From an optimization exercise on the open Yosys and OpenROAD flow, aimed at small area, a short achievable clock period and few clock cycles per item; shortcuts taken in it are not production practice.
At most, simulation tests tie the RTL to the original design; equivalence was not proved.
Some runs may be left out. An edit can pass the tests and still lose a function that they never use.
No functional check of the RTL was part of runs 2, 4 and 5.

### flow/design.v
`timescale 1ns / 1ps
module pe #(
    parameter DATA_WIDTH = 32
) (
    input clk,
    input rst,
    input [DATA_WIDTH-1:0] x_in,
    input [DATA_WIDTH-1:0] w_in,
    output reg [DATA_WIDTH-1:0] x_out,
    output reg [DATA_WIDTH-1:0] w_out,
    output reg [DATA_WIDTH-1:0] y_out
);
    always @(posedge clk) begin : proc_w_out
        if(~rst) begin
            w_out <= 0;
        end else begin
            w_out <= w_in;
        end
    end
    always @(posedge clk) begin : proc_x_out
        if(~rst) begin
            x_out <= 0;
        end else begin
            x_out <= x_in;
        end
    end
    always @(posedge clk) begin : proc_y_out
        if(~rst) begin
            y_out <= 0;
        end else begin
            y_out <= y_out + x_in * w_in;
        end
    end
endmodule
`timescale 1ns / 1ps
module systolic_array#(
    parameter M           = 4,
    parameter N           = 16,
    parameter K           = 4,
    parameter DATA_WIDTH  = 32
) (
    input clk,
    input rst_n,
    input [DATA_WIDTH*M-1:0] X,
    input [DATA_WIDTH*K-1:0] W,
    output reg [DATA_WIDTH*M*K-1:0] Y,
    output reg done
);
    genvar i, j;
    reg [DATA_WIDTH-1:0] X_buffer [0:M-1][0:M-1];
    reg [DATA_WIDTH-1:0] W_buffer [0:K-1][0:K-1];
    reg [DATA_WIDTH-1:0] X_in [0:M-1];
    reg [DATA_WIDTH-1:0] W_in [0:K-1];
    for (i = 0; i < M; i = i + 1) begin
        always @(posedge clk) begin : proc_X_in
            if(~rst_n) begin
                X_in[i] <= 'b0;
            end else begin
                X_in[i] <= X_buffer[i][0];
            end
        end
        for (j = 0; j <= i; j = j + 1) begin
            always @(posedge clk) begin : proc_X_buffer
                if(~rst_n) begin
                    X_buffer[i][j] <= 'b0;
                end else begin
                    if (j == i) begin
                        X_buffer[i][j] <= X[DATA_WIDTH*(i+1)-1:DATA_WIDTH*i];
                    end else begin
                        X_buffer[i][j] <= X_buffer[i][j+1];
                    end
                end
            end
        end
    end
    for (j = 0; j < K; j = j + 1) begin
        always @(posedge clk) begin : proc_W_in
            if(~rst_n) begin
                W_in[j] <= 'b0;
            end else begin
                W_in[j] <= W_buffer[0][j];
            end
        end
        for (i = 0; i <= j; i = i + 1) begin
            always @(posedge clk) begin : proc_W_buffer
                if(~rst_n) begin
                    W_buffer[i][j] <= 'b0;
                end else begin
                    if (i == j) begin
                        W_buffer[i][j] <= W[DATA_WIDTH*(j+1)-1:DATA_WIDTH*j];
                    end else begin
                        W_buffer[i][j] <= W_buffer[i+1][j];
                    end
                end
            end
        end
    end
    wire [DATA_WIDTH-1:0] X_out [0:M-1][0:K-1];
    wire [DATA_WIDTH-1:0] W_out [0:M-1][0:K-1];
    wire [DATA_WIDTH-1:0] Y_out [0:M-1][0:K-1];
    generate
        for (i = 0; i < M; i = i + 1) begin
            for (j = 0; j < K; j = j + 1) begin
                if (i == 0 && j == 0) begin
                    pe pe_00(
                        .clk(clk),
                        .rst(rst_n),
                        .x_in(X_in[0]),
                        .w_in(W_in[0]),
                        .x_out(X_out[0][0]),
                        .w_out(W_out[0][0]),
                        .y_out(Y_out[0][0])
                        );
                end else if (i == 0 && j != 0) begin
                    pe pe_i0(
                        .clk(clk),
                        .rst(rst_n),
                        .x_in(X_out[i][j-1]),
                        .w_in(W_in[j]),
                        .x_out(X_out[i][j]),
                        .w_out(W_out[i][j]),
                        .y_out(Y_out[i][j])
                        );
                end else if (i != 0 && j == 0) begin
                    pe pe_j0(
                        .clk(clk),
                        .rst(rst_n),
                        .x_in(X_in[i]),
                        .w_in(W_out[i-1][j]),
                        .x_out(X_out[i][j]),
                        .w_out(W_out[i][j]),
                        .y_out(Y_out[i][j])
                        );
                end else begin
                    pe pe_ij(
                        .clk(clk),
                        .rst(rst_n),
                        .x_in(X_out[i][j-1]),
                        .w_in(W_out[i-1][j]),
                        .x_out(X_out[i][j]),
                        .w_out(W_out[i][j]),
                        .y_out(Y_out[i][j])
                        );
                end
            end
        end
    endgenerate
    for (i = 0; i < M; i = i + 1) begin
        for (j = 0; j < K; j = j + 1) begin
            always @(posedge clk) begin : proc_Y
                if(~rst_n) begin
                    Y[(i*K+j+1)*DATA_WIDTH-1:(i*K+j)*DATA_WIDTH] <= 'b0;
                end else begin
                    Y[(i*K+j+1)*DATA_WIDTH-1:(i*K+j)*DATA_WIDTH] <= Y_out[i][j];
                end
            end
        end
    end
    reg [31:0] cnt;
    always @(posedge clk) begin : proc_done
        if(~rst_n) begin
            cnt <= 0;
            done <= 1'b0;
        end else begin
            cnt <= cnt + 1;
            if (cnt > N + M + K + 2) begin
                done <= 1'b1;
            end
        end
    end
endmodule
### flow/run.sh
#!/bin/bash
# synth_recipe.tcl (not shown) runs the flow's synth.tcl, then flattens the netlist and writes it again
# the make line also repeats each setting of config.mk as NAME=value (left out here)
make -C /OpenROAD-flow-scripts/flow DESIGN_CONFIG=/design/flow/config.mk WORK_HOME=/design/flow/orfs CLKGATE_MAP_FILE= SYNTH_SCRIPT=/design/flow/synth_recipe.tcl finish
### flow/config.mk
export PLATFORM = sky130hd
export DESIGN_NAME = systolic_array
export DESIGN_NICKNAME = systolic_array
export VERILOG_FILES = /design/flow/design.v
export SDC_FILE = /design/flow/constraint.sdc
export NUM_CORES = 8
export LEC_CHECK = 0
export CAP_MARGIN = 20
export CORE_MARGIN = 2
export CORE_UTILIZATION = 45
export PLACE_DENSITY = 0.6
export SLEW_MARGIN = 20
### flow/constraint.sdc
create_clock -name core_clock -period 8.0 [get_ports {clk}]
set_input_delay 1.6000 -clock core_clock [delete_from_list [all_inputs] [get_ports {clk}]]
set_output_delay 1.6000 -clock core_clock [all_outputs]
set_load 0.01 [all_outputs]
**Run 1: clock wires, drivers and flops**

Scale bar: 200 µm.
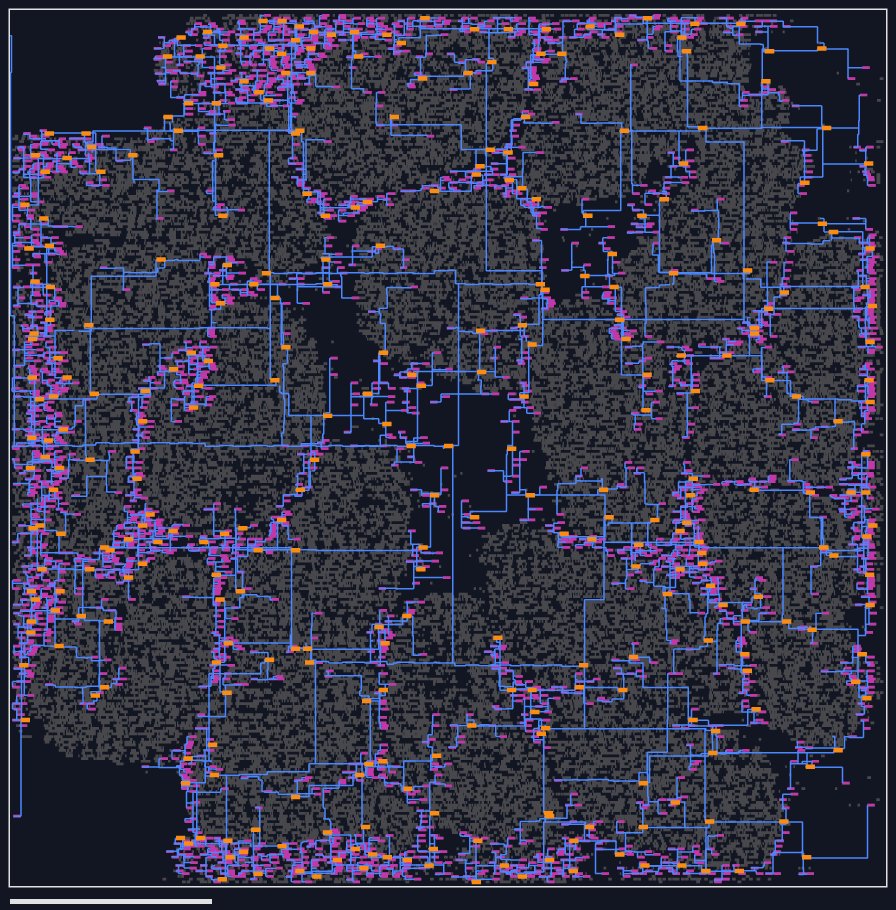
blue -> clock wires  # length 45.8 mm
magenta -> flip-flops  # count 2721
orange -> clock drivers  # count 338
flops lie = widely spread
Clock Skew: 0.0676 ns
Clk Latency, worst-skew pair: 1.05 ns

**Run 1: cell density map**

22 x 22 tiles, from black (low) to pale yellow (high), 0 to 100% covered.
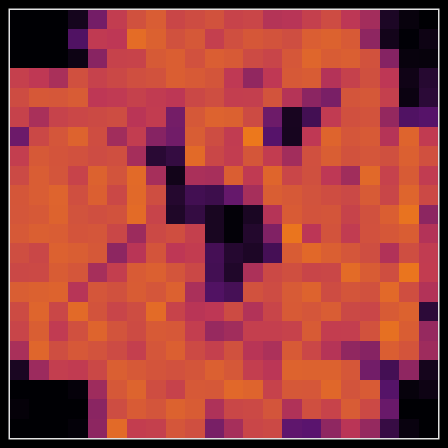
nearly empty tiles = 6.2%
mean over tiles = 47%
fullest tile = 69%

**Run 1: placed cells, one colour a class**

Scale bar: 200 µm.
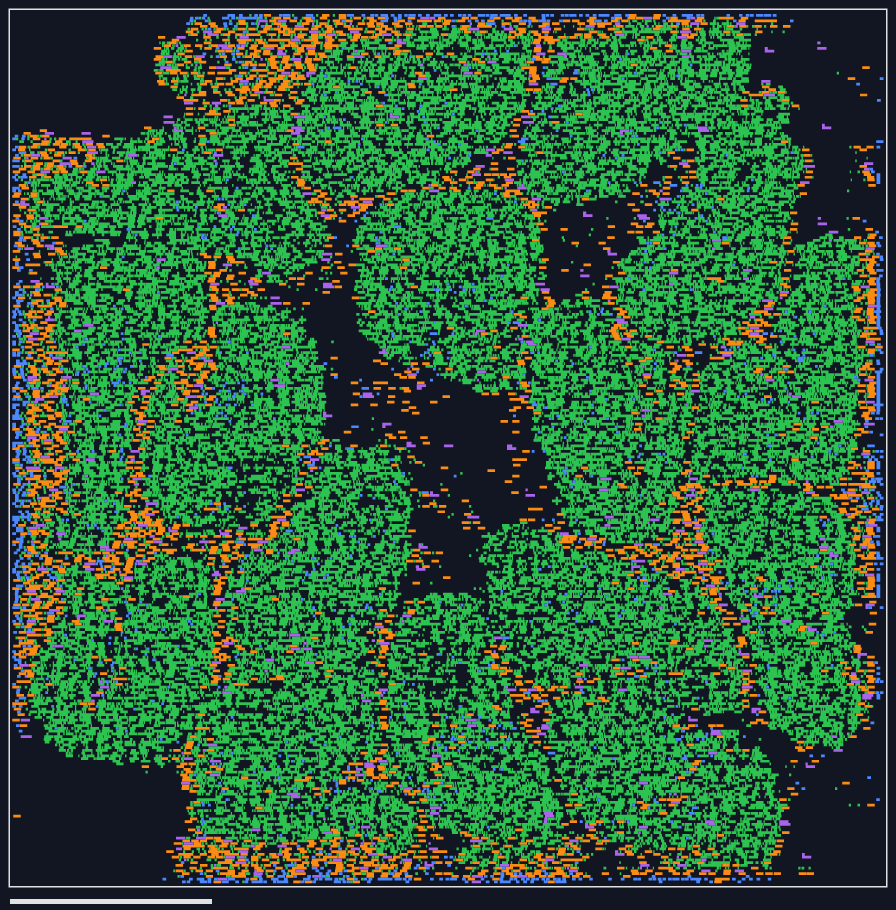
orange -> sequential cells  # cells 2721, share of their area 15%
green -> combinational and other logic  # cells 31181, share of their area 77%
blue -> remaining buffers and delay cells  # cells 1692, share of their area 4.2%
purple -> clock drivers and dummy loads  # cells 622, share of their area 3.3%
core area: 745000 µm²
Final Util: 0.496
sequential cell area share: 0.147
Design Area, Final: 370000 µm²
row count: 317

==> results.json, run 1 <==
{
  "viasPerCell": 5.05,
  "area_dominant_class": "multi-input combinational cells",
  "drv_slew": 0,
  "io_pins": 771,
  "synthCells": 35700,
  "place_ws_ns": 0.275,
  "grt_pass1_wl_um": 1610000,
  "dr.first_iter.drc_count": 15400,
  "hold_depth": 1,
  "synth_mux_area_frac": 0.000178,
  "synth_top_family_by_area": "adder cells",
  "buffer_area_frac": 0.0407,
  "detail_route.wl_per_cell_um": 22.8,
  "holdBufCountCts": 0,
  "multi_input_gates": 23400,
  "place_congestion": 0.948,
  "wl_met2_um": 491000,
  "die_area_um2": 755000,
  "status": "no timing/DRC/antenna violations",
  "wl_met3_um": 74100,
  "antenna_left": 0,
  "tap_cells": 9889,
  "tns_ns": 0,
  "final-setup-viol-count": 0,
  "die_h_um": 869,
  "postCtsSetupBuffers": 0,
  "critPathTopFamily": "adder cells",
  "yosys_register_bits": 2721,
  "holdWs_ns": 0.402
}
Testbench counts for the RTL of run 1, summed over its fixed seeds: cycles 7,424, gemms 256.
--- run 2 (changed files replaced; the others as in run 1) ---
==> flow/design.v <==
module pe (
    input             clk,
    input             clr,
    input      [31:0] x,
    input      [31:0] x3,
    input      [54:0] we,
    output reg [31:0] y
);
  reg  [31:0] as, ac;
  wire [31:0] as_g = as & {32{~clr}};
  wire [31:0] ac_g = ac & {32{~clr}};
  wire [31:0] ns, nc;
  wire n1;
  wire n2;
  wire n3;
  wire n4;
  wire n5;
  wire n6;
  wire n7;
  wire n8;
  wire n9;
  wire n10;
  wire n11;
  wire n12;
  wire n13;
  wire n14;
  wire n15;
  wire n16;
  wire n17;
  wire n18;
  wire n19;
  wire n20;
  wire n21;
  wire n22;
  wire n23;
  wire n24;
  wire n25;
  wire n26;
  wire n27;
  wire n28;
  wire n29;
  wire n30;
  wire n31;
  wire n32;
  wire n33;
  wire n34;
  wire n35;
  wire n36;
  wire n37;
  wire n38;
  wire n39;
  wire n40;
  wire n41;
  wire n42;
  wire n43;
  wire n44;
  wire n45;
  wire n46;
  wire n47;
  wire n48;
  wire n49;
  wire n50;
  wire n51;
  wire n52;
  wire n53;
  wire n54;
  wire n55;
  wire n56;
  wire n57;
  wire n58;
  wire n59;
  wire n60;
  wire n61;
  wire n62;
  wire n63;
  wire n64;
  wire n65;
  wire n66;
  wire n67;
  wire n68;
  wire n69;
  wire n70;
  wire n71;
  wire n72;
  wire n73;
  wire n74;
  wire n75;
  wire n76;
  wire n77;
  wire n78;
  wire n79;
  wire n80;
  wire n81;
  wire n82;
  wire n83;
  wire n84;
  wire n85;
  wire n86;
  wire n87;
  wire n88;
  wire n89;
  wire n90;
  wire n91;
  wire n92;
  wire n93;
  wire n94;
  wire n95;
  wire n96;
  wire n97;
  wire n98;
  wire n99;
  wire n100;
  wire n101;
  wire n102;
  wire n103;
  wire n104;
  wire n105;
  wire n106;
  wire n107;
  wire n108;
  wire n109;
  wire n110;
  wire n111;
  wire n112;
  wire n113;
  wire n114;
  wire n115;
  wire n116;
  wire n117;
  wire n118;
  wire n119;
  wire n120;
  wire n121;
  wire n122;
  wire n123;
  wire n124;
  wire n125;
  wire n126;
  wire n127;
  wire n128;
  wire n129;
  wire n130;
  wire n131;
  wire n132;
  wire n133;
  wire n134;
  wire n135;
  wire n136;
  wire n137;
  wire n138;
  wire n139;
  wire n140;
  wire n141;
  wire n142;
  wire n143;
  wire n144;
  wire n145;
  wire n146;
  wire n147;
  wire n148;
  wire n149;
  wire n150;
  wire n151;
  wire n152;
  wire n153;
  wire n154;
  wire n155;
  wire n156;
  wire n157;
  wire n158;
  wire n159;
  wire n160;
  wire n161;
  wire n162;
  wire n163;
  wire n164;
  wire n165;
  wire n166;
  wire n167;
  wire n168;
  wire n169;
  wire n170;
  wire n171;
  wire n172;
  wire n173;
  wire n174;
  wire n175;
  wire n176;
  wire n177;
  wire n178;
  wire n179;
  wire n180;
  wire n181;
  wire n182;
  wire n183;
  wire n184;
  wire n185;
  wire n186;
  wire n187;
  wire n188;
  wire n189;
  wire n190;
  wire n191;
  wire n192;
  wire n193;
  wire n194;
  wire n195;
  wire n196;
  wire n197;
  wire n198;
  wire n199;
  wire n200;
  wire n201;
  wire n202;
  wire n203;
  wire n204;
  wire n205;
  wire n206;
  wire n207;
  wire n208;
  wire n209;
  wire n210;
  wire n211;
  wire n212;
  wire n213;
  wire n214;
  wire n215;
  wire n216;
  wire n217;
  wire n218;
  wire n219;
  wire n220;
  wire n221;
  wire n222;
  wire n223;
  wire n224;
  wire n225;
  wire n226;
  wire n227;
  wire n228;
  wire n229;
  wire n230;
  wire n231;
  wire n232;
  wire n233;
  wire n234;
  wire n235;
  wire n236;
  wire n237;
  wire n238;
  wire n239;
  wire n240;
  wire n241;
  wire n242;
  wire n243;
  wire n244;
  wire n245;
  wire n246;
  wire n247;
  wire n248;
  wire n249;
  wire n250;
  wire n251;
  wire n252;
  wire n253;
  wire n254;
  wire n255;
  wire n256;
  wire n257;
  wire n258;
  wire n259;
  wire n260;
  wire n261;
  wire n262;
  wire n263;
  wire n264;
  wire n265;
  wire n266;
  wire n267;
  wire n268;
  wire n269;
  wire n270;
  wire n271;
  wire n272;
  wire n273;
  wire n274;
  wire n275;
  wire n276;
  wire n277;
  wire n278;
  wire n279;
  wire n280;
  wire n281;
  wire n282;
  wire n283;
  wire n284;
  wire n285;
  wire n286;
  wire n287;
  wire n288;
  wire n289;
  wire n290;
  wire n291;
  wire n292;
  wire n293;
  wire n294;
  wire n295;
  wire n296;
  wire n297;
  wire n298;
  wire n299;
  wire n300;
  wire n301;
  wire n302;
  wire n303;
  wire n304;
  wire n305;
  wire n306;
  wire n307;
  wire n308;
  wire n309;
  wire n310;
  wire n311;
  wire n312;
  wire n313;
  wire n314;
  wire n315;
  wire n316;
  wire n317;
  wire n318;
  wire n319;
  wire n320;
  wire n321;
  wire n322;
  wire n323;
  wire n324;
  wire n325;
  wire n326;
  wire n327;
  wire n328;
  wire n329;
  wire n330;
  wire n331;
  wire n332;
  wire n333;
  wire n334;
  wire n335;
  wire n336;
  wire n337;
  wire n338;
  wire n339;
  wire n340;
  wire n341;
  wire n342;
  wire n343;
  wire n344;
  wire n345;
  wire n346;
  wire n347;
  wire n348;
  wire n349;
  wire n350;
  wire n351;
  wire n352;
  wire n353;
  wire n354;
  wire n355;
  wire n356;
  wire n357;
  wire n358;
  wire n359;
  wire n360;
  wire n361;
  wire n362;
  wire n363;
  wire n364;
  wire n365;
  wire n366;
  wire n367;
  wire n368;
  wire n369;
  wire n370;
  wire n371;
  wire n372;
  wire n373;
  wire n374;
  wire n375;
  wire n376;
  wire n377;
  wire n378;
  wire n379;
  wire n380;
  wire n381;
  wire n382;
  wire n383;
  wire n384;
  wire n385;
  wire n386;
  wire n387;
  wire n388;
  wire n389;
  wire n390;
  wire n391;
  wire n392;
  wire n393;
  wire n394;
  wire n395;
  wire n396;
  wire n397;
  wire n398;
  wire n399;
  wire n400;
  wire n401;
  wire n402;
  wire n403;
  wire n404;
  wire n405;
  wire n406;
  wire n407;
  wire n408;
  wire n409;
  wire n410;
  wire n411;
  wire n412;
  wire n413;
  wire n414;
  wire n415;
  wire n416;
  wire n417;
  wire n418;
  wire n419;
  wire n420;
  wire n421;
  wire n422;
  wire n423;
  wire n424;
  wire n425;
  wire n426;
  wire n427;
  wire n428;
  wire n429;
  wire n430;
  wire n431;
  wire n432;
  wire n433;
  wire n434;
  wire n435;
  wire n436;
  wire n437;
  wire n438;
  wire n439;
  wire n440;
  wire n441;
  wire n442;
  wire n443;
  wire n444;
  wire n445;
  wire n446;
  wire n447;
  wire n448;
  wire n449;
  wire n450;
  wire n451;
  wire n452;
  wire n453;
  wire n454;
  wire n455;
  wire n456;
  wire n457;
  wire n458;
  wire n459;
  wire n460;
  wire n461;
  wire n462;
  wire n463;
  wire n464;
  wire n465;
  wire n466;
  wire n467;
  wire n468;
  wire n469;
  wire n470;
  wire n471;
  wire n472;
  wire n473;
  wire n474;
  wire n475;
  wire n476;
  wire n477;
  wire n478;
  wire n479;
  wire n480;
  wire n481;
  wire n482;
  wire n483;
  wire n484;
  wire n485;
  wire n486;
  wire n487;
  wire n488;
  wire n489;
  wire n490;
  wire n491;
  wire n492;
  wire n493;
  wire n494;
  wire n495;
  wire n496;
  wire n497;
  wire n498;
  wire n499;
  wire n500;
  wire n501;
  wire n502;
  wire n503;
  wire n504;
  wire n505;
  wire n506;
  wire n507;
  wire n508;
  wire n509;
  wire n510;
  wire n511;
  wire n512;
  wire n513;
  wire n514;
  wire n515;
  wire n516;
  wire n517;
  wire n518;
  wire n519;
  wire n520;
  wire n521;
  wire n522;
  wire n523;
  wire n524;
  wire n525;
  wire n526;
  wire n527;
  wire n528;
  wire n529;
  wire n530;
  wire n531;
  wire n532;
  wire n533;
  wire n534;
  wire n535;
  wire n536;
  wire n537;
  wire n538;
  wire n539;
  wire n540;
  wire n541;
  wire n542;
  wire n543;
  wire n544;
  wire n545;
  wire n546;
  wire n547;
  wire n548;
  wire n549;
  wire n550;
  wire n551;
  wire n552;
  wire n553;
  wire n554;
  wire n555;
  wire n556;
  wire n557;
  wire n558;
  wire n559;
  wire n560;
  wire n561;
  assign n1 = we[4] ^ ((we[0] & x[0]) | (we[2] & x3[0]));
  assign n2 = we[4] ^ ((we[0] & x[1]) | (we[2] & x3[1]) | (we[1] & x[0]));
  assign n3 = we[4] ^ ((we[0] & x[2]) | (we[2] & x3[2]) | (we[1] & x[1]) | (we[3] & x[0]));
  assign n4 = we[4] ^ ((we[0] & x[3]) | (we[2] & x3[3]) | (we[1] & x[2]) | (we[3] & x[1]));
  assign n5 = we[4] ^ ((we[0] & x[4]) | (we[2] & x3[4]) | (we[1] & x[3]) | (we[3] & x[2]));
  assign n6 = we[4] ^ ((we[0] & x[5]) | (we[2] & x3[5]) | (we[1] & x[4]) | (we[3] & x[3]));
  assign n7 = we[4] ^ ((we[0] & x[6]) | (we[2] & x3[6]) | (we[1] & x[5]) | (we[3] & x[4]));
  assign n8 = we[4] ^ ((we[0] & x[7]) | (we[2] & x3[7]) | (we[1] & x[6]) | (we[3] & x[5]));
  assign n9 = we[4] ^ ((we[0] & x[8]) | (we[2] & x3[8]) | (we[1] & x[7]) | (we[3] & x[6]));
  assign n10 = we[4] ^ ((we[0] & x[9]) | (we[2] & x3[9]) | (we[1] & x[8]) | (we[3] & x[7]));
  assign n11 = we[4] ^ ((we[0] & x[10]) | (we[2] & x3[10]) | (we[1] & x[9]) | (we[3] & x[8]));
  assign n12 = we[4] ^ ((we[0] & x[11]) | (we[2] & x3[11]) | (we[1] & x[10]) | (we[3] & x[9]));
  assign n13 = we[4] ^ ((we[0] & x[12]) | (we[2] & x3[12]) | (we[1] & x[11]) | (we[3] & x[10]));
  assign n14 = we[4] ^ ((we[0] & x[13]) | (we[2] & x3[13]) | (we[1] & x[12]) | (we[3] & x[11]));
  assign n15 = we[4] ^ ((we[0] & x[14]) | (we[2] & x3[14]) | (we[1] & x[13]) | (we[3] & x[12]));
  assign n16 = we[4] ^ ((we[0] & x[15]) | (we[2] & x3[15]) | (we[1] & x[14]) | (we[3] & x[13]));
  assign n17 = we[4] ^ ((we[0] & x[16]) | (we[2] & x3[16]) | (we[1] & x[15]) | (we[3] & x[14]));
  assign n18 = we[4] ^ ((we[0] & x[17]) | (we[2] & x3[17]) | (we[1] & x[16]) | (we[3] & x[15]));
  assign n19 = we[4] ^ ((we[0] & x[18]) | (we[2] & x3[18]) | (we[1] & x[17]) | (we[3] & x[16]));
  assign n20 = we[4] ^ ((we[0] & x[19]) | (we[2] & x3[19]) | (we[1] & x[18]) | (we[3] & x[17]));
  assign n21 = we[4] ^ ((we[0] & x[20]) | (we[2] & x3[20]) | (we[1] & x[19]) | (we[3] & x[18]));
  assign n22 = we[4] ^ ((we[0] & x[21]) | (we[2] & x3[21]) | (we[1] & x[20]) | (we[3] & x[19]));
  assign n23 = we[4] ^ ((we[0] & x[22]) | (we[2] & x3[22]) | (we[1] & x[21]) | (we[3] & x[20]));
  assign n24 = we[4] ^ ((we[0] & x[23]) | (we[2] & x3[23]) | (we[1] & x[22]) | (we[3] & x[21]));
  assign n25 = we[4] ^ ((we[0] & x[24]) | (we[2] & x3[24]) | (we[1] & x[23]) | (we[3] & x[22]));
  assign n26 = we[4] ^ ((we[0] & x[25]) | (we[2] & x3[25]) | (we[1] & x[24]) | (we[3] & x[23]));
  assign n27 = we[4] ^ ((we[0] & x[26]) | (we[2] & x3[26]) | (we[1] & x[25]) | (we[3] & x[24]));
  assign n28 = we[4] ^ ((we[0] & x[27]) | (we[2] & x3[27]) | (we[1] & x[26]) | (we[3] & x[25]));
  assign n29 = we[4] ^ ((we[0] & x[28]) | (we[2] & x3[28]) | (we[1] & x[27]) | (we[3] & x[26]));
  assign n30 = we[4] ^ ((we[0] & x[29]) | (we[2] & x3[29]) | (we[1] & x[28]) | (we[3] & x[27]));
  assign n31 = we[4] ^ ((we[0] & x[30]) | (we[2] & x3[30]) | (we[1] & x[29]) | (we[3] & x[28]));
  assign n32 = we[4] ^ ((we[0] & x[31]) | (we[2] & x3[31]) | (we[1] & x[30]) | (we[3] & x[29]));
  assign n33 = we[9] ^ ((we[5] & x[0]) | (we[7] & x3[0]));
  assign n34 = we[9] ^ ((we[5] & x[1]) | (we[7] & x3[1]) | (we[6] & x[0]));
  assign n35 = we[9] ^ ((we[5] & x[2]) | (we[7] & x3[2]) | (we[6] & x[1]) | (we[8] & x[0]));
  assign n36 = we[9] ^ ((we[5] & x[3]) | (we[7] & x3[3]) | (we[6] & x[2]) | (we[8] & x[1]));
  assign n37 = we[9] ^ ((we[5] & x[4]) | (we[7] & x3[4]) | (we[6] & x[3]) | (we[8] & x[2]));
  assign n38 = we[9] ^ ((we[5] & x[5]) | (we[7] & x3[5]) | (we[6] & x[4]) | (we[8] & x[3]));
  assign n39 = we[9] ^ ((we[5] & x[6]) | (we[7] & x3[6]) | (we[6] & x[5]) | (we[8] & x[4]));
  assign n40 = we[9] ^ ((we[5] & x[7]) | (we[7] & x3[7]) | (we[6] & x[6]) | (we[8] & x[5]));
  assign n41 = we[9] ^ ((we[5] & x[8]) | (we[7] & x3[8]) | (we[6] & x[7]) | (we[8] & x[6]));
  assign n42 = we[9] ^ ((we[5] & x[9]) | (we[7] & x3[9]) | (we[6] & x[8]) | (we[8] & x[7]));
  assign n43 = we[9] ^ ((we[5] & x[10]) | (we[7] & x3[10]) | (we[6] & x[9]) | (we[8] & x[8]));
  assign n44 = we[9] ^ ((we[5] & x[11]) | (we[7] & x3[11]) | (we[6] & x[10]) | (we[8] & x[9]));
  assign n45 = we[9] ^ ((we[5] & x[12]) | (we[7] & x3[12]) | (we[6] & x[11]) | (we[8] & x[10]));
  assign n46 = we[9] ^ ((we[5] & x[13]) | (we[7] & x3[13]) | (we[6] & x[12]) | (we[8] & x[11]));
  assign n47 = we[9] ^ ((we[5] & x[14]) | (we[7] & x3[14]) | (we[6] & x[13]) | (we[8] & x[12]));
  assign n48 = we[9] ^ ((we[5] & x[15]) | (we[7] & x3[15]) | (we[6] & x[14]) | (we[8] & x[13]));
  assign n49 = we[9] ^ ((we[5] & x[16]) | (we[7] & x3[16]) | (we[6] & x[15]) | (we[8] & x[14]));
  assign n50 = we[9] ^ ((we[5] & x[17]) | (we[7] & x3[17]) | (we[6] & x[16]) | (we[8] & x[15]));
  assign n51 = we[9] ^ ((we[5] & x[18]) | (we[7] & x3[18]) | (we[6] & x[17]) | (we[8] & x[16]));
  assign n52 = we[9] ^ ((we[5] & x[19]) | (we[7] & x3[19]) | (we[6] & x[18]) | (we[8] & x[17]));
  assign n53 = we[9] ^ ((we[5] & x[20]) | (we[7] & x3[20]) | (we[6] & x[19]) | (we[8] & x[18]));
  assign n54 = we[9] ^ ((we[5] & x[21]) | (we[7] & x3[21]) | (we[6] & x[20]) | (we[8] & x[19]));
  assign n55 = we[9] ^ ((we[5] & x[22]) | (we[7] & x3[22]) | (we[6] & x[21]) | (we[8] & x[20]));
  assign n56 = we[9] ^ ((we[5] & x[23]) | (we[7] & x3[23]) | (we[6] & x[22]) | (we[8] & x[21]));
  assign n57 = we[9] ^ ((we[5] & x[24]) | (we[7] & x3[24]) | (we[6] & x[23]) | (we[8] & x[22]));
  assign n58 = we[9] ^ ((we[5] & x[25]) | (we[7] & x3[25]) | (we[6] & x[24]) | (we[8] & x[23]));
  assign n59 = we[9] ^ ((we[5] & x[26]) | (we[7] & x3[26]) | (we[6] & x[25]) | (we[8] & x[24]));
  assign n60 = we[9] ^ ((we[5] & x[27]) | (we[7] & x3[27]) | (we[6] & x[26]) | (we[8] & x[25]));
  assign n61 = we[9] ^ ((we[5] & x[28]) | (we[7] & x3[28]) | (we[6] & x[27]) | (we[8] & x[26]));
  assign n62 = we[14] ^ ((we[10] & x[0]) | (we[12] & x3[0]));
  assign n63 = we[14] ^ ((we[10] & x[1]) | (we[12] & x3[1]) | (we[11] & x[0]));
  assign n64 = we[14] ^ ((we[10] & x[2]) | (we[12] & x3[2]) | (we[11] & x[1]) | (we[13] & x[0]));
  assign n65 = we[14] ^ ((we[10] & x[3]) | (we[12] & x3[3]) | (we[11] & x[2]) | (we[13] & x[1]));
  assign n66 = we[14] ^ ((we[10] & x[4]) | (we[12] & x3[4]) | (we[11] & x[3]) | (we[13] & x[2]));
  assign n67 = we[14] ^ ((we[10] & x[5]) | (we[12] & x3[5]) | (we[11] & x[4]) | (we[13] & x[3]));
  assign n68 = we[14] ^ ((we[10] & x[6]) | (we[12] & x3[6]) | (we[11] & x[5]) | (we[13] & x[4]));
  assign n69 = we[14] ^ ((we[10] & x[7]) | (we[12] & x3[7]) | (we[11] & x[6]) | (we[13] & x[5]));
  assign n70 = we[14] ^ ((we[10] & x[8]) | (we[12] & x3[8]) | (we[11] & x[7]) | (we[13] & x[6]));
  assign n71 = we[14] ^ ((we[10] & x[9]) | (we[12] & x3[9]) | (we[11] & x[8]) | (we[13] & x[7]));
  assign n72 = we[14] ^ ((we[10] & x[10]) | (we[12] & x3[10]) | (we[11] & x[9]) | (we[13] & x[8]));
  assign n73 = we[14] ^ ((we[10] & x[11]) | (we[12] & x3[11]) | (we[11] & x[10]) | (we[13] & x[9]));
  assign n74 = we[14] ^ ((we[10] & x[12]) | (we[12] & x3[12]) | (we[11] & x[11]) | (we[13] & x[10]));
  assign n75 = we[14] ^ ((we[10] & x[13]) | (we[12] & x3[13]) | (we[11] & x[12]) | (we[13] & x[11]));
  assign n76 = we[14] ^ ((we[10] & x[14]) | (we[12] & x3[14]) | (we[11] & x[13]) | (we[13] & x[12]));
  assign n77 = we[14] ^ ((we[10] & x[15]) | (we[12] & x3[15]) | (we[11] & x[14]) | (we[13] & x[13]));
  assign n78 = we[14] ^ ((we[10] & x[16]) | (we[12] & x3[16]) | (we[11] & x[15]) | (we[13] & x[14]));
  assign n79 = we[14] ^ ((we[10] & x[17]) | (we[12] & x3[17]) | (we[11] & x[16]) | (we[13] & x[15]));
  assign n80 = we[14] ^ ((we[10] & x[18]) | (we[12] & x3[18]) | (we[11] & x[17]) | (we[13] & x[16]));
  assign n81 = we[14] ^ ((we[10] & x[19]) | (we[12] & x3[19]) | (we[11] & x[18]) | (we[13] & x[17]));
  assign n82 = we[14] ^ ((we[10] & x[20]) | (we[12] & x3[20]) | (we[11] & x[19]) | (we[13] & x[18]));
  assign n83 = we[14] ^ ((we[10] & x[21]) | (we[12] & x3[21]) | (we[11] & x[20]) | (we[13] & x[19]));
  assign n84 = we[14] ^ ((we[10] & x[22]) | (we[12] & x3[22]) | (we[11] & x[21]) | (we[13] & x[20]));
  assign n85 = we[14] ^ ((we[10] & x[23]) | (we[12] & x3[23]) | (we[11] & x[22]) | (we[13] & x[21]));
  assign n86 = we[14] ^ ((we[10] & x[24]) | (we[12] & x3[24]) | (we[11] & x[23]) | (we[13] & x[22]));
  assign n87 = we[14] ^ ((we[10] & x[25]) | (we[12] & x3[25]) | (we[11] & x[24]) | (we[13] & x[23]));
  assign n88 = we[19] ^ ((we[15] & x[0]) | (we[17] & x3[0]));
  assign n89 = we[19] ^ ((we[15] & x[1]) | (we[17] & x3[1]) | (we[16] & x[0]));
  assign n90 = we[19] ^ ((we[15] & x[2]) | (we[17] & x3[2]) | (we[16] & x[1]) | (we[18] & x[0]));
  assign n91 = we[19] ^ ((we[15] & x[3]) | (we[17] & x3[3]) | (we[16] & x[2]) | (we[18] & x[1]));
  assign n92 = we[19] ^ ((we[15] & x[4]) | (we[17] & x3[4]) | (we[16] & x[3]) | (we[18] & x[2]));
  assign n93 = we[19] ^ ((we[15] & x[5]) | (we[17] & x3[5]) | (we[16] & x[4]) | (we[18] & x[3]));
  assign n94 = we[19] ^ ((we[15] & x[6]) | (we[17] & x3[6]) | (we[16] & x[5]) | (we[18] & x[4]));
  assign n95 = we[19] ^ ((we[15] & x[7]) | (we[17] & x3[7]) | (we[16] & x[6]) | (we[18] & x[5]));
  assign n96 = we[19] ^ ((we[15] & x[8]) | (we[17] & x3[8]) | (we[16] & x[7]) | (we[18] & x[6]));
  assign n97 = we[19] ^ ((we[15] & x[9]) | (we[17] & x3[9]) | (we[16] & x[8]) | (we[18] & x[7]));
  assign n98 = we[19] ^ ((we[15] & x[10]) | (we[17] & x3[10]) | (we[16] & x[9]) | (we[18] & x[8]));
  assign n99 = we[19] ^ ((we[15] & x[11]) | (we[17] & x3[11]) | (we[16] & x[10]) | (we[18] & x[9]));
  assign n100 = we[19] ^ ((we[15] & x[12]) | (we[17] & x3[12]) | (we[16] & x[11]) | (we[18] & x[10]));
  assign n101 = we[19] ^ ((we[15] & x[13]) | (we[17] & x3[13]) | (we[16] & x[12]) | (we[18] & x[11]));
  assign n102 = we[19] ^ ((we[15] & x[14]) | (we[17] & x3[14]) | (we[16] & x[13]) | (we[18] & x[12]));
  assign n103 = we[19] ^ ((we[15] & x[15]) | (we[17] & x3[15]) | (we[16] & x[14]) | (we[18] & x[13]));
  assign n104 = we[19] ^ ((we[15] & x[16]) | (we[17] & x3[16]) | (we[16] & x[15]) | (we[18] & x[14]));
  assign n105 = we[19] ^ ((we[15] & x[17]) | (we[17] & x3[17]) | (we[16] & x[16]) | (we[18] & x[15]));
  assign n106 = we[19] ^ ((we[15] & x[18]) | (we[17] & x3[18]) | (we[16] & x[17]) | (we[18] & x[16]));
  assign n107 = we[19] ^ ((we[15] & x[19]) | (we[17] & x3[19]) | (we[16] & x[18]) | (we[18] & x[17]));
  assign n108 = we[19] ^ ((we[15] & x[20]) | (we[17] & x3[20]) | (we[16] & x[19]) | (we[18] & x[18]));
  assign n109 = we[19] ^ ((we[15] & x[21]) | (we[17] & x3[21]) | (we[16] & x[20]) | (we[18] & x[19]));
  assign n110 = we[19] ^ ((we[15] & x[22]) | (we[17] & x3[22]) | (we[16] & x[21]) | (we[18] & x[20]));
  assign n111 = we[24] ^ ((we[20] & x[0]) | (we[22] & x3[0]));
  assign n112 = we[24] ^ ((we[20] & x[1]) | (we[22] & x3[1]) | (we[21] & x[0]));
  assign n113 = we[24] ^ ((we[20] & x[2]) | (we[22] & x3[2]) | (we[21] & x[1]) | (we[23] & x[0]));
  assign n114 = we[24] ^ ((we[20] & x[3]) | (we[22] & x3[3]) | (we[21] & x[2]) | (we[23] & x[1]));
  assign n115 = we[24] ^ ((we[20] & x[4]) | (we[22] & x3[4]) | (we[21] & x[3]) | (we[23] & x[2]));
  assign n116 = we[24] ^ ((we[20] & x[5]) | (we[22] & x3[5]) | (we[21] & x[4]) | (we[23] & x[3]));
  assign n117 = we[24] ^ ((we[20] & x[6]) | (we[22] & x3[6]) | (we[21] & x[5]) | (we[23] & x[4]));
  assign n118 = we[24] ^ ((we[20] & x[7]) | (we[22] & x3[7]) | (we[21] & x[6]) | (we[23] & x[5]));
  assign n119 = we[24] ^ ((we[20] & x[8]) | (we[22] & x3[8]) | (we[21] & x[7]) | (we[23] & x[6]));
  assign n120 = we[24] ^ ((we[20] & x[9]) | (we[22] & x3[9]) | (we[21] & x[8]) | (we[23] & x[7]));
  assign n121 = we[24] ^ ((we[20] & x[10]) | (we[22] & x3[10]) | (we[21] & x[9]) | (we[23] & x[8]));
  assign n122 = we[24] ^ ((we[20] & x[11]) | (we[22] & x3[11]) | (we[21] & x[10]) | (we[23] & x[9]));
  assign n123 = we[24] ^ ((we[20] & x[12]) | (we[22] & x3[12]) | (we[21] & x[11]) | (we[23] & x[10]));
  assign n124 = we[24] ^ ((we[20] & x[13]) | (we[22] & x3[13]) | (we[21] & x[12]) | (we[23] & x[11]));
  assign n125 = we[24] ^ ((we[20] & x[14]) | (we[22] & x3[14]) | (we[21] & x[13]) | (we[23] & x[12]));
  assign n126 = we[24] ^ ((we[20] & x[15]) | (we[22] & x3[15]) | (we[21] & x[14]) | (we[23] & x[13]));
  assign n127 = we[24] ^ ((we[20] & x[16]) | (we[22] & x3[16]) | (we[21] & x[15]) | (we[23] & x[14]));
  assign n128 = we[24] ^ ((we[20] & x[17]) | (we[22] & x3[17]) | (we[21] & x[16]) | (we[23] & x[15]));
  assign n129 = we[24] ^ ((we[20] & x[18]) | (we[22] & x3[18]) | (we[21] & x[17]) | (we[23] & x[16]));
  assign n130 = we[24] ^ ((we[20] & x[19]) | (we[22] & x3[19]) | (we[21] & x[18]) | (we[23] & x[17]));
  assign n131 = we[29] ^ ((we[25] & x[0]) | (we[27] & x3[0]));
  assign n132 = we[29] ^ ((we[25] & x[1]) | (we[27] & x3[1]) | (we[26] & x[0]));
  assign n133 = we[29] ^ ((we[25] & x[2]) | (we[27] & x3[2]) | (we[26] & x[1]) | (we[28] & x[0]));
  assign n134 = we[29] ^ ((we[25] & x[3]) | (we[27] & x3[3]) | (we[26] & x[2]) | (we[28] & x[1]));
  assign n135 = we[29] ^ ((we[25] & x[4]) | (we[27] & x3[4]) | (we[26] & x[3]) | (we[28] & x[2]));
  assign n136 = we[29] ^ ((we[25] & x[5]) | (we[27] & x3[5]) | (we[26] & x[4]) | (we[28] & x[3]));
  assign n137 = we[29] ^ ((we[25] & x[6]) | (we[27] & x3[6]) | (we[26] & x[5]) | (we[28] & x[4]));
  assign n138 = we[29] ^ ((we[25] & x[7]) | (we[27] & x3[7]) | (we[26] & x[6]) | (we[28] & x[5]));
  assign n139 = we[29] ^ ((we[25] & x[8]) | (we[27] & x3[8]) | (we[26] & x[7]) | (we[28] & x[6]));
  assign n140 = we[29] ^ ((we[25] & x[9]) | (we[27] & x3[9]) | (we[26] & x[8]) | (we[28] & x[7]));
  assign n141 = we[29] ^ ((we[25] & x[10]) | (we[27] & x3[10]) | (we[26] & x[9]) | (we[28] & x[8]));
  assign n142 = we[29] ^ ((we[25] & x[11]) | (we[27] & x3[11]) | (we[26] & x[10]) | (we[28] & x[9]));
  assign n143 = we[29] ^ ((we[25] & x[12]) | (we[27] & x3[12]) | (we[26] & x[11]) | (we[28] & x[10]));
  assign n144 = we[29] ^ ((we[25] & x[13]) | (we[27] & x3[13]) | (we[26] & x[12]) | (we[28] & x[11]));
  assign n145 = we[29] ^ ((we[25] & x[14]) | (we[27] & x3[14]) | (we[26] & x[13]) | (we[28] & x[12]));
  assign n146 = we[29] ^ ((we[25] & x[15]) | (we[27] & x3[15]) | (we[26] & x[14]) | (we[28] & x[13]));
  assign n147 = we[29] ^ ((we[25] & x[16]) | (we[27] & x3[16]) | (we[26] & x[15]) | (we[28] & x[14]));
  assign n148 = we[34] ^ ((we[30] & x[0]) | (we[32] & x3[0]));
  assign n149 = we[34] ^ ((we[30] & x[1]) | (we[32] & x3[1]) | (we[31] & x[0]));
  assign n150 = we[34] ^ ((we[30] & x[2]) | (we[32] & x3[2]) | (we[31] & x[1]) | (we[33] & x[0]));
  assign n151 = we[34] ^ ((we[30] & x[3]) | (we[32] & x3[3]) | (we[31] & x[2]) | (we[33] & x[1]));
  assign n152 = we[34] ^ ((we[30] & x[4]) | (we[32] & x3[4]) | (we[31] & x[3]) | (we[33] & x[2]));
  assign n153 = we[34] ^ ((we[30] & x[5]) | (we[32] & x3[5]) | (we[31] & x[4]) | (we[33] & x[3]));
  assign n154 = we[34] ^ ((we[30] & x[6]) | (we[32] & x3[6]) | (we[31] & x[5]) | (we[33] & x[4]));
  assign n155 = we[34] ^ ((we[30] & x[7]) | (we[32] & x3[7]) | (we[31] & x[6]) | (we[33] & x[5]));
  assign n156 = we[34] ^ ((we[30] & x[8]) | (we[32] & x3[8]) | (we[31] & x[7]) | (we[33] & x[6]));
  assign n157 = we[34] ^ ((we[30] & x[9]) | (we[32] & x3[9]) | (we[31] & x[8]) | (we[33] & x[7]));
  assign n158 = we[34] ^ ((we[30] & x[10]) | (we[32] & x3[10]) | (we[31] & x[9]) | (we[33] & x[8]));
  assign n159 = we[34] ^ ((we[30] & x[11]) | (we[32] & x3[11]) | (we[31] & x[10]) | (we[33] & x[9]));
  assign n160 = we[34] ^ ((we[30] & x[12]) | (we[32] & x3[12]) | (we[31] & x[11]) | (we[33] & x[10]));
  assign n161 = we[34] ^ ((we[30] & x[13]) | (we[32] & x3[13]) | (we[31] & x[12]) | (we[33] & x[11]));
  assign n162 = we[39] ^ ((we[35] & x[0]) | (we[37] & x3[0]));
  assign n163 = we[39] ^ ((we[35] & x[1]) | (we[37] & x3[1]) | (we[36] & x[0]));
  assign n164 = we[39] ^ ((we[35] & x[2]) | (we[37] & x3[2]) | (we[36] & x[1]) | (we[38] & x[0]));
  assign n165 = we[39] ^ ((we[35] & x[3]) | (we[37] & x3[3]) | (we[36] & x[2]) | (we[38] & x[1]));
  assign n166 = we[39] ^ ((we[35] & x[4]) | (we[37] & x3[4]) | (we[36] & x[3]) | (we[38] & x[2]));
  assign n167 = we[39] ^ ((we[35] & x[5]) | (we[37] & x3[5]) | (we[36] & x[4]) | (we[38] & x[3]));
  assign n168 = we[39] ^ ((we[35] & x[6]) | (we[37] & x3[6]) | (we[36] & x[5]) | (we[38] & x[4]));
  assign n169 = we[39] ^ ((we[35] & x[7]) | (we[37] & x3[7]) | (we[36] & x[6]) | (we[38] & x[5]));
  assign n170 = we[39] ^ ((we[35] & x[8]) | (we[37] & x3[8]) | (we[36] & x[7]) | (we[38] & x[6]));
  assign n171 = we[39] ^ ((we[35] & x[9]) | (we[37] & x3[9]) | (we[36] & x[8]) | (we[38] & x[7]));
  assign n172 = we[39] ^ ((we[35] & x[10]) | (we[37] & x3[10]) | (we[36] & x[9]) | (we[38] & x[8]));
  assign n173 = we[44] ^ ((we[40] & x[0]) | (we[42] & x3[0]));
  assign n174 = we[44] ^ ((we[40] & x[1]) | (we[42] & x3[1]) | (we[41] & x[0]));
  assign n175 = we[44] ^ ((we[40] & x[2]) | (we[42] & x3[2]) | (we[41] & x[1]) | (we[43] & x[0]));
  assign n176 = we[44] ^ ((we[40] & x[3]) | (we[42] & x3[3]) | (we[41] & x[2]) | (we[43] & x[1]));
  assign n177 = we[44] ^ ((we[40] & x[4]) | (we[42] & x3[4]) | (we[41] & x[3]) | (we[43] & x[2]));
  assign n178 = we[44] ^ ((we[40] & x[5]) | (we[42] & x3[5]) | (we[41] & x[4]) | (we[43] & x[3]));
  assign n179 = we[44] ^ ((we[40] & x[6]) | (we[42] & x3[6]) | (we[41] & x[5]) | (we[43] & x[4]));
  assign n180 = we[44] ^ ((we[40] & x[7]) | (we[42] & x3[7]) | (we[41] & x[6]) | (we[43] & x[5]));
  assign n181 = we[49] ^ ((we[45] & x[0]) | (we[47] & x3[0]));
  assign n182 = we[49] ^ ((we[45] & x[1]) | (we[47] & x3[1]) | (we[46] & x[0]));
  assign n183 = we[49] ^ ((we[45] & x[2]) | (we[47] & x3[2]) | (we[46] & x[1]) | (we[48] & x[0]));
  assign n184 = we[49] ^ ((we[45] & x[3]) | (we[47] & x3[3]) | (we[46] & x[2]) | (we[48] & x[1]));
  assign n185 = we[49] ^ ((we[45] & x[4]) | (we[47] & x3[4]) | (we[46] & x[3]) | (we[48] & x[2]));
  assign n186 = (we[50] & x[0]) | (we[52] & x3[0]);
  assign n187 = (we[50] & x[1]) | (we[52] & x3[1]) | (we[51] & x[0]);
  fa u_fa1 (.a(we[4]), .b(ac_g[0]), .c(as_g[0]), .s(n188), .co(n189));
  fa u_fa2 (.a(ac_g[1]), .b(as_g[1]), .c(n189), .s(n190), .co(n191));
  fa u_fa3 (.a(ac_g[2]), .b(as_g[2]), .c(n3), .s(n192), .co(n193));
  fa u_fa4 (.a(we[9]), .b(ac_g[3]), .c(as_g[3]), .s(n194), .co(n195));
  fa u_fa5 (.a(n194), .b(n33), .c(n4), .s(n196), .co(n197));
  fa u_fa6 (.a(ac_g[4]), .b(as_g[4]), .c(n195), .s(n198), .co(n199));
  fa u_fa7 (.a(n34), .b(n5), .c(n197), .s(n200), .co(n201));
  fa u_fa8 (.a(ac_g[5]), .b(as_g[5]), .c(n35), .s(n202), .co(n203));
  fa u_fa9 (.a(n6), .b(n199), .c(n202), .s(n204), .co(n205));
  fa u_fa10 (.a(we[14]), .b(ac_g[6]), .c(as_g[6]), .s(n206), .co(n207));
  fa u_fa11 (.a(n206), .b(n36), .c(n62), .s(n208), .co(n209));
  fa u_fa12 (.a(n7), .b(n203), .c(n208), .s(n210), .co(n211));
  fa u_fa13 (.a(ac_g[7]), .b(as_g[7]), .c(n207), .s(n212), .co(n213));
  fa u_fa14 (.a(n37), .b(n63), .c(n8), .s(n214), .co(n215));
  fa u_fa15 (.a(n209), .b(n212), .c(n214), .s(n216), .co(n217));
  fa u_fa16 (.a(ac_g[8]), .b(as_g[8]), .c(n38), .s(n218), .co(n219));
  fa u_fa17 (.a(n64), .b(n9), .c(n213), .s(n220), .co(n221));
  fa u_fa18 (.a(n215), .b(n218), .c(n220), .s(n222), .co(n223));
  fa u_fa19 (.a(we[19]), .b(ac_g[9]), .c(as_g[9]), .s(n224), .co(n225));
  fa u_fa20 (.a(n10), .b(n224), .c(n39), .s(n226), .co(n227));
  fa u_fa21 (.a(n65), .b(n88), .c(n219), .s(n228), .co(n229));
  fa u_fa22 (.a(n226), .b(n221), .c(n228), .s(n230), .co(n231));
  fa u_fa23 (.a(ac_g[10]), .b(as_g[10]), .c(n225), .s(n232), .co(n233));
  fa u_fa24 (.a(n11), .b(n40), .c(n66), .s(n234), .co(n235));
  fa u_fa25 (.a(n89), .b(n227), .c(n232), .s(n236), .co(n237));
  fa u_fa26 (.a(n234), .b(n229), .c(n236), .s(n238), .co(n239));
  fa u_fa27 (.a(ac_g[11]), .b(as_g[11]), .c(n12), .s(n240), .co(n241));
  fa u_fa28 (.a(n41), .b(n67), .c(n90), .s(n242), .co(n243));
  fa u_fa29 (.a(n233), .b(n235), .c(n240), .s(n244), .co(n245));
  fa u_fa30 (.a(n242), .b(n237), .c(n244), .s(n246), .co(n247));
  fa u_fa31 (.a(we[24]), .b(ac_g[12]), .c(as_g[12]), .s(n248), .co(n249));
  fa u_fa32 (.a(n111), .b(n13), .c(n248), .s(n250), .co(n251));
  fa u_fa33 (.a(n42), .b(n68), .c(n91), .s(n252), .co(n253));
  fa u_fa34 (.a(n241), .b(n243), .c(n250), .s(n254), .co(n255));
  fa u_fa35 (.a(n252), .b(n245), .c(n254), .s(n256), .co(n257));
  fa u_fa36 (.a(ac_g[13]), .b(as_g[13]), .c(n249), .s(n258), .co(n259));
  fa u_fa37 (.a(n112), .b(n14), .c(n43), .s(n260), .co(n261));
  fa u_fa38 (.a(n69), .b(n92), .c(n251), .s(n262), .co(n263));
  fa u_fa39 (.a(n253), .b(n258), .c(n260), .s(n264), .co(n265));
  fa u_fa40 (.a(n255), .b(n262), .c(n264), .s(n266), .co(n267));
  fa u_fa41 (.a(ac_g[14]), .b(as_g[14]), .c(n113), .s(n268), .co(n269));
  fa u_fa42 (.a(n15), .b(n44), .c(n70), .s(n270), .co(n271));
  fa u_fa43 (.a(n93), .b(n259), .c(n261), .s(n272), .co(n273));
  fa u_fa44 (.a(n268), .b(n270), .c(n263), .s(n274), .co(n275));
  fa u_fa45 (.a(n265), .b(n272), .c(n274), .s(n276), .co(n277));
  fa u_fa46 (.a(we[29]), .b(ac_g[15]), .c(as_g[15]), .s(n278), .co(n279));
  fa u_fa47 (.a(n114), .b(n131), .c(n16), .s(n280), .co(n281));
  fa u_fa48 (.a(n278), .b(n45), .c(n71), .s(n282), .co(n283));
  fa u_fa49 (.a(n94), .b(n269), .c(n271), .s(n284), .co(n285));
  fa u_fa50 (.a(n280), .b(n282), .c(n273), .s(n286), .co(n287));
  fa u_fa51 (.a(n284), .b(n275), .c(n286), .s(n288), .co(n289));
  fa u_fa52 (.a(ac_g[16]), .b(as_g[16]), .c(n279), .s(n290), .co(n291));
  fa u_fa53 (.a(n115), .b(n132), .c(n17), .s(n292), .co(n293));
  fa u_fa54 (.a(n46), .b(n72), .c(n95), .s(n294), .co(n295));
  fa u_fa55 (.a(n281), .b(n283), .c(n290), .s(n296), .co(n297));
  fa u_fa56 (.a(n292), .b(n294), .c(n285), .s(n298), .co(n299));
  fa u_fa57 (.a(n296), .b(n287), .c(n298), .s(n300), .co(n301));
  fa u_fa58 (.a(ac_g[17]), .b(as_g[17]), .c(n116), .s(n302), .co(n303));
  fa u_fa59 (.a(n133), .b(n18), .c(n47), .s(n304), .co(n305));
  fa u_fa60 (.a(n73), .b(n96), .c(n291), .s(n306), .co(n307));
  fa u_fa61 (.a(n293), .b(n295), .c(n302), .s(n308), .co(n309));
  fa u_fa62 (.a(n304), .b(n297), .c(n306), .s(n310), .co(n311));
  fa u_fa63 (.a(n308), .b(n299), .c(n310), .s(n312), .co(n313));
  fa u_fa64 (.a(we[34]), .b(ac_g[18]), .c(as_g[18]), .s(n314), .co(n315));
  fa u_fa65 (.a(n117), .b(n134), .c(n148), .s(n316), .co(n317));
  fa u_fa66 (.a(n19), .b(n314), .c(n48), .s(n318), .co(n319));
  fa u_fa67 (.a(n74), .b(n97), .c(n303), .s(n320), .co(n321));
  fa u_fa68 (.a(n305), .b(n316), .c(n318), .s(n322), .co(n323));
  fa u_fa69 (.a(n307), .b(n309), .c(n320), .s(n324), .co(n325));
  fa u_fa70 (.a(n322), .b(n311), .c(n324), .s(n326), .co(n327));
  fa u_fa71 (.a(ac_g[19]), .b(as_g[19]), .c(n315), .s(n328), .co(n329));
  fa u_fa72 (.a(n118), .b(n135), .c(n149), .s(n330), .co(n331));
  fa u_fa73 (.a(n20), .b(n49), .c(n75), .s(n332), .co(n333));
  fa u_fa74 (.a(n98), .b(n317), .c(n319), .s(n334), .co(n335));
  fa u_fa75 (.a(n328), .b(n330), .c(n332), .s(n336), .co(n337));
  fa u_fa76 (.a(n321), .b(n323), .c(n334), .s(n338), .co(n339));
  fa u_fa77 (.a(n336), .b(n325), .c(n338), .s(n340), .co(n341));
  fa u_fa78 (.a(ac_g[20]), .b(as_g[20]), .c(n119), .s(n342), .co(n343));
  fa u_fa79 (.a(n136), .b(n150), .c(n21), .s(n344), .co(n345));
  fa u_fa80 (.a(n50), .b(n76), .c(n99), .s(n346), .co(n347));
  fa u_fa81 (.a(n329), .b(n331), .c(n333), .s(n348), .co(n349));
  fa u_fa82 (.a(n342), .b(n344), .c(n346), .s(n350), .co(n351));
  fa u_fa83 (.a(n335), .b(n337), .c(n348), .s(n352), .co(n353));
  fa u_fa84 (.a(n350), .b(n339), .c(n352), .s(n354), .co(n355));
  fa u_fa85 (.a(we[39]), .b(ac_g[21]), .c(as_g[21]), .s(n356), .co(n357));
  fa u_fa86 (.a(n100), .b(n120), .c(n137), .s(n358), .co(n359));
  fa u_fa87 (.a(n151), .b(n162), .c(n22), .s(n360), .co(n361));
  fa u_fa88 (.a(n356), .b(n51), .c(n77), .s(n362), .co(n363));
  fa u_fa89 (.a(n343), .b(n345), .c(n347), .s(n364), .co(n365));
  fa u_fa90 (.a(n358), .b(n360), .c(n362), .s(n366), .co(n367));
  fa u_fa91 (.a(n349), .b(n351), .c(n364), .s(n368), .co(n369));
  fa u_fa92 (.a(n366), .b(n353), .c(n368), .s(n370), .co(n371));
  fa u_fa93 (.a(ac_g[22]), .b(as_g[22]), .c(n357), .s(n372), .co(n373));
  fa u_fa94 (.a(n101), .b(n121), .c(n138), .s(n374), .co(n375));
  fa u_fa95 (.a(n152), .b(n163), .c(n23), .s(n376), .co(n377));
  fa u_fa96 (.a(n52), .b(n78), .c(n359), .s(n378), .co(n379));
  fa u_fa97 (.a(n361), .b(n363), .c(n372), .s(n380), .co(n381));
  fa u_fa98 (.a(n374), .b(n376), .c(n365), .s(n382), .co(n383));
  fa u_fa99 (.a(n367), .b(n378), .c(n380), .s(n384), .co(n385));
  fa u_fa100 (.a(n369), .b(n382), .c(n384), .s(n386), .co(n387));
  fa u_fa101 (.a(ac_g[23]), .b(as_g[23]), .c(n102), .s(n388), .co(n389));
  fa u_fa102 (.a(n122), .b(n139), .c(n153), .s(n390), .co(n391));
  fa u_fa103 (.a(n164), .b(n24), .c(n53), .s(n392), .co(n393));
  fa u_fa104 (.a(n79), .b(n373), .c(n375), .s(n394), .co(n395));
  fa u_fa105 (.a(n377), .b(n388), .c(n390), .s(n396), .co(n397));
  fa u_fa106 (.a(n392), .b(n379), .c(n381), .s(n398), .co(n399));
  fa u_fa107 (.a(n394), .b(n396), .c(n383), .s(n400), .co(n401));
  fa u_fa108 (.a(n385), .b(n398), .c(n400), .s(n402), .co(n403));
  fa u_fa109 (.a(we[44]), .b(ac_g[24]), .c(as_g[24]), .s(n404), .co(n405));
  fa u_fa110 (.a(n103), .b(n123), .c(n140), .s(n406), .co(n407));
  fa u_fa111 (.a(n154), .b(n165), .c(n173), .s(n408), .co(n409));
  fa u_fa112 (.a(n25), .b(n404), .c(n54), .s(n410), .co(n411));
  fa u_fa113 (.a(n80), .b(n389), .c(n391), .s(n412), .co(n413));
  fa u_fa114 (.a(n393), .b(n406), .c(n408), .s(n414), .co(n415));
  fa u_fa115 (.a(n410), .b(n395), .c(n397), .s(n416), .co(n417));
  fa u_fa116 (.a(n412), .b(n414), .c(n399), .s(n418), .co(n419));
  fa u_fa117 (.a(n416), .b(n401), .c(n418), .s(n420), .co(n421));
  fa u_fa118 (.a(ac_g[25]), .b(as_g[25]), .c(n405), .s(n422), .co(n423));
  fa u_fa119 (.a(n104), .b(n124), .c(n141), .s(n424), .co(n425));
  fa u_fa120 (.a(n155), .b(n166), .c(n174), .s(n426), .co(n427));
  fa u_fa121 (.a(n26), .b(n55), .c(n81), .s(n428), .co(n429));
  fa u_fa122 (.a(n407), .b(n409), .c(n411), .s(n430), .co(n431));
  fa u_fa123 (.a(n422), .b(n424), .c(n426), .s(n432), .co(n433));
  fa u_fa124 (.a(n428), .b(n413), .c(n415), .s(n434), .co(n435));
  fa u_fa125 (.a(n430), .b(n432), .c(n417), .s(n436), .co(n437));
  fa u_fa126 (.a(n434), .b(n419), .c(n436), .s(n438), .co(n439));
  fa u_fa127 (.a(ac_g[26]), .b(as_g[26]), .c(n105), .s(n440), .co(n441));
  fa u_fa128 (.a(n125), .b(n142), .c(n156), .s(n442), .co(n443));
  fa u_fa129 (.a(n167), .b(n175), .c(n27), .s(n444), .co(n445));
  fa u_fa130 (.a(n56), .b(n82), .c(n423), .s(n446), .co(n447));
  fa u_fa131 (.a(n425), .b(n427), .c(n429), .s(n448), .co(n449));
  fa u_fa132 (.a(n440), .b(n442), .c(n444), .s(n450), .co(n451));
  fa u_fa133 (.a(n431), .b(n446), .c(n433), .s(n452), .co(n453));
  fa u_fa134 (.a(n448), .b(n450), .c(n435), .s(n454), .co(n455));
  fa u_fa135 (.a(n452), .b(n437), .c(n454), .s(n456), .co(n457));
  fa u_fa136 (.a(we[49]), .b(ac_g[27]), .c(as_g[27]), .s(n458), .co(n459));
  fa u_fa137 (.a(n106), .b(n126), .c(n143), .s(n460), .co(n461));
  fa u_fa138 (.a(n157), .b(n168), .c(n176), .s(n462), .co(n463));
  fa u_fa139 (.a(n181), .b(n28), .c(n458), .s(n464), .co(n465));
  fa u_fa140 (.a(n57), .b(n83), .c(n441), .s(n466), .co(n467));
  fa u_fa141 (.a(n443), .b(n445), .c(n460), .s(n468), .co(n469));
  fa u_fa142 (.a(n462), .b(n464), .c(n447), .s(n470), .co(n471));
  fa u_fa143 (.a(n449), .b(n451), .c(n466), .s(n472), .co(n473));
  fa u_fa144 (.a(n468), .b(n470), .c(n453), .s(n474), .co(n475));
  fa u_fa145 (.a(n472), .b(n455), .c(n474), .s(n476), .co(n477));
  fa u_fa146 (.a(ac_g[28]), .b(as_g[28]), .c(n459), .s(n478), .co(n479));
  fa u_fa147 (.a(n107), .b(n127), .c(n144), .s(n480), .co(n481));
  fa u_fa148 (.a(n158), .b(n169), .c(n177), .s(n482), .co(n483));
  fa u_fa149 (.a(n182), .b(n29), .c(n58), .s(n484), .co(n485));
  fa u_fa150 (.a(n84), .b(n461), .c(n463), .s(n486), .co(n487));
  fa u_fa151 (.a(n465), .b(n478), .c(n480), .s(n488), .co(n489));
  fa u_fa152 (.a(n482), .b(n484), .c(n467), .s(n490), .co(n491));
  fa u_fa153 (.a(n469), .b(n486), .c(n488), .s(n492), .co(n493));
  fa u_fa154 (.a(n471), .b(n473), .c(n490), .s(n494), .co(n495));
  fa u_fa155 (.a(n492), .b(n475), .c(n494), .s(n496), .co(n497));
  fa u_fa156 (.a(ac_g[29]), .b(as_g[29]), .c(n108), .s(n498), .co(n499));
  fa u_fa157 (.a(n128), .b(n145), .c(n159), .s(n500), .co(n501));
  fa u_fa158 (.a(n170), .b(n178), .c(n183), .s(n502), .co(n503));
  fa u_fa159 (.a(n30), .b(n59), .c(n85), .s(n504), .co(n505));
  fa u_fa160 (.a(n479), .b(n481), .c(n483), .s(n506), .co(n507));
  fa u_fa161 (.a(n485), .b(n498), .c(n500), .s(n508), .co(n509));
  fa u_fa162 (.a(n502), .b(n504), .c(n487), .s(n510), .co(n511));
  fa u_fa163 (.a(n489), .b(n506), .c(n508), .s(n512), .co(n513));
  fa u_fa164 (.a(n491), .b(n510), .c(n493), .s(n514), .co(n515));
  fa u_fa165 (.a(n512), .b(n495), .c(n514), .s(n516), .co(n517));
  fa u_fa166 (.a(ac_g[30]), .b(as_g[30]), .c(n109), .s(n518), .co(n519));
  fa u_fa167 (.a(n129), .b(n146), .c(n160), .s(n520), .co(n521));
  fa u_fa168 (.a(n171), .b(n179), .c(n184), .s(n522), .co(n523));
  fa u_fa169 (.a(n186), .b(n31), .c(n60), .s(n524), .co(n525));
  fa u_fa170 (.a(n86), .b(n499), .c(n501), .s(n526), .co(n527));
  fa u_fa171 (.a(n503), .b(n505), .c(n518), .s(n528), .co(n529));
  fa u_fa172 (.a(n520), .b(n522), .c(n524), .s(n530), .co(n531));
  fa u_fa173 (.a(n507), .b(n509), .c(n526), .s(n532), .co(n533));
  fa u_fa174 (.a(n528), .b(n530), .c(n511), .s(n534), .co(n535));
  fa u_fa175 (.a(n532), .b(n513), .c(n534), .s(n536), .co(n537));
  assign n538 = n515 ^ n536;
  assign n539 = n515 & n536;
  xr2 u_xn540 (.a(ac_g[31]), .b(as_g[31]), .y(n540));
  xr2 u_xn541 (.a(n540), .b(n110), .y(n541));
  xr2 u_xn542 (.a(n130), .b(n147), .y(n542));
  xr2 u_xn543 (.a(n161), .b(n172), .y(n543));
  xr2 u_xn544 (.a(n180), .b(n185), .y(n544));
  xr2 u_xn545 (.a(n187), .b(n32), .y(n545));
  xr2 u_xn546 (.a(n61), .b(n87), .y(n546));
  xr2 u_xn547 (.a(n541), .b(n542), .y(n547));
  xr2 u_xn548 (.a(n543), .b(n544), .y(n548));
  xr2 u_xn549 (.a(n545), .b(n546), .y(n549));
  xr2 u_xn550 (.a(n519), .b(n521), .y(n550));
  xr2 u_xn551 (.a(n523), .b(n525), .y(n551));
  xr2 u_xn552 (.a(n547), .b(n548), .y(n552));
  xr2 u_xn553 (.a(n549), .b(n550), .y(n553));
  xr2 u_xn554 (.a(n551), .b(n552), .y(n554));
  xr2 u_xn555 (.a(n527), .b(n553), .y(n555));
  xr2 u_xn556 (.a(n554), .b(n529), .y(n556));
  xr2 u_xn557 (.a(n531), .b(n555), .y(n557));
  xr2 u_xn558 (.a(n556), .b(n557), .y(n558));
  xr2 u_xn559 (.a(n533), .b(n558), .y(n559));
  xr2 u_xn560 (.a(n535), .b(n559), .y(n560));
  xr2 u_xn561 (.a(n560), .b(n537), .y(n561));
  assign ns = {n539, n517, n497, n477, n457, n439, n421, n403, n387, n371, n355, n341, n327, n313, n301, n289, n277, n267, n257, n247, n239, n231, n223, n217, n211, n205, n201, n198, n193, n191, n2, n1};
  assign nc = {n561, n538, n516, n496, n476, n456, n438, n420, n402, n386, n370, n354, n340, n326, n312, n300, n288, n276, n266, n256, n246, n238, n230, n222, n216, n210, n204, n200, n196, n192, n190, n188};
  always @(posedge clk) begin
    as <= ns;
    ac <= nc;
    y  <= as + ac;
  end
endmodule
module xr2 (
    input  a,
    input  b,
    output y
);
  assign y = a ^ b;
endmodule
module fa (
    input  a,
    input  b,
    input  c,
    output s,
    output co
);
  assign s  = a ^ b ^ c;
  assign co = (a & b) | (c & (a ^ b));
endmodule
module systolic_array #(
    parameter M          = 4,
    parameter N          = 16,
    parameter K          = 4,
    parameter DATA_WIDTH = 32
) (
    input                           clk,
    input                           rst_n,
    input      [DATA_WIDTH*M-1:0]   X,
    input      [DATA_WIDTH*K-1:0]   W,
    output     [DATA_WIDTH*M*K-1:0] Y,
    output reg                      done
);
  genvar i, j, k;
  reg [31:0] xr  [0:3];
  reg [31:0] x3r [0:3];
  reg [54:0] wer [0:3];
  for (i = 0; i < 4; i = i + 1) begin : g_x
    wire [31:0] xi = X[32*i +: 32];
    always @(posedge clk) begin
      xr[i]  <= xi;
      x3r[i] <= xi + {xi[30:0], 1'b0};
    end
  end
  for (j = 0; j < 4; j = j + 1) begin : g_w
    wire [34:0] wx = {2'b00, W[32*j +: 32], 1'b0};
    wire [54:0] enc;
    for (k = 0; k < 11; k = k + 1) begin : g_d
      wire b0 = wx[3*k];
      wire b1 = wx[3*k+1];
      wire b2 = wx[3*k+2];
      wire b3 = wx[3*k+3];
      wire [2:0] p = {1'b0, b2, 1'b0} + {2'b00, b1} + {2'b00, b0};
      wire [2:0] m = b3 ? (3'd4 - p) : p;
      assign enc[5*k+0] = (m == 3'd1);
      assign enc[5*k+1] = (m == 3'd2);
      assign enc[5*k+2] = (m == 3'd3);
      assign enc[5*k+3] = (m == 3'd4);
      assign enc[5*k+4] = b3 & (m != 3'd0);
    end
    always @(posedge clk) wer[j] <= enc;
  end
  reg [4:0] cnt;
  reg       rprev, clr;
  always @(posedge clk) begin
    rprev <= rst_n;
    clr   <= ~rprev;
    if (~rst_n) begin
      cnt  <= 5'd0;
      done <= 1'b0;
    end else begin
      if (cnt != 5'd31) cnt <= cnt + 5'd1;
      if (cnt == 5'd17) done <= 1'b1;
    end
  end
  for (i = 0; i < 4; i = i + 1) begin : g_r
    for (j = 0; j < 4; j = j + 1) begin : g_c
      pe u_pe (
        .clk (clk),
        .clr (clr),
        .x   (xr[i]),
        .x3  (x3r[i]),
        .we  (wer[j]),
        .y   (Y[32*(4*i+j) +: 32])
      );
    end
  end
endmodule
==> flow/config.mk <==
export PLATFORM = sky130hd
export DESIGN_NAME = systolic_array
export DESIGN_NICKNAME = systolic_array
export VERILOG_FILES = /design/flow/design.v
export SDC_FILE = /design/flow/constraint.sdc
export NUM_CORES = 8
export LEC_CHECK = 0
export CAP_MARGIN = 20
export CORE_MARGIN = 2
export CORE_UTILIZATION = 45
export PLACE_DENSITY = 0.6
export SETUP_SLACK_MARGIN = 5
export SLEW_MARGIN = 20
export SYNTH_HIERARCHICAL = 1
==> run 2 against run 1 <==
Synthesized area down 31%. The flow now stops in global routing (5_1_grt). Synthesized cell count fell by 35%.
==> results.json, run 2 <==
{
  "clockBufferDepth": 4,
  "htreeDepth": 5,
  "first-error": "[ERROR GRT-0232] Routing congestion too high. Check the congestion heatmap in the GUI.",
  "grt.busiest_layer": "met2",
  "grtUsageMet3": 0.486,
  "status": "did not finish",
  "synthCells": 23300,
  "cts_root_buffer": "clkbuf_16",
  "io_pins": 771,
  "yosysWarnings": 14,
  "die_x_um": 723,
  "haltStage": "global routing (5_1_grt)",
  "postCtsSetupBuffers": 1200,
  "dp_cells": 28700,
  "grt_use_met2": 0.699,
  "port_buffers": 770,
  "holdBufCountCts": 0,
  "synth.avg_cell_area_um2": 10.0,
  "die_h_um": 723,
  "numCtsBuffers": 273,
  "place_congestion": 0.972,
  "synth_area_um2": 233000,
  "start_util": 0.451,
  "dpl.hpwl_um": 724000,
  "cts_resized": 5562,
  "num_rows": 264,
  "grtUsageMet1": 0.609,
  "overflow": 1,
  "place_ws_ns": 2.93
}
==> run 3: too many edits to list; what changed since run 2 <==
flow/design.v: 1052 -> 540 lines; modules unchanged: 2
  pe: edited, 967 -> 434 lines
  ha: new, 9 lines
  systolic_array: edited, 68 -> 49 lines
  xin: new, 11 lines
  win: new, 20 lines
==> module ha as of run 3 <==
module ha (
    input  a,
    input  b,
    output s,
    output co
);
  assign s  = a ^ b;
  assign co = a & b;
endmodule
==> module xin as of run 3 <==
module xin (
    input             clk,
    input      [31:0] x,
    output reg [31:0] xm1,
    output reg [31:0] xm3
);
  always @(posedge clk) begin
    xm1 <= x;
    xm3 <= x + {x[30:0], 1'b0};
  end
endmodule
==> module win as of run 3 <==
module win (
    input             clk,
    input      [31:0] w,
    output reg [54:0] wer
);
  genvar k;
  wire [34:0] wx = {2'd0, w, 1'b0};
  wire [54:0] enc;
  for (k = 0; k < 11; k = k + 1) begin : g_d
    wire [3:0] b = wx[3*k +: 4];
    wire [2:0] p = {2'd0, b[1]} + {1'd0, b[2], 1'd0} + {2'd0, b[0]};
    wire [2:0] mag = b[3] ? (3'd4 - p) : p;
    assign enc[5*k+0] = (mag == 3'd1);
    assign enc[5*k+1] = (mag == 3'd2);
    assign enc[5*k+2] = (mag == 3'd3);
    assign enc[5*k+3] = (mag == 3'd4);
    assign enc[5*k+4] = b[3] & (mag != 3'd0);
  end
  always @(posedge clk) wer <= enc;
endmodule
==> module systolic_array as of run 3 <==
module systolic_array #(
    parameter M          = 4,
    parameter N          = 16,
    parameter K          = 4,
    parameter DATA_WIDTH = 32
) (
    input                           clk,
    input                           rst_n,
    input      [DATA_WIDTH*M-1:0]   X,
    input      [DATA_WIDTH*K-1:0]   W,
    output     [DATA_WIDTH*M*K-1:0] Y,
    output reg                      done
);
  localparam DUP = 2;
  genvar i, j, c;
  wire [31:0] xm1 [0:3][0:DUP-1];
  wire [31:0] xm3 [0:3][0:DUP-1];
  wire [54:0] wer [0:3][0:DUP-1];
  for (c = 0; c < DUP; c = c + 1) begin : g_dup
    for (i = 0; i < 4; i = i + 1) begin : g_x
      xin u_xin (.clk(clk), .x(X[32*i +: 32]), .xm1(xm1[i][c]), .xm3(xm3[i][c]));
    end
    for (j = 0; j < 4; j = j + 1) begin : g_w
      win u_win (.clk(clk), .w(W[32*j +: 32]), .wer(wer[j][c]));
    end
  end
  reg [4:0] cnt;
  always @(posedge clk) begin
    if (~rst_n) begin
      cnt  <= 5'd0;
      done <= 1'b0;
    end else begin
      if (cnt != 5'd31) cnt <= cnt + 5'd1;
      if (cnt == 5'd17) done <= 1'b1;
    end
  end
  for (i = 0; i < 4; i = i + 1) begin : g_r
    for (j = 0; j < 4; j = j + 1) begin : g_c
      pe u_pe (
        .clk   (clk),
        .rst_n (rst_n),
        .xm1 (xm1[i][j*DUP/4]),
        .xm3 (xm3[i][j*DUP/4]),
        .we    (wer[j][i*DUP/4]),
        .y     (Y[32*(4*i+j) +: 32])
      );
    end
  end
endmodule
--- a/flow/config.mk
+++ b/flow/config.mk
@@ -8,7 +8,7 @@
 export CAP_MARGIN = 20
 export CORE_MARGIN = 2
-export CORE_UTILIZATION = 45
-export PLACE_DENSITY = 0.6
-export SETUP_SLACK_MARGIN = 5
+export CORE_UTILIZATION = 38
+export PLACE_DENSITY = 0.55
+export SETUP_SLACK_MARGIN = 4.6
 export SLEW_MARGIN = 20
 export SYNTH_HIERARCHICAL = 1
**Run 3: placed cells, one colour a class**

Scale bar: 200 µm.
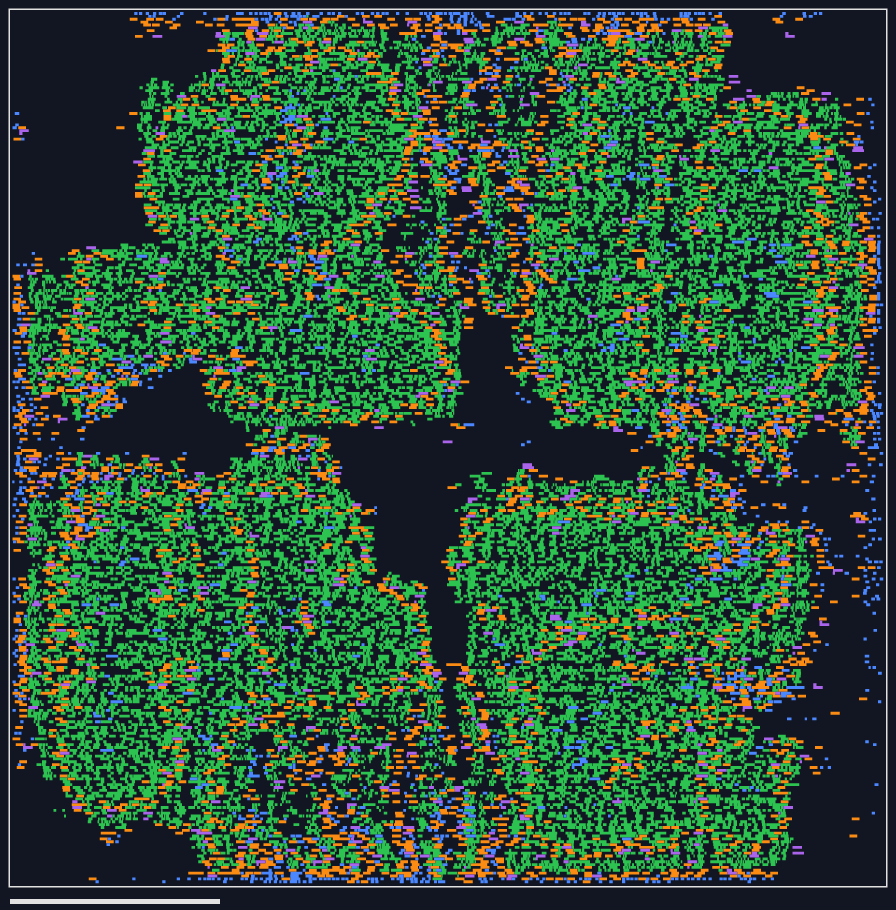
orange -> sequential cells  # cells 2790, share of their area 20%
green -> combinational and other logic  # cells 19716, share of their area 69%
purple -> clock drivers and dummy loads  # cells 661, share of their area 4.4%
blue -> remaining buffers and delay cells  # cells 1649, share of their area 6.5%

==> run 3 against run 2 <==
The run now finishes clean. Synthesized cell count grew 8.2%. Synthesized area grew 12%.
==> results.json, run 3 <==
{
  "skew_ns": 0.0793,
  "area_dominant_class": "multi-input combinational cells",
  "final-setup-viol-count": 0,
  "grtUsageMet3": 0.131,
  "fin_area_um2": 300000,
  "die_area_um2": 696000,
  "numCtsBuffers": 360,
  "antenna_left": 0,
  "multi_input_gates": 19500,
  "dp_cells": 33100,
  "die_h_um": 834,
  "yosysWarnings": 10,
  "tap_cells": 9210,
  "viasPerCell": 6.72,
  "grt.busiest_layer": "met2",
  "htreeDepth": 5,
  "synth_area_um2": 262000,
  "place_congestion": 0.958,
  "synthCells": 25200,
  "status": "no timing/DRC/antenna violations",
  "detail_route.wl_per_cell_um": 36.3
}
Testbench counts for the RTL of run 3, summed over its fixed seeds: cycles 4,864, gemms 256.
**Run 3: cell density map**

21 x 21 tiles, from black (low) to pale yellow (high), 0 to 100% covered.
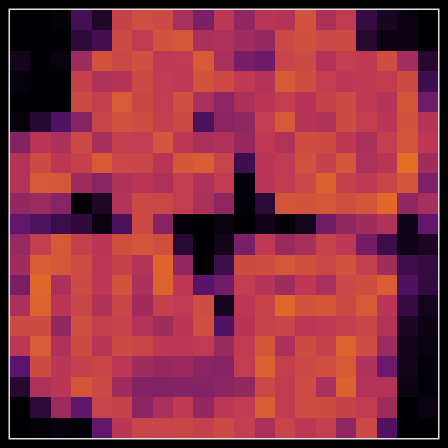
emptiest ninth of the die = upper left
fullest tile = 66%
mean over tiles = 41%
nearly empty tiles = 7.9%
core area: 688000 µm²
initial core utilization: 0.381

==> run 4, diff against run 3 <==
--- a/flow/design.v
+++ b/flow/design.v
@@ -471,7 +471,7 @@
     output     [DATA_WIDTH*M*K-1:0] Y,
     output reg                      done
 );
-  localparam DUP = 2;
+  localparam DUP = 1;
   genvar i, j, c;
   wire [31:0] xm1 [0:3][0:DUP-1];
   wire [31:0] xm3 [0:3][0:DUP-1];
==> run 4 against run 3 <==
The run now fails in global routing (5_1_grt). Synthesized cell count is 7.2% lower. Synthesized area shrank 7.4%.
==> results.json, run 4 <==
{
  "status": "did not finish",
  "haltStage": "global routing (5_1_grt)",
  "first-error": "[ERROR GRT-0232] Routing congestion too high. Check the congestion heatmap in the GUI.",
  "htreeDepth": 5,
  "grtUsageMet3": 0.347,
  "postCtsSetupBuffers": 518,
  "synth.avg_cell_area_um2": 10.4,
  "holdBufCountCts": 0,
  "start_util": 0.381,
  "die_x_um": 803,
  "cts_resized": 1534,
  "numCtsBuffers": 318,
  "postPlaceCellArea_um2": 257000,
  "grtUsageMet1": 0.504,
  "cts_root_buffer": "clkbuf_16",
  "grt.busiest_layer": "met2",
  "yosysWarnings": 10,
  "dpl.hpwl_um": 754000,
  "io_pins": 771,
  "track_usage": 0.474,
  "port_buffers": 770,
  "grt_start_max_net_pins": 105,
  "num_rows": 293,
  "die_h_um": 803,
  "synthCells": 23400,
  "dp_cells": 30400,
  "place_ws_ns": 3.17,
  "place_congestion": 0.955,
  "clockBufferDepth": 4,
  "grt_use_met2": 0.581,
  "overflow": 2,
  "synth_area_um2": 243000
}
==> run 5, diff against run 4 <==
--- a/flow/config.mk
+++ b/flow/config.mk
@@ -8,6 +8,8 @@
 export CAP_MARGIN = 20
 export CORE_MARGIN = 2
 export CORE_UTILIZATION = 38
+export CTS_CLUSTER_DIAMETER = 100
+export CTS_CLUSTER_SIZE = 30
 export PLACE_DENSITY = 0.55
 export SETUP_SLACK_MARGIN = 4.6
 export SLEW_MARGIN = 20
==> run 5 against run 4 <==
The flow again stops in global routing (5_1_grt). Synthesized cell count did not move. Synthesized area did not move.
==> results.json, run 5 <==
{
  "dpl.hpwl_um": 754000,
  "yosysWarnings": 10,
  "track_usage": 0.464,
  "haltStage": "global routing (5_1_grt)",
  "cts_resized": 1700,
  "die_x_um": 803,
  "io_pins": 771,
  "status": "did not finish",
  "grt_use_met2": 0.577,
  "postCtsSetupBuffers": 601,
  "grt_start_max_net_pins": 101,
  "holdBufCountCts": 0,
  "port_buffers": 770,
  "clockBufferDepth": 4,
  "start_util": 0.381,
  "synth.avg_cell_area_um2": 10.4,
  "cts_root_buffer": "clkbuf_16",
  "synth_area_um2": 243000,
  "die_h_um": 803,
  "synthCells": 23400,
  "grt.busiest_layer": "met2",
  "first-error": "[ERROR GRT-0232] Routing congestion too high. Check the congestion heatmap in the GUI.",
  "postPlaceCellArea_um2": 257000,
  "grtUsageMet3": 0.332,
  "dp_cells": 30400
}
==> run 6, diff against run 5 <==
--- a/flow/design.v
+++ b/flow/design.v
@@ -471,7 +471,7 @@
     output     [DATA_WIDTH*M*K-1:0] Y,
     output reg                      done
 );
-  localparam DUP = 1;
+  localparam DUP = 2;
   genvar i, j, c;
   wire [31:0] xm1 [0:3][0:DUP-1];
   wire [31:0] xm3 [0:3][0:DUP-1];
==> flow/flow/run.sh (new file) <==
#!/bin/bash
set -euo pipefail
bash standard.sh \
  "BUFFER_PORTS_ARGS=-buffer_cell sky130_fd_sc_hd__buf_2" \
  "MATCH_CELL_FOOTPRINT=0" \
  finish > standard.log 2>&1
==> flow/standard.sh (new file) <==
#!/bin/bash
# synth_recipe.tcl (not shown) runs the flow's synth.tcl, then flattens the netlist and writes it again
# the make line also repeats each setting of config.mk as NAME=value (left out here)
make -C /OpenROAD-flow-scripts/flow DESIGN_CONFIG=/design/flow/config.mk WORK_HOME=/design/flow/orfs CLKGATE_MAP_FILE= SYNTH_SCRIPT=/design/flow/synth_recipe.tcl "${@:-finish}"
--- a/flow/config.mk
+++ b/flow/config.mk
@@ -8,8 +8,6 @@
 export CAP_MARGIN = 20
 export CORE_MARGIN = 2
 export CORE_UTILIZATION = 38
-export CTS_CLUSTER_DIAMETER = 100
-export CTS_CLUSTER_SIZE = 30
 export PLACE_DENSITY = 0.55
 export SETUP_SLACK_MARGIN = 4.6
 export SLEW_MARGIN = 20
removed: flow/run.sh
**Run 6: placed cells, one colour a class**

Scale bar: 200 µm.
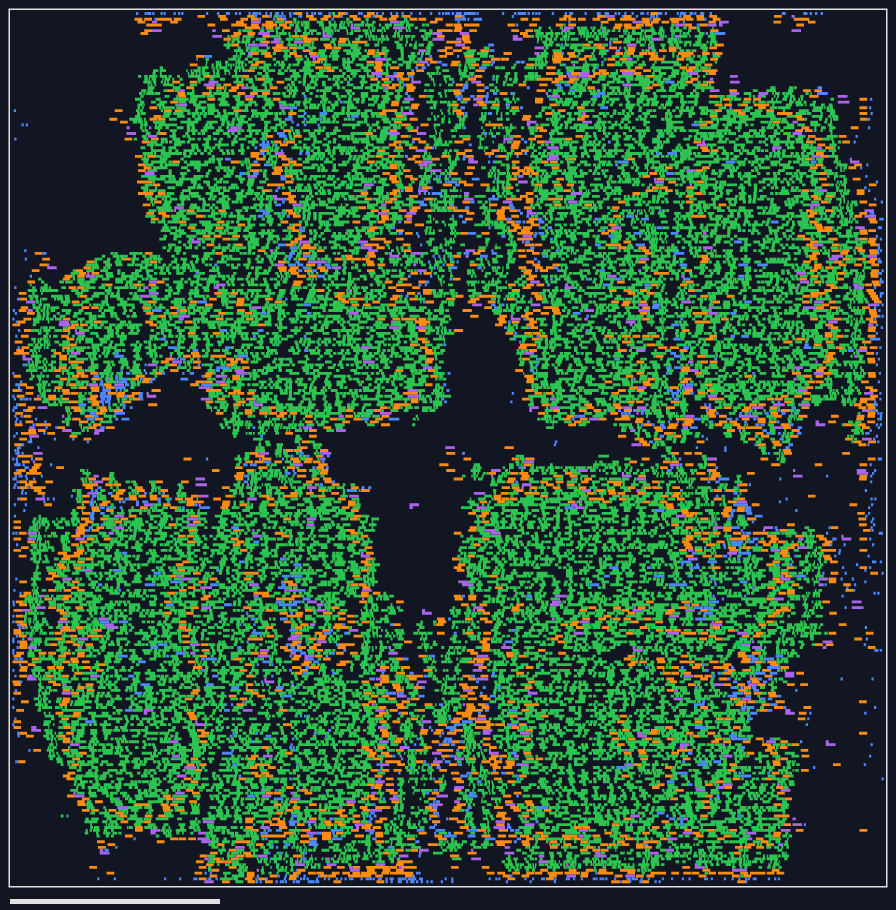
orange -> sequential cells  # cells 2790, share of their area 20%
purple -> clock drivers and dummy loads  # cells 667, share of their area 4.5%
green -> combinational and other logic  # cells 19716, share of their area 70%
blue -> remaining buffers and delay cells  # cells 1553, share of their area 5.0%

==> run 6 against run 5 <==
Now clean on timing, DRC and antenna. Synthesized area grew 8.0%. Synthesized cell count grew 7.7%.
==> results.json, run 6 <==
{
  "synth.avg_cell_area_um2": 10.4,
  "multi_input_gates": 19500,
  "maxCapViolations": 0,
  "skew_ns": 0.0811,
  "io_pins": 771,
  "final-setup-viol-count": 0,
  "place_congestion": 0.962,
  "holdBufCountCts": 0,
  "startpoint": "g_r[1].g_c[1].u_pe.acc[0]",
  "grt_pass1_wl_um": 1670000,
  "seq_area_frac": 0.194,
  "postPlaceCellArea_um2": 273000,
  "fin_area_um2": 294000,
  "synthCells": 25200,
  "yosysWarnings": 10,
  "tns_ns": 0,
  "grt_start_max_net_pins": 87,
  "wl_met3_um": 153000,
  "port_buffers": 770,
  "synth_area_um2": 262000,
  "num_rows": 305,
  "area_dominant_class": "multi-input combinational cells",
  "tap_cells": 9210,
  "grtUsageMet3": 0.111,
  "dp_cells": 33100,
  "die_area_um2": 696000,
  "htreeDepth": 5,
  "drv_slew": 0,
  "hold_path.class": "register to register",
  "viasPerCell": 6.64,
  "place_ws_ns": 3.64,
  "status": "no timing/DRC/antenna violations",
  "track_usage": 0.326,
  "die_x_um": 834,
  "worstSkewPairLatency_ns": 1.11,
  "die_h_um": 834,
  "clockBufferDepth": 4,
  "fin_util": 0.427,
  "antenna_left": 0,
  "dr.first_iter.drc_count": 31100,
  "hold_depth": 1,
  "cts_root_buffer": "clkbuf_16",
  "numCtsBuffers": 360,
  "critical_path.cell_chain": "ha_1, fa_1, a21o_1, a221oi_4, o21ai_1, a311oi_2, o41ai_2, a21oi_1, xnor2_2",
  "cts_resized": 767,
  "postCtsSetupBuffers": 71,
  "buffer_area_frac": 0.0478,
  "detail_route.wl_per_cell_um": 35.0,
  "start_util": 0.381,
  "grtUsageMet1": 0.418,
  "dpl.hpwl_um": 780000,
  "cts_tree": "built"
}
Testbench counts for the RTL of run 6, summed over its fixed seeds: cycles 4,864, gemms 256.
**Run 6: clock wires, drivers and flops**

Scale bar: 200 µm.
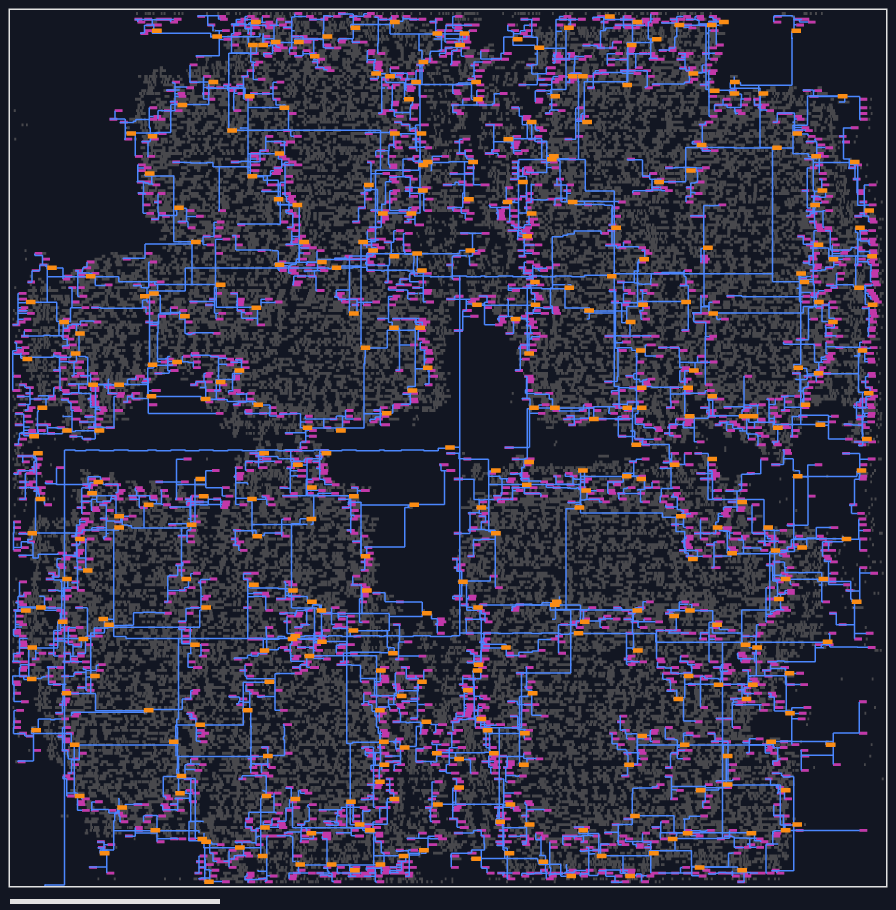
orange -> clock drivers  # count 360
magenta -> flip-flops  # count 2790
blue -> clock wires  # length 48.5 mm
routed clock nets = 361

==> run 7, diff against run 6 <==
--- a/flow/config.mk
+++ b/flow/config.mk
@@ -7,8 +7,8 @@
 export LEC_CHECK = 0
 export CAP_MARGIN = 20
 export CORE_MARGIN = 2
-export CORE_UTILIZATION = 38
-export PLACE_DENSITY = 0.55
+export CORE_UTILIZATION = 46
+export PLACE_DENSITY = 0.62
 export SETUP_SLACK_MARGIN = 4.6
 export SLEW_MARGIN = 20
 export SYNTH_HIERARCHICAL = 1
**Run 7: sequential cells coloured by netlist name**

Scale bar: 200 µm. Other sequential cells in the stronger grey, the rest of the logic in the fainter grey.
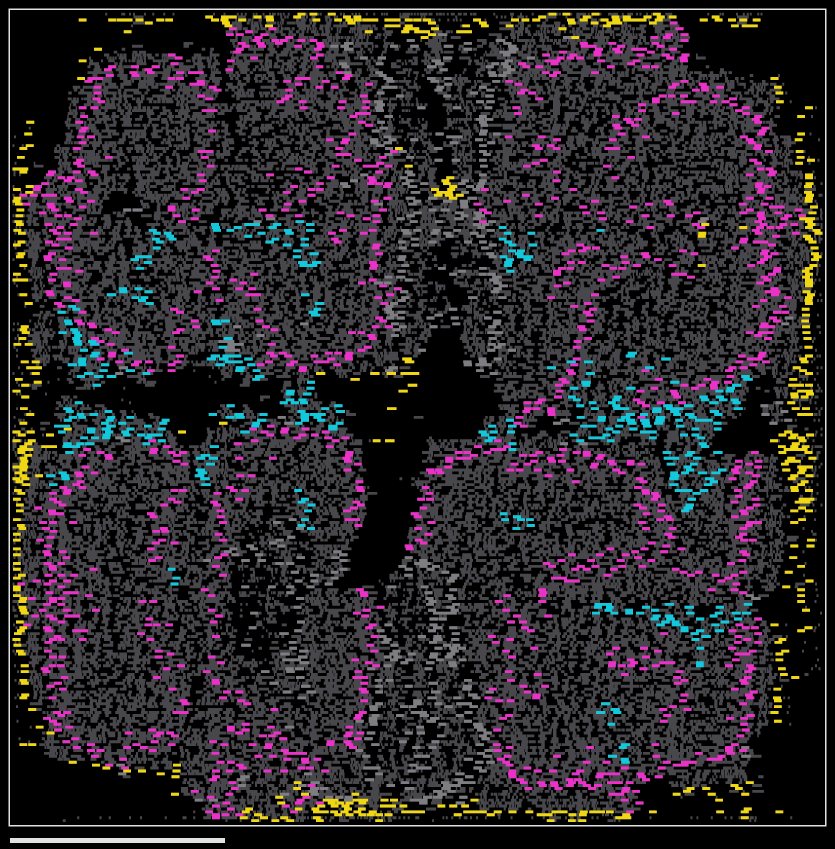
yellow -> g_r.g_c.u_pe.y  # flops 512, where widely spread
magenta -> g_r.g_c.u_pe.acc  # flops 1312, where widely spread
cyan -> g_dup.g_w.u_win.wer  # flops 424
Final Util: 0.511

==> run 7 against run 6 <==
Largest cell class unchanged. Synthesized area unchanged. Global-route usage increased by 5.1 points. Via count increased by 0.91%. Final area decreased by 1.3%. Non-clock buffer count decreased by 69. Sequential share of layout area increased by 0.25 points. Utilization increased by 8.4 points.
==> results.json, run 7 <==
{
  "skew_ns": 0.0561,
  "detail_route.wl_per_cell_um": 35.1,
  "postCtsSetupBuffers": 40,
  "drv_slew": 0,
  "dpl.hpwl_um": 734000,
  "port_buffers": 770,
  "die_x_um": 759,
  "io_pins": 771,
  "synth_area_um2": 262000,
  "grt_use_met2": 0.526,
  "critPathTopFamily": "compound AO/OA/AOI/OAI gates",
  "final-setup-viol-count": 0,
  "dr.first_iter.drc_count": 33200,
  "die_h_um": 759,
  "wl_met2_um": 453000,
  "holdBufCountCts": 0,
  "multi_input_gates": 19500,
  "holdWs_ns": 0.349,
  "cts_resized": 695,
  "hold_depth": 1,
  "synth.avg_cell_area_um2": 10.4,
  "num_rows": 277,
  "place_ws_ns": 3.68,
  "grtUsageMet1": 0.473,
  "start_util": 0.461,
  "grt_pass1_wl_um": 1610000,
  "seq_area_frac": 0.196,
  "numCtsBuffers": 355,
  "antenna_left": 0,
  "maxCapViolations": 0,
  "status": "no timing/DRC/antenna violations",
  "overflow": 0,
  "wl_met3_um": 169000,
  "grt_start_max_net_pins": 87,
  "yosysWarnings": 10,
  "die_area_um2": 576000,
  "clockBufferDepth": 4,
  "synthCells": 25200,
  "worstSkewPairLatency_ns": 1.05,
  "core_area_um2": 568000,
  "hold_path.class": "register to register",
  "place_congestion": 0.994,
  "cts_root_buffer": "clkbuf_16"
}
**Run 7: the worst timing path**

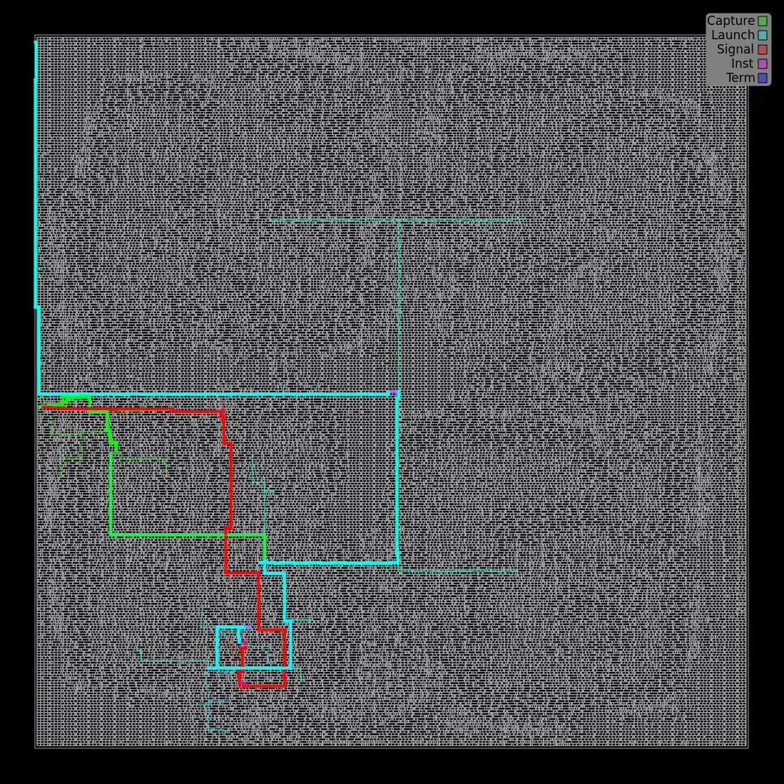
min Tclk post-route: 3.45 ns
setup TNS: 0 ns

## Run 8: large edit since run 7, in outline
flow/design.v: 540 -> 553 lines; modules unchanged: 2
  pe: edited, 434 -> 435 lines
  fa1: new, 9 lines
  systolic_array: edited, 49 -> 60 lines
  dq: new, 9 lines
  times3: new, 6 lines
  encw: new, 17 lines
  removed: ha, xin, win
==> module times3 as of run 8 <==
module times3 (
    input  [31:0] x,
    output [31:0] y
);
  assign y = x + {x[30:0], 1'b0};
endmodule
==> module fa1 as of run 8 <==
module fa1 (
    input  a,
    input  b,
    output s,
    output co
);
  assign s  = ~(a ^ b);
  assign co = a | b;
endmodule
==> module systolic_array as of run 8 <==
module systolic_array #(
    parameter M          = 4,
    parameter N          = 16,
    parameter K          = 4,
    parameter DATA_WIDTH = 32
) (
    input                           clk,
    input                           rst_n,
    input      [DATA_WIDTH*M-1:0]   X,
    input      [DATA_WIDTH*K-1:0]   W,
    output     [DATA_WIDTH*M*K-1:0] Y,
    output reg                      done
);
  localparam DX1 = 2;
  localparam DX3 = 2;
  localparam DW  = 2;
  genvar i, j, c;
  wire [31:0] xm1 [0:3][0:DX1-1];
  wire [31:0] xm3 [0:3][0:DX3-1];
  wire [54:0] wer [0:3][0:DW-1];
  for (i = 0; i < 4; i = i + 1) begin : g_x
    wire [31:0] x3;
    times3 u_t3 (.x(X[32*i +: 32]), .y(x3));
    for (c = 0; c < DX1; c = c + 1) begin : g_c1
      dq #(.W(32)) u_q (.clk(clk), .d(X[32*i +: 32]), .q(xm1[i][c]));
    end
    for (c = 0; c < DX3; c = c + 1) begin : g_c3
      dq #(.W(32)) u_q (.clk(clk), .d(x3), .q(xm3[i][c]));
    end
  end
  for (j = 0; j < 4; j = j + 1) begin : g_w
    wire [54:0] enc;
    encw u_e (.w(W[32*j +: 32]), .enc(enc));
    for (c = 0; c < DW; c = c + 1) begin : g_cw
      dq #(.W(55)) u_q (.clk(clk), .d(enc), .q(wer[j][c]));
    end
  end
  reg [4:0] cnt;
  always @(posedge clk) begin
    if (~rst_n) begin
      cnt  <= 5'd0;
      done <= 1'b0;
    end else begin
      if (cnt != 5'd31) cnt <= cnt + 5'd1;
      if (cnt == 5'd17) done <= 1'b1;
    end
  end
  for (i = 0; i < 4; i = i + 1) begin : g_r
    for (j = 0; j < 4; j = j + 1) begin : g_c
      pe u_pe (
        .clk   (clk),
        .rst_n (rst_n),
        .xm1   (xm1[i][j*DX1/4]),
        .xm3   (xm3[i][j*DX3/4]),
        .we    (wer[j][i*DW/4]),
        .y     (Y[32*(4*i+j) +: 32])
      );
    end
  end
endmodule
==> module dq as of run 8 <==
module dq #(
    parameter W = 32
) (
    input              clk,
    input      [W-1:0] d,
    output reg [W-1:0] q
);
  always @(posedge clk) q <= d;
endmodule
==> module encw as of run 8 <==
module encw (
    input  [31:0] w,
    output [54:0] enc
);
  genvar k;
  wire [34:0] wx = {2'd0, w, 1'b0};
  for (k = 0; k < 11; k = k + 1) begin : g_d
    wire [3:0] b = wx[3*k +: 4];
    wire [2:0] p = {1'b0, b[2], 1'b0} + {2'd0, b[1]} + {2'd0, b[0]};
    wire [2:0] mag = b[3] ? (3'd4 - p) : p;
    assign enc[5*k+0] = (mag == 3'd1);
    assign enc[5*k+1] = (mag == 3'd2);
    assign enc[5*k+2] = (mag == 3'd3);
    assign enc[5*k+3] = (mag == 3'd4);
    assign enc[5*k+4] = b[3] & (mag != 3'd0);
  end
endmodule
==> flow/flow/run.sh (replaced) <==
#!/bin/bash
set -euo pipefail
bash standard.sh \
  "BUFFER_PORTS_ARGS=-buffer_cell sky130_fd_sc_hd__buf_2" \
  "MATCH_CELL_FOOTPRINT=0" \
  "CTS_ARGS=-sink_clustering_enable -repair_clock_nets -dont_use_dummy_load" \
  finish > standard.log 2>&1
**Run 8: clock wires, drivers and flops**

Scale bar: 200 µm.
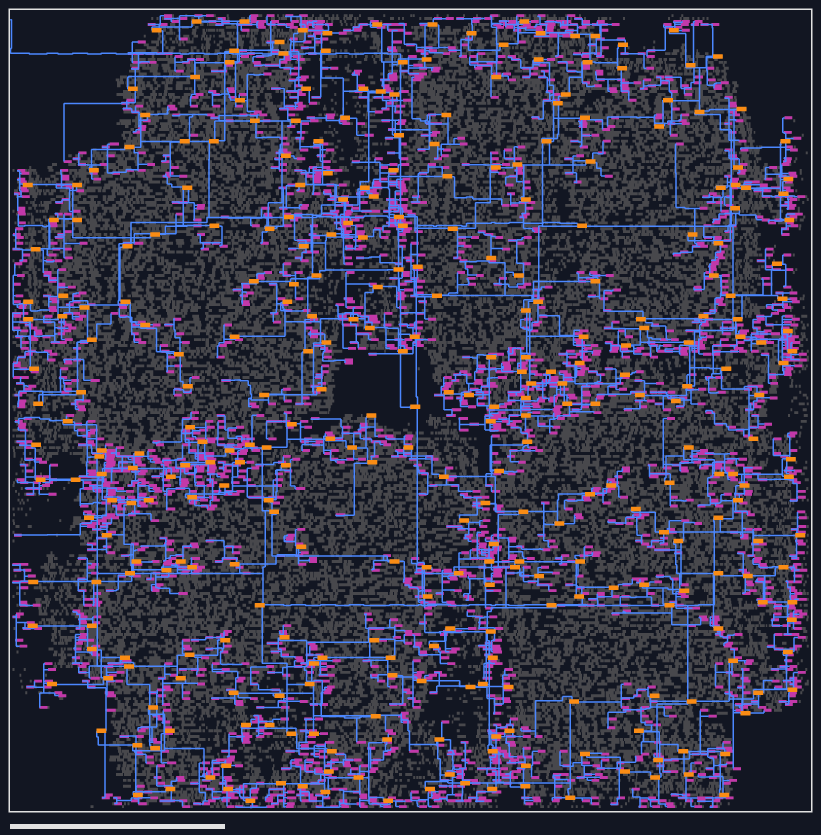
blue -> clock wires  # length 43.9 mm
orange -> clock drivers  # count 342
magenta -> flip-flops  # count 2798
routed clock nets = 343
Clk Latency, worst-skew pair: 1.07 ns
Clock Skew: 0.109 ns

==> run 8 against run 7 <==
Global-route usage rose by 2.2 points. Via count fell by 1.6%. Utilization fell by 0.32 points. Sequential cell count rose by 8. Highest routed layer unchanged. Die area fell by 3.2%. Clock-buffer cell count fell by 119. Largest cell class unchanged.
==> results.json, run 8 <==
{
  "status": "no timing/DRC/antenna violations",
  "overflow": 0,
  "wl_met3_um": 182000,
  "viasPerCell": 7.27,
  "dpl.hpwl_um": 745000,
  "hold_path.class": "register to register",
  "dr.first_iter.drc_count": 36200,
  "holdWs_ns": 0.321,
  "seq_area_frac": 0.205,
  "synth.avg_cell_area_um2": 10.5,
  "grtUsageMet3": 0.175,
  "holdBufCountCts": 0,
  "detail_route.wl_per_cell_um": 37.8,
  "die_area_um2": 557000,
  "yosysWarnings": 10,
  "port_buffers": 770,
  "min_period_ns": 3.56,
  "tns_ns": 0,
  "startpoint": "g_r[3].g_c[0].u_pe.acc[17]",
  "synthCells": 24200,
  "final-setup-viol-count": 0,
  "grt_start_max_net_pins": 83,
  "postCtsSetupBuffers": 47,
  "grt.busiest_layer": "met2",
  "cts_root_buffer": "clkbuf_16",
  "critPathTopFamily": "compound AO/OA/AOI/OAI gates",
  "place_ws_ns": 3.70,
  "maxCapViolations": 0,
  "track_usage": 0.399,
  "place_congestion": 0.979,
  "die_x_um": 746
}
Testbench counts for the RTL of run 8, summed over its fixed seeds: cycles 4,864, gemms 256.
**Run 8: placed cells, one colour a class**

Scale bar: 200 µm.
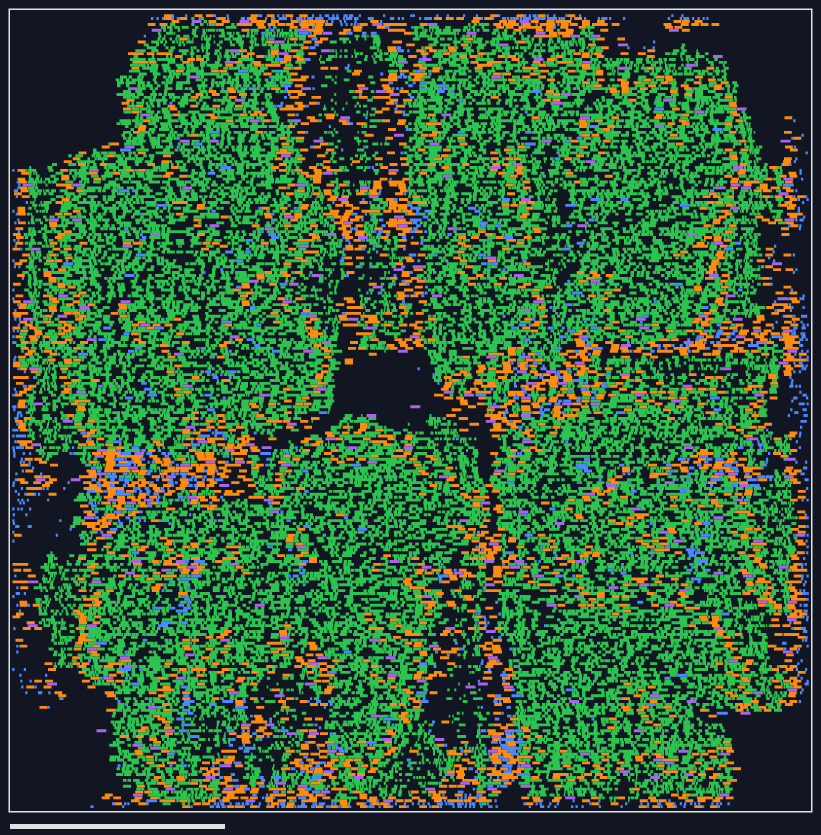
orange -> sequential cells  # cells 2798, share of their area 21%
blue -> remaining buffers and delay cells  # cells 1538, share of their area 5.1%
purple -> clock drivers  # cells 342, share of their area 3.2%
green -> combinational and other logic  # cells 18748, share of their area 70%

==> run 9, diff against run 8 <==
--- a/flow/config.mk
+++ b/flow/config.mk
@@ -6,6 +6,7 @@
 export NUM_CORES = 8
 export LEC_CHECK = 0
 export CAP_MARGIN = 20
+export CORE_ASPECT_RATIO = 0.4
 export CORE_MARGIN = 2
 export CORE_UTILIZATION = 46
 export PLACE_DENSITY = 0.62
**Run 9: placed cells, one colour a class**

Scale bar: 200 µm.
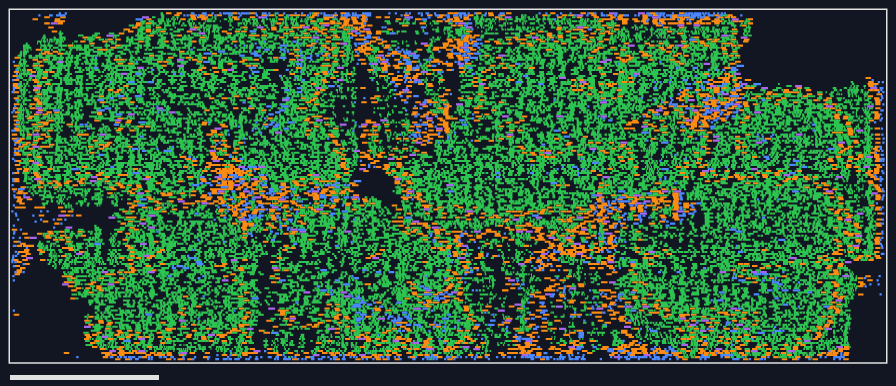
blue -> remaining buffers and delay cells  # cells 1666, share of their area 5.9%
green -> combinational and other logic  # cells 18748, share of their area 70%
orange -> sequential cells  # cells 2798, share of their area 21%
purple -> clock drivers  # cells 279, share of their area 2.6%
sequential cell area share: 0.205
Design Area, Final: 279000 µm²

==> run 9 against run 8 <==
Clock-buffer cell count is 63 lower. Clock skew is 0.030 ns lower. Utilization is 0.12 points higher. First-iteration DRC count is 18% higher. Still clean on timing, DRC and antenna. Synthesized area stayed put. Register-to-register slack better by 0.05 ns. Setup slack better by 0.049 ns. Via count is 2.7% higher. Worst hold slack better by 0.030 ns.
==> results.json, run 9 <==
{
  "grt.busiest_layer": "met1",
  "grt_pass1_wl_um": 1700000,
  "tap_cells": 7395,
  "synth.avg_cell_area_um2": 10.5,
  "grt_use_met2": 0.522,
  "wl_met2_um": 441000,
  "core_area_um2": 549000,
  "place_ws_ns": 3.84,
  "critPathTopFamily": "adder cells",
  "hold_depth": 1,
  "postCtsSetupBuffers": 50,
  "start_util": 0.462,
  "io_pins": 771,
  "htreeDepth": 5,
  "final-setup-viol-count": 0,
  "status": "no timing/DRC/antenna violations",
  "cts_tree": "built",
  "num_rows": 172,
  "critical_path.cell_chain": "buf_12, a22o_1, a221oi_2, xnor2_1, fa_1, fa_1, fa_1, fa_1",
  "multi_input_gates": 18600,
  "cts_resized": 836,
  "hold_path.class": "register to register"
}
**Run 9: cell density map**

29 x 12 tiles, from black (low) to pale yellow (high), 0 to 100% covered.
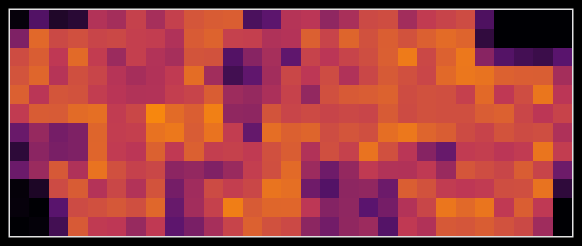
fullest tile = 74%
mean over tiles = 48%
nearly empty tiles = 4.6%

==> run 10, diff against run 9 <==
--- a/flow/config.mk
+++ b/flow/config.mk
@@ -10,6 +10,6 @@
 export CORE_MARGIN = 2
 export CORE_UTILIZATION = 46
 export PLACE_DENSITY = 0.62
-export SETUP_SLACK_MARGIN = 4.6
+export SETUP_SLACK_MARGIN = 4.75
 export SLEW_MARGIN = 20
 export SYNTH_HIERARCHICAL = 1
**Run 10: placed cells, one colour a class**

Scale bar: 200 µm.
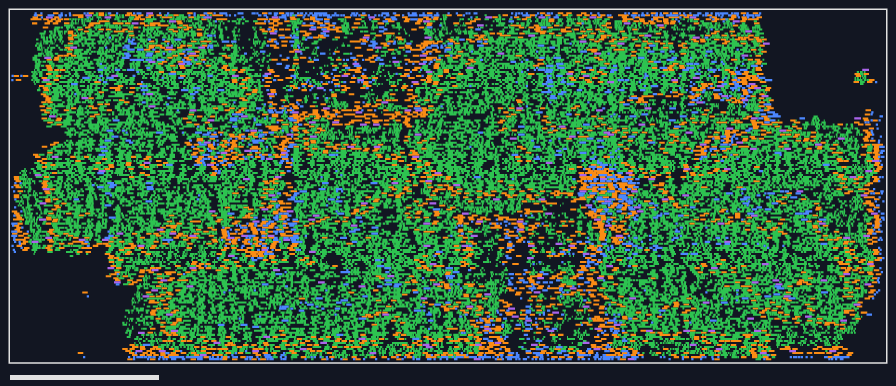
blue -> remaining buffers and delay cells  # cells 1905, share of their area 7.6%
purple -> clock drivers  # cells 284, share of their area 2.5%
green -> combinational and other logic  # cells 18748, share of their area 69%
orange -> sequential cells  # cells 2798, share of their area 20%
row count: 172
sequential cell area share: 0.198

==> run 10 against run 9 <==
Still clean on timing, DRC and antenna. Clock-buffer cell count up 5. Wire length up 4.4%. Final cell count up 0.74%. Register-to-register slack better by 0.08 ns. Global-route usage up 1.6 points. Via count up 2.9%. Maximum frequency up 2.4%. Critical endpoint is now g_r[3].g_c[1].u_pe.acc[81].
==> results.json, run 10 <==
{
  "fin_area_um2": 290000,
  "overflow": 0,
  "cts_tree": "built",
  "cts_root_buffer": "clkbuf_16",
  "buffer_area_frac": 0.0733,
  "worstSkewPairLatency_ns": 0.99,
  "io_pins": 771,
  "dpl.hpwl_um": 792000,
  "grt.busiest_layer": "met1",
  "grtUsageMet1": 0.560,
  "grt_start_max_net_pins": 83,
  "postCtsSetupBuffers": 193,
  "tap_cells": 7395,
  "holdBufCountCts": 0,
  "grtUsageMet3": 0.265,
  "drv_slew": 0,
  "status": "no timing/DRC/antenna violations",
  "final-setup-viol-count": 0,
  "wl_met2_um": 453000,
  "multi_input_gates": 18600,
  "htreeDepth": 5,
  "nets": 27800,
  "numCtsBuffers": 284,
  "maxCapViolations": 0,
  "die_area_um2": 558000,
  "wl_met3_um": 244000,
  "min_period_ns": 3.43,
  "hold_depth": 1,
  "detail_route.wl_per_cell_um": 41.4,
  "die_x_um": 1180,
  "cts_resized": 1768,
  "synth.avg_cell_area_um2": 10.5,
  "dr.first_iter.drc_count": 47300,
  "clockBufferDepth": 4,
  "skew_ns": 0.0872,
  "core_area_um2": 549000,
  "tns_ns": 0,
  "hold_path.class": "register to register",
  "dp_cells": 30300,
  "track_usage": 0.434,
  "area_dominant_class": "multi-input combinational cells",
  "finalWorstSetupSlack_ns": 4.57,
  "place_congestion": 0.992,
  "start_util": 0.462,
  "critical_path.cell_chain": "buf_16, a222oi_1, xnor2_1, fa_2, fa_1, fa_2, fa_1",
  "holdWs_ns": 0.330,
  "inverters_excl_clock": 173,
  "startpoint": "g_x[3].g_c1[0].u_q.q[1]",
  "place_ws_ns": 3.77,
  "synthCells": 24200
}
**Run 10: sequential cells coloured by netlist name**

Scale bar: 200 µm. Other sequential cells in the stronger grey, the rest of the logic in the fainter grey.
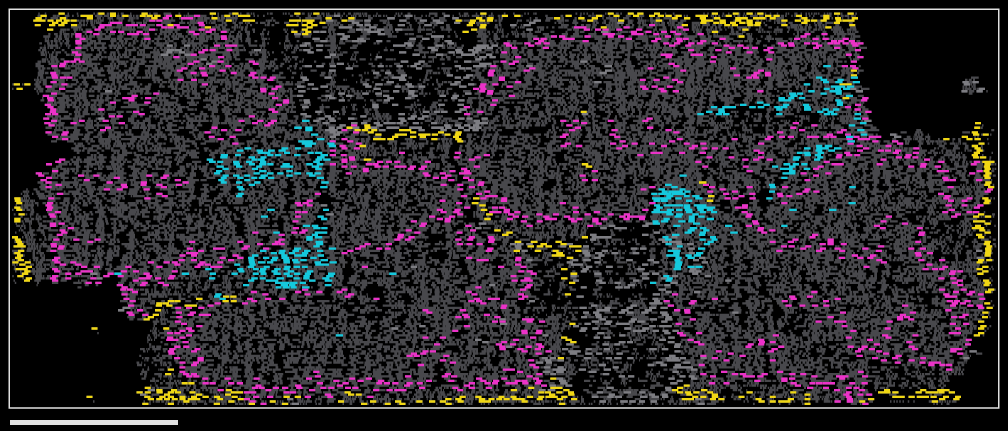
cyan -> g_w.g_cw.u_q.q  # flops 424
magenta -> g_r.g_c.u_pe.acc  # flops 1312, where widely spread
yellow -> g_r.g_c.u_pe.y  # flops 512, where widely spread
Register Area: 57400 µm²
Final Util: 0.528

==> run 11, diff against run 10 <==
--- a/flow/config.mk
+++ b/flow/config.mk
@@ -6,7 +6,7 @@
 export NUM_CORES = 8
 export LEC_CHECK = 0
 export CAP_MARGIN = 20
-export CORE_ASPECT_RATIO = 0.4
+export CORE_ASPECT_RATIO = 0.25
 export CORE_MARGIN = 2
 export CORE_UTILIZATION = 46
 export PLACE_DENSITY = 0.62
**Run 11: sequential cells coloured by netlist name**

Scale bar: 500 µm. Other sequential cells in the stronger grey, the rest of the logic in the fainter grey.
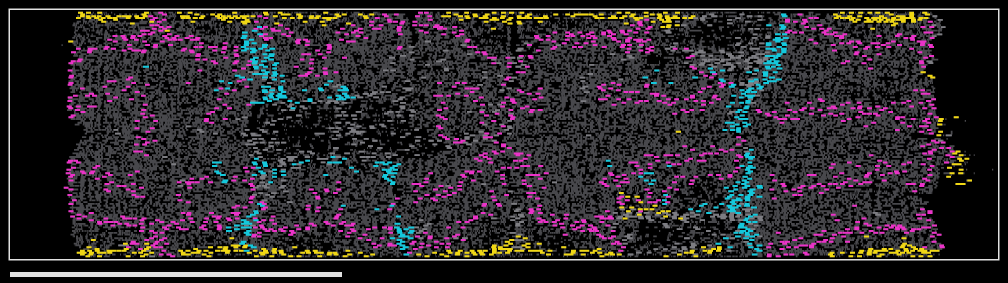
cyan -> g_w.g_cw.u_q.q  # flops 424
magenta -> g_r.g_c.u_pe.acc  # flops 1312, where widely spread
yellow -> g_r.g_c.u_pe.y  # flops 512, where widely spread
Final Util: 0.528
sequential cell area share: 0.198

==> run 11 against run 10 <==
The layout now fails its checks (max-capacitance violations, max-slew violations). Register-to-register slack about the same. Sequential cell count did not move. Clock skew is 0.022 ns higher. Synthesized area unchanged. Non-clock buffer count increased by 116. Global-route usage is 0.45 points higher. Highest routed layer unchanged. Maximum frequency is 0.38% lower. Clock-buffer cell count decreased by 43. Worst hold slack improved by 0.015 ns.
==> results.json, run 11 <==
{
  "check.faults": "max-capacitance violations, max-slew violations",
  "place_ws_ns": 3.73,
  "hold_path.class": "register to register",
  "buffer_area_frac": 0.0757,
  "multi_input_gates": 18600,
  "synthCells": 24200,
  "min_period_ns": 3.44,
  "nets": 27900,
  "tns_ns": 0,
  "antenna_left": 0,
  "cts_tree": "built",
  "dpl.hpwl_um": 800000,
  "cts_root_buffer": "clkbuf_16",
  "htreeDepth": 4,
  "core_area_um2": 549000,
  "die_h_um": 375,
  "drv_slew": 3,
  "skew_ns": 0.109,
  "clockBufferDepth": 4,
  "grtUsageMet1": 0.550,
  "dp_cells": 30300,
  "critical_path.cell_chain": "buf_12, buf_16, a222oi_1, xnor2_1, fa_2, fa_1, fa_2, fa_1",
  "synth_area_um2": 254000,
  "grt_pass1_wl_um": 1750000,
  "viasPerCell": 7.55,
  "num_rows": 136,
  "final-setup-viol-count": 0,
  "die_area_um2": 559000,
  "wl_met2_um": 463000,
  "track_usage": 0.438,
  "port_buffers": 770,
  "status": "failed layout checks",
  "grt_start_max_net_pins": 65,
  "detail_route.wl_per_cell_um": 41.5,
  "postPlaceCellArea_um2": 262000,
  "grt.busiest_layer": "met1",
  "maxCapViolations": 1,
  "overflow": 0,
  "holdWs_ns": 0.345,
  "numCtsBuffers": 241,
  "yosysWarnings": 10,
  "worstSkewPairLatency_ns": 1.08,
  "wl_met3_um": 259000,
  "area_dominant_class": "multi-input combinational cells",
  "grtUsageMet3": 0.298,
  "postCtsSetupBuffers": 294,
  "synth.avg_cell_area_um2": 10.5,
  "inverters_excl_clock": 173,
  "place_congestion": 1.02,
  "critPathTopFamily": "adder cells",
  "final-seq-area_um2": 57400,
  "hold_depth": 1
}
**Run 11: clock wires, drivers and flops**

Scale bar: 500 µm.
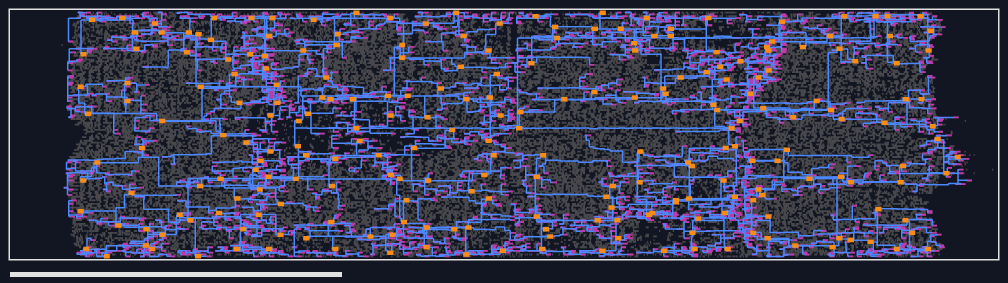
magenta -> flip-flops  # count 2798
orange -> clock drivers  # count 241
blue -> clock wires  # length 44.1 mm
routed clock nets = 242
flops lie = widely spread

==> run 12, diff against run 11 <==
--- a/flow/config.mk
+++ b/flow/config.mk
@@ -10,6 +10,6 @@
 export CORE_MARGIN = 2
 export CORE_UTILIZATION = 46
 export PLACE_DENSITY = 0.62
-export SETUP_SLACK_MARGIN = 4.75
+export SETUP_SLACK_MARGIN = 4.6
 export SLEW_MARGIN = 20
 export SYNTH_HIERARCHICAL = 1
**Run 12: sequential cells coloured by netlist name**

Scale bar: 500 µm. Other sequential cells in the stronger grey, the rest of the logic in the fainter grey.
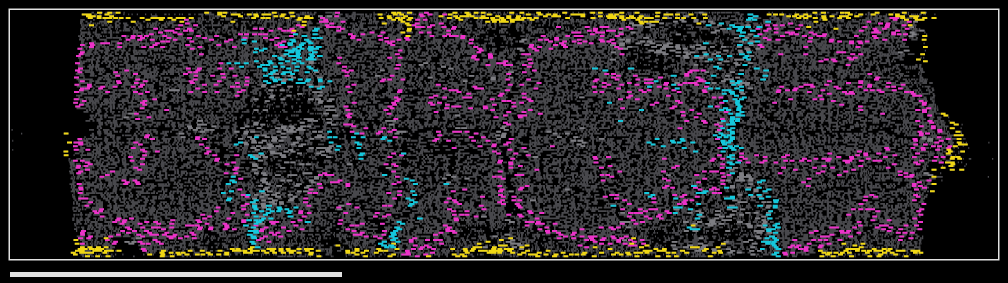
cyan -> g_w.g_cw.u_q.q  # flops 424
magenta -> g_r.g_c.u_pe.acc  # flops 1312, where widely spread
yellow -> g_r.g_c.u_pe.y  # flops 512, where widely spread
Final Util: 0.507
sequential cell area share: 0.206

==> run 12 against run 11 <==
Now clean on timing, DRC and antenna. Final area fell by 4.0%. Final cell count fell by 1.1%. Sequential cell count did not move. Clock skew fell by 0.010 ns. Maximum frequency fell by 3.9%. Largest cell class unchanged. Highest routed layer unchanged.
==> results.json, run 12 <==
{
  "wl_met2_um": 449000,
  "critical_path.cell_chain": "a22o_1, a221oi_1, xnor2_1, fa_1, fa_1, fa_1, fa_1",
  "holdBufCountCts": 0,
  "maxCapViolations": 0,
  "track_usage": 0.418,
  "status": "no timing/DRC/antenna violations",
  "hold_depth": 1,
  "nets": 27500,
  "grtUsageMet1": 0.530,
  "buffer_area_frac": 0.0564,
  "postPlaceCellArea_um2": 262000,
  "die_h_um": 375,
  "synth_area_um2": 254000,
  "final-seq-area_um2": 57200,
  "critPathTopFamily": "adder cells",
  "synthCells": 24200,
  "holdWs_ns": 0.358,
  "numCtsBuffers": 242,
  "fin_area_um2": 278000,
  "yosysWarnings": 10,
  "startpoint": "g_x[2].g_c3[0].u_q.q[28]",
  "worstSkewPairLatency_ns": 1.06,
  "dp_cells": 30300,
  "grt_start_max_net_pins": 83,
  "detail_route.wl_per_cell_um": 39.9,
  "die_x_um": 1490,
  "multi_input_gates": 18600,
  "port_buffers": 770,
  "tap_cells": 7383,
  "drv_slew": 0,
  "area_dominant_class": "multi-input combinational cells",
  "cts_root_buffer": "clkbuf_16",
  "grtUsageMet3": 0.260
}
**Run 12: cell density map**

37 x 9 tiles, from black (low) to pale yellow (high), 0 to 100% covered.
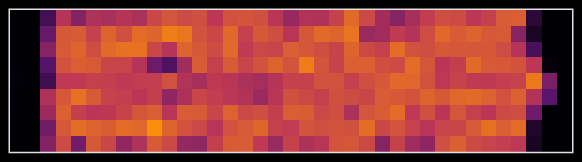
tiles over 75% full = 0.30%
fullest tile = 75%
mean over tiles = 48%
nearly empty tiles = 10%


==> layout pictures side by side <==
Clock wires, drivers and flops.
Plate I
Scale bar: 200 µm.
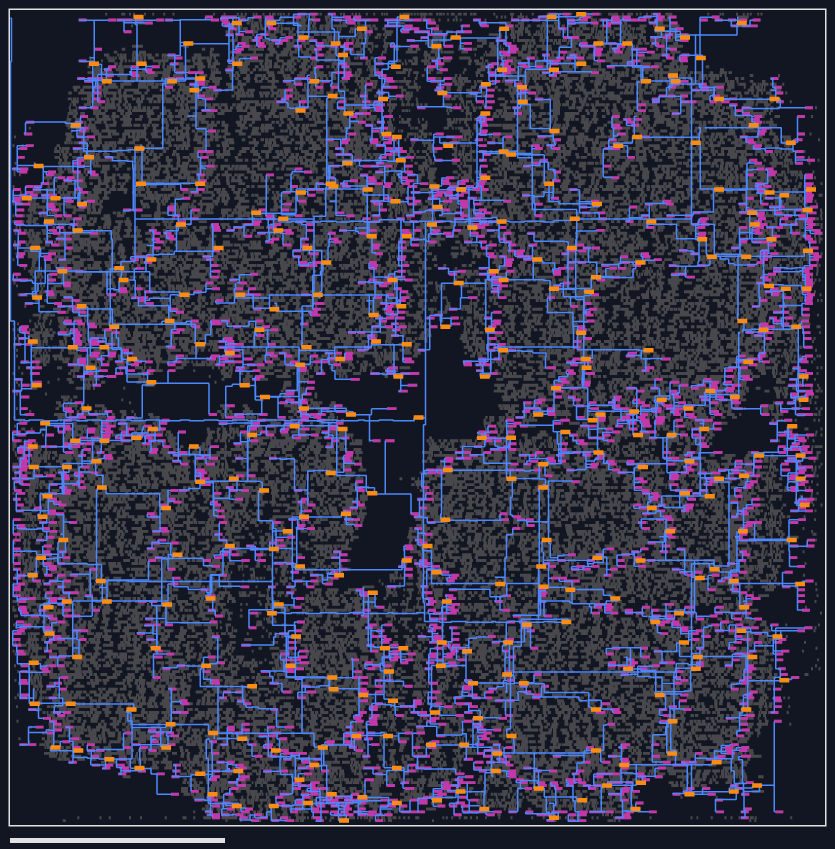
Plate II
Scale bar: 200 µm.
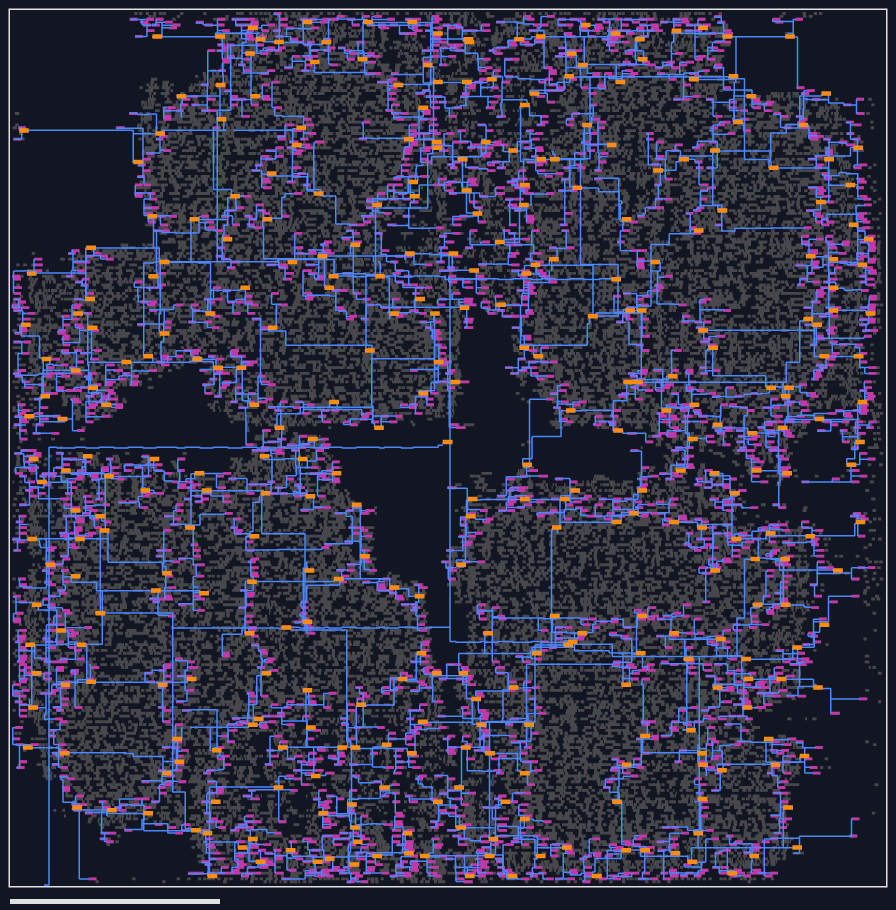
Plate III
Scale bar: 200 µm.
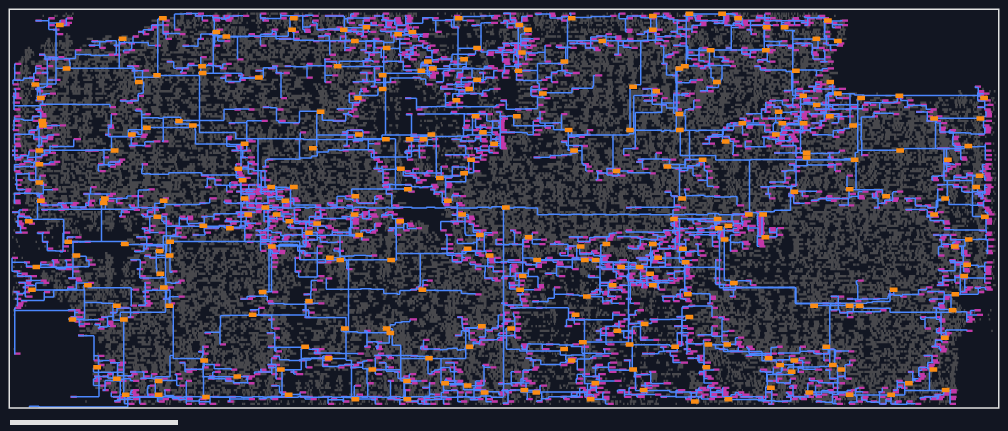
Plate IV
Scale bar: 500 µm.
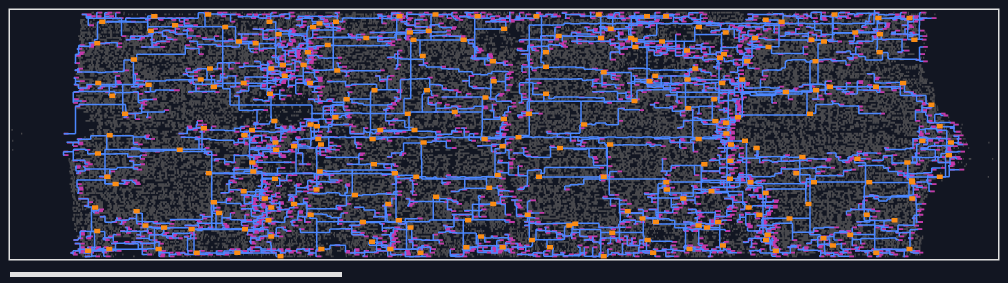
run 3: Plate II
run 9: Plate III
run 12: Plate IV
run 7: Plate I

Key to Plate II:
blue -> clock wires  # length 48.8 mm
magenta -> flip-flops  # count 2790
orange -> clock drivers  # count 360
routed clock nets = 361

[re-timing with driven ports]
No port has a modelled driver above. Below, the same layouts with a new extraction and two added sets of constraints. Step 1 (the two cells are an assumption about what drives the block):
set clk [get_ports {clk}]
set_driving_cell -lib_cell sky130_fd_sc_hd__clkbuf_16 $clk
set_driving_cell -lib_cell sky130_fd_sc_hd__buf_2 [delete_from_list [all_inputs] $clk]
Step 2 adds t to the input delays and takes it off the output delays; t is the mean of the earliest and latest rising clock arrival at the registers after step 1. Input paths then give back, and output paths get back, about the clock's delay inside the block. Three values: ideal ports, drivers, drivers and shift; two values: the first two.
run	t, ns	slack for setup (ns)	worst setup path at the end
run 1	1.190	0.240 / 0.240 / 0.240	register to register
run 3	1.200	4.454 / 4.454 / 3.461	input to register
run 6	1.198	4.537 / 4.526 / 3.577	input to register
run 7	1.153	4.548 / 4.548 / 3.606	input to register
run 8	1.132	4.437 / 4.437 / 3.631	input to register
run 9	1.103	4.486 / 4.486 / 3.798	input to register
run 10	1.099	4.570 / 4.570 / 3.786	input to register
run 11	1.167	4.557 / 4.557 / 3.732	input to register
run 12	1.171	4.418 / 4.418 / 3.533	input to register
For run 3, which loses most, drivers alone change the setup slack by 0.000 ns; drivers and shift together by -0.993 ns.
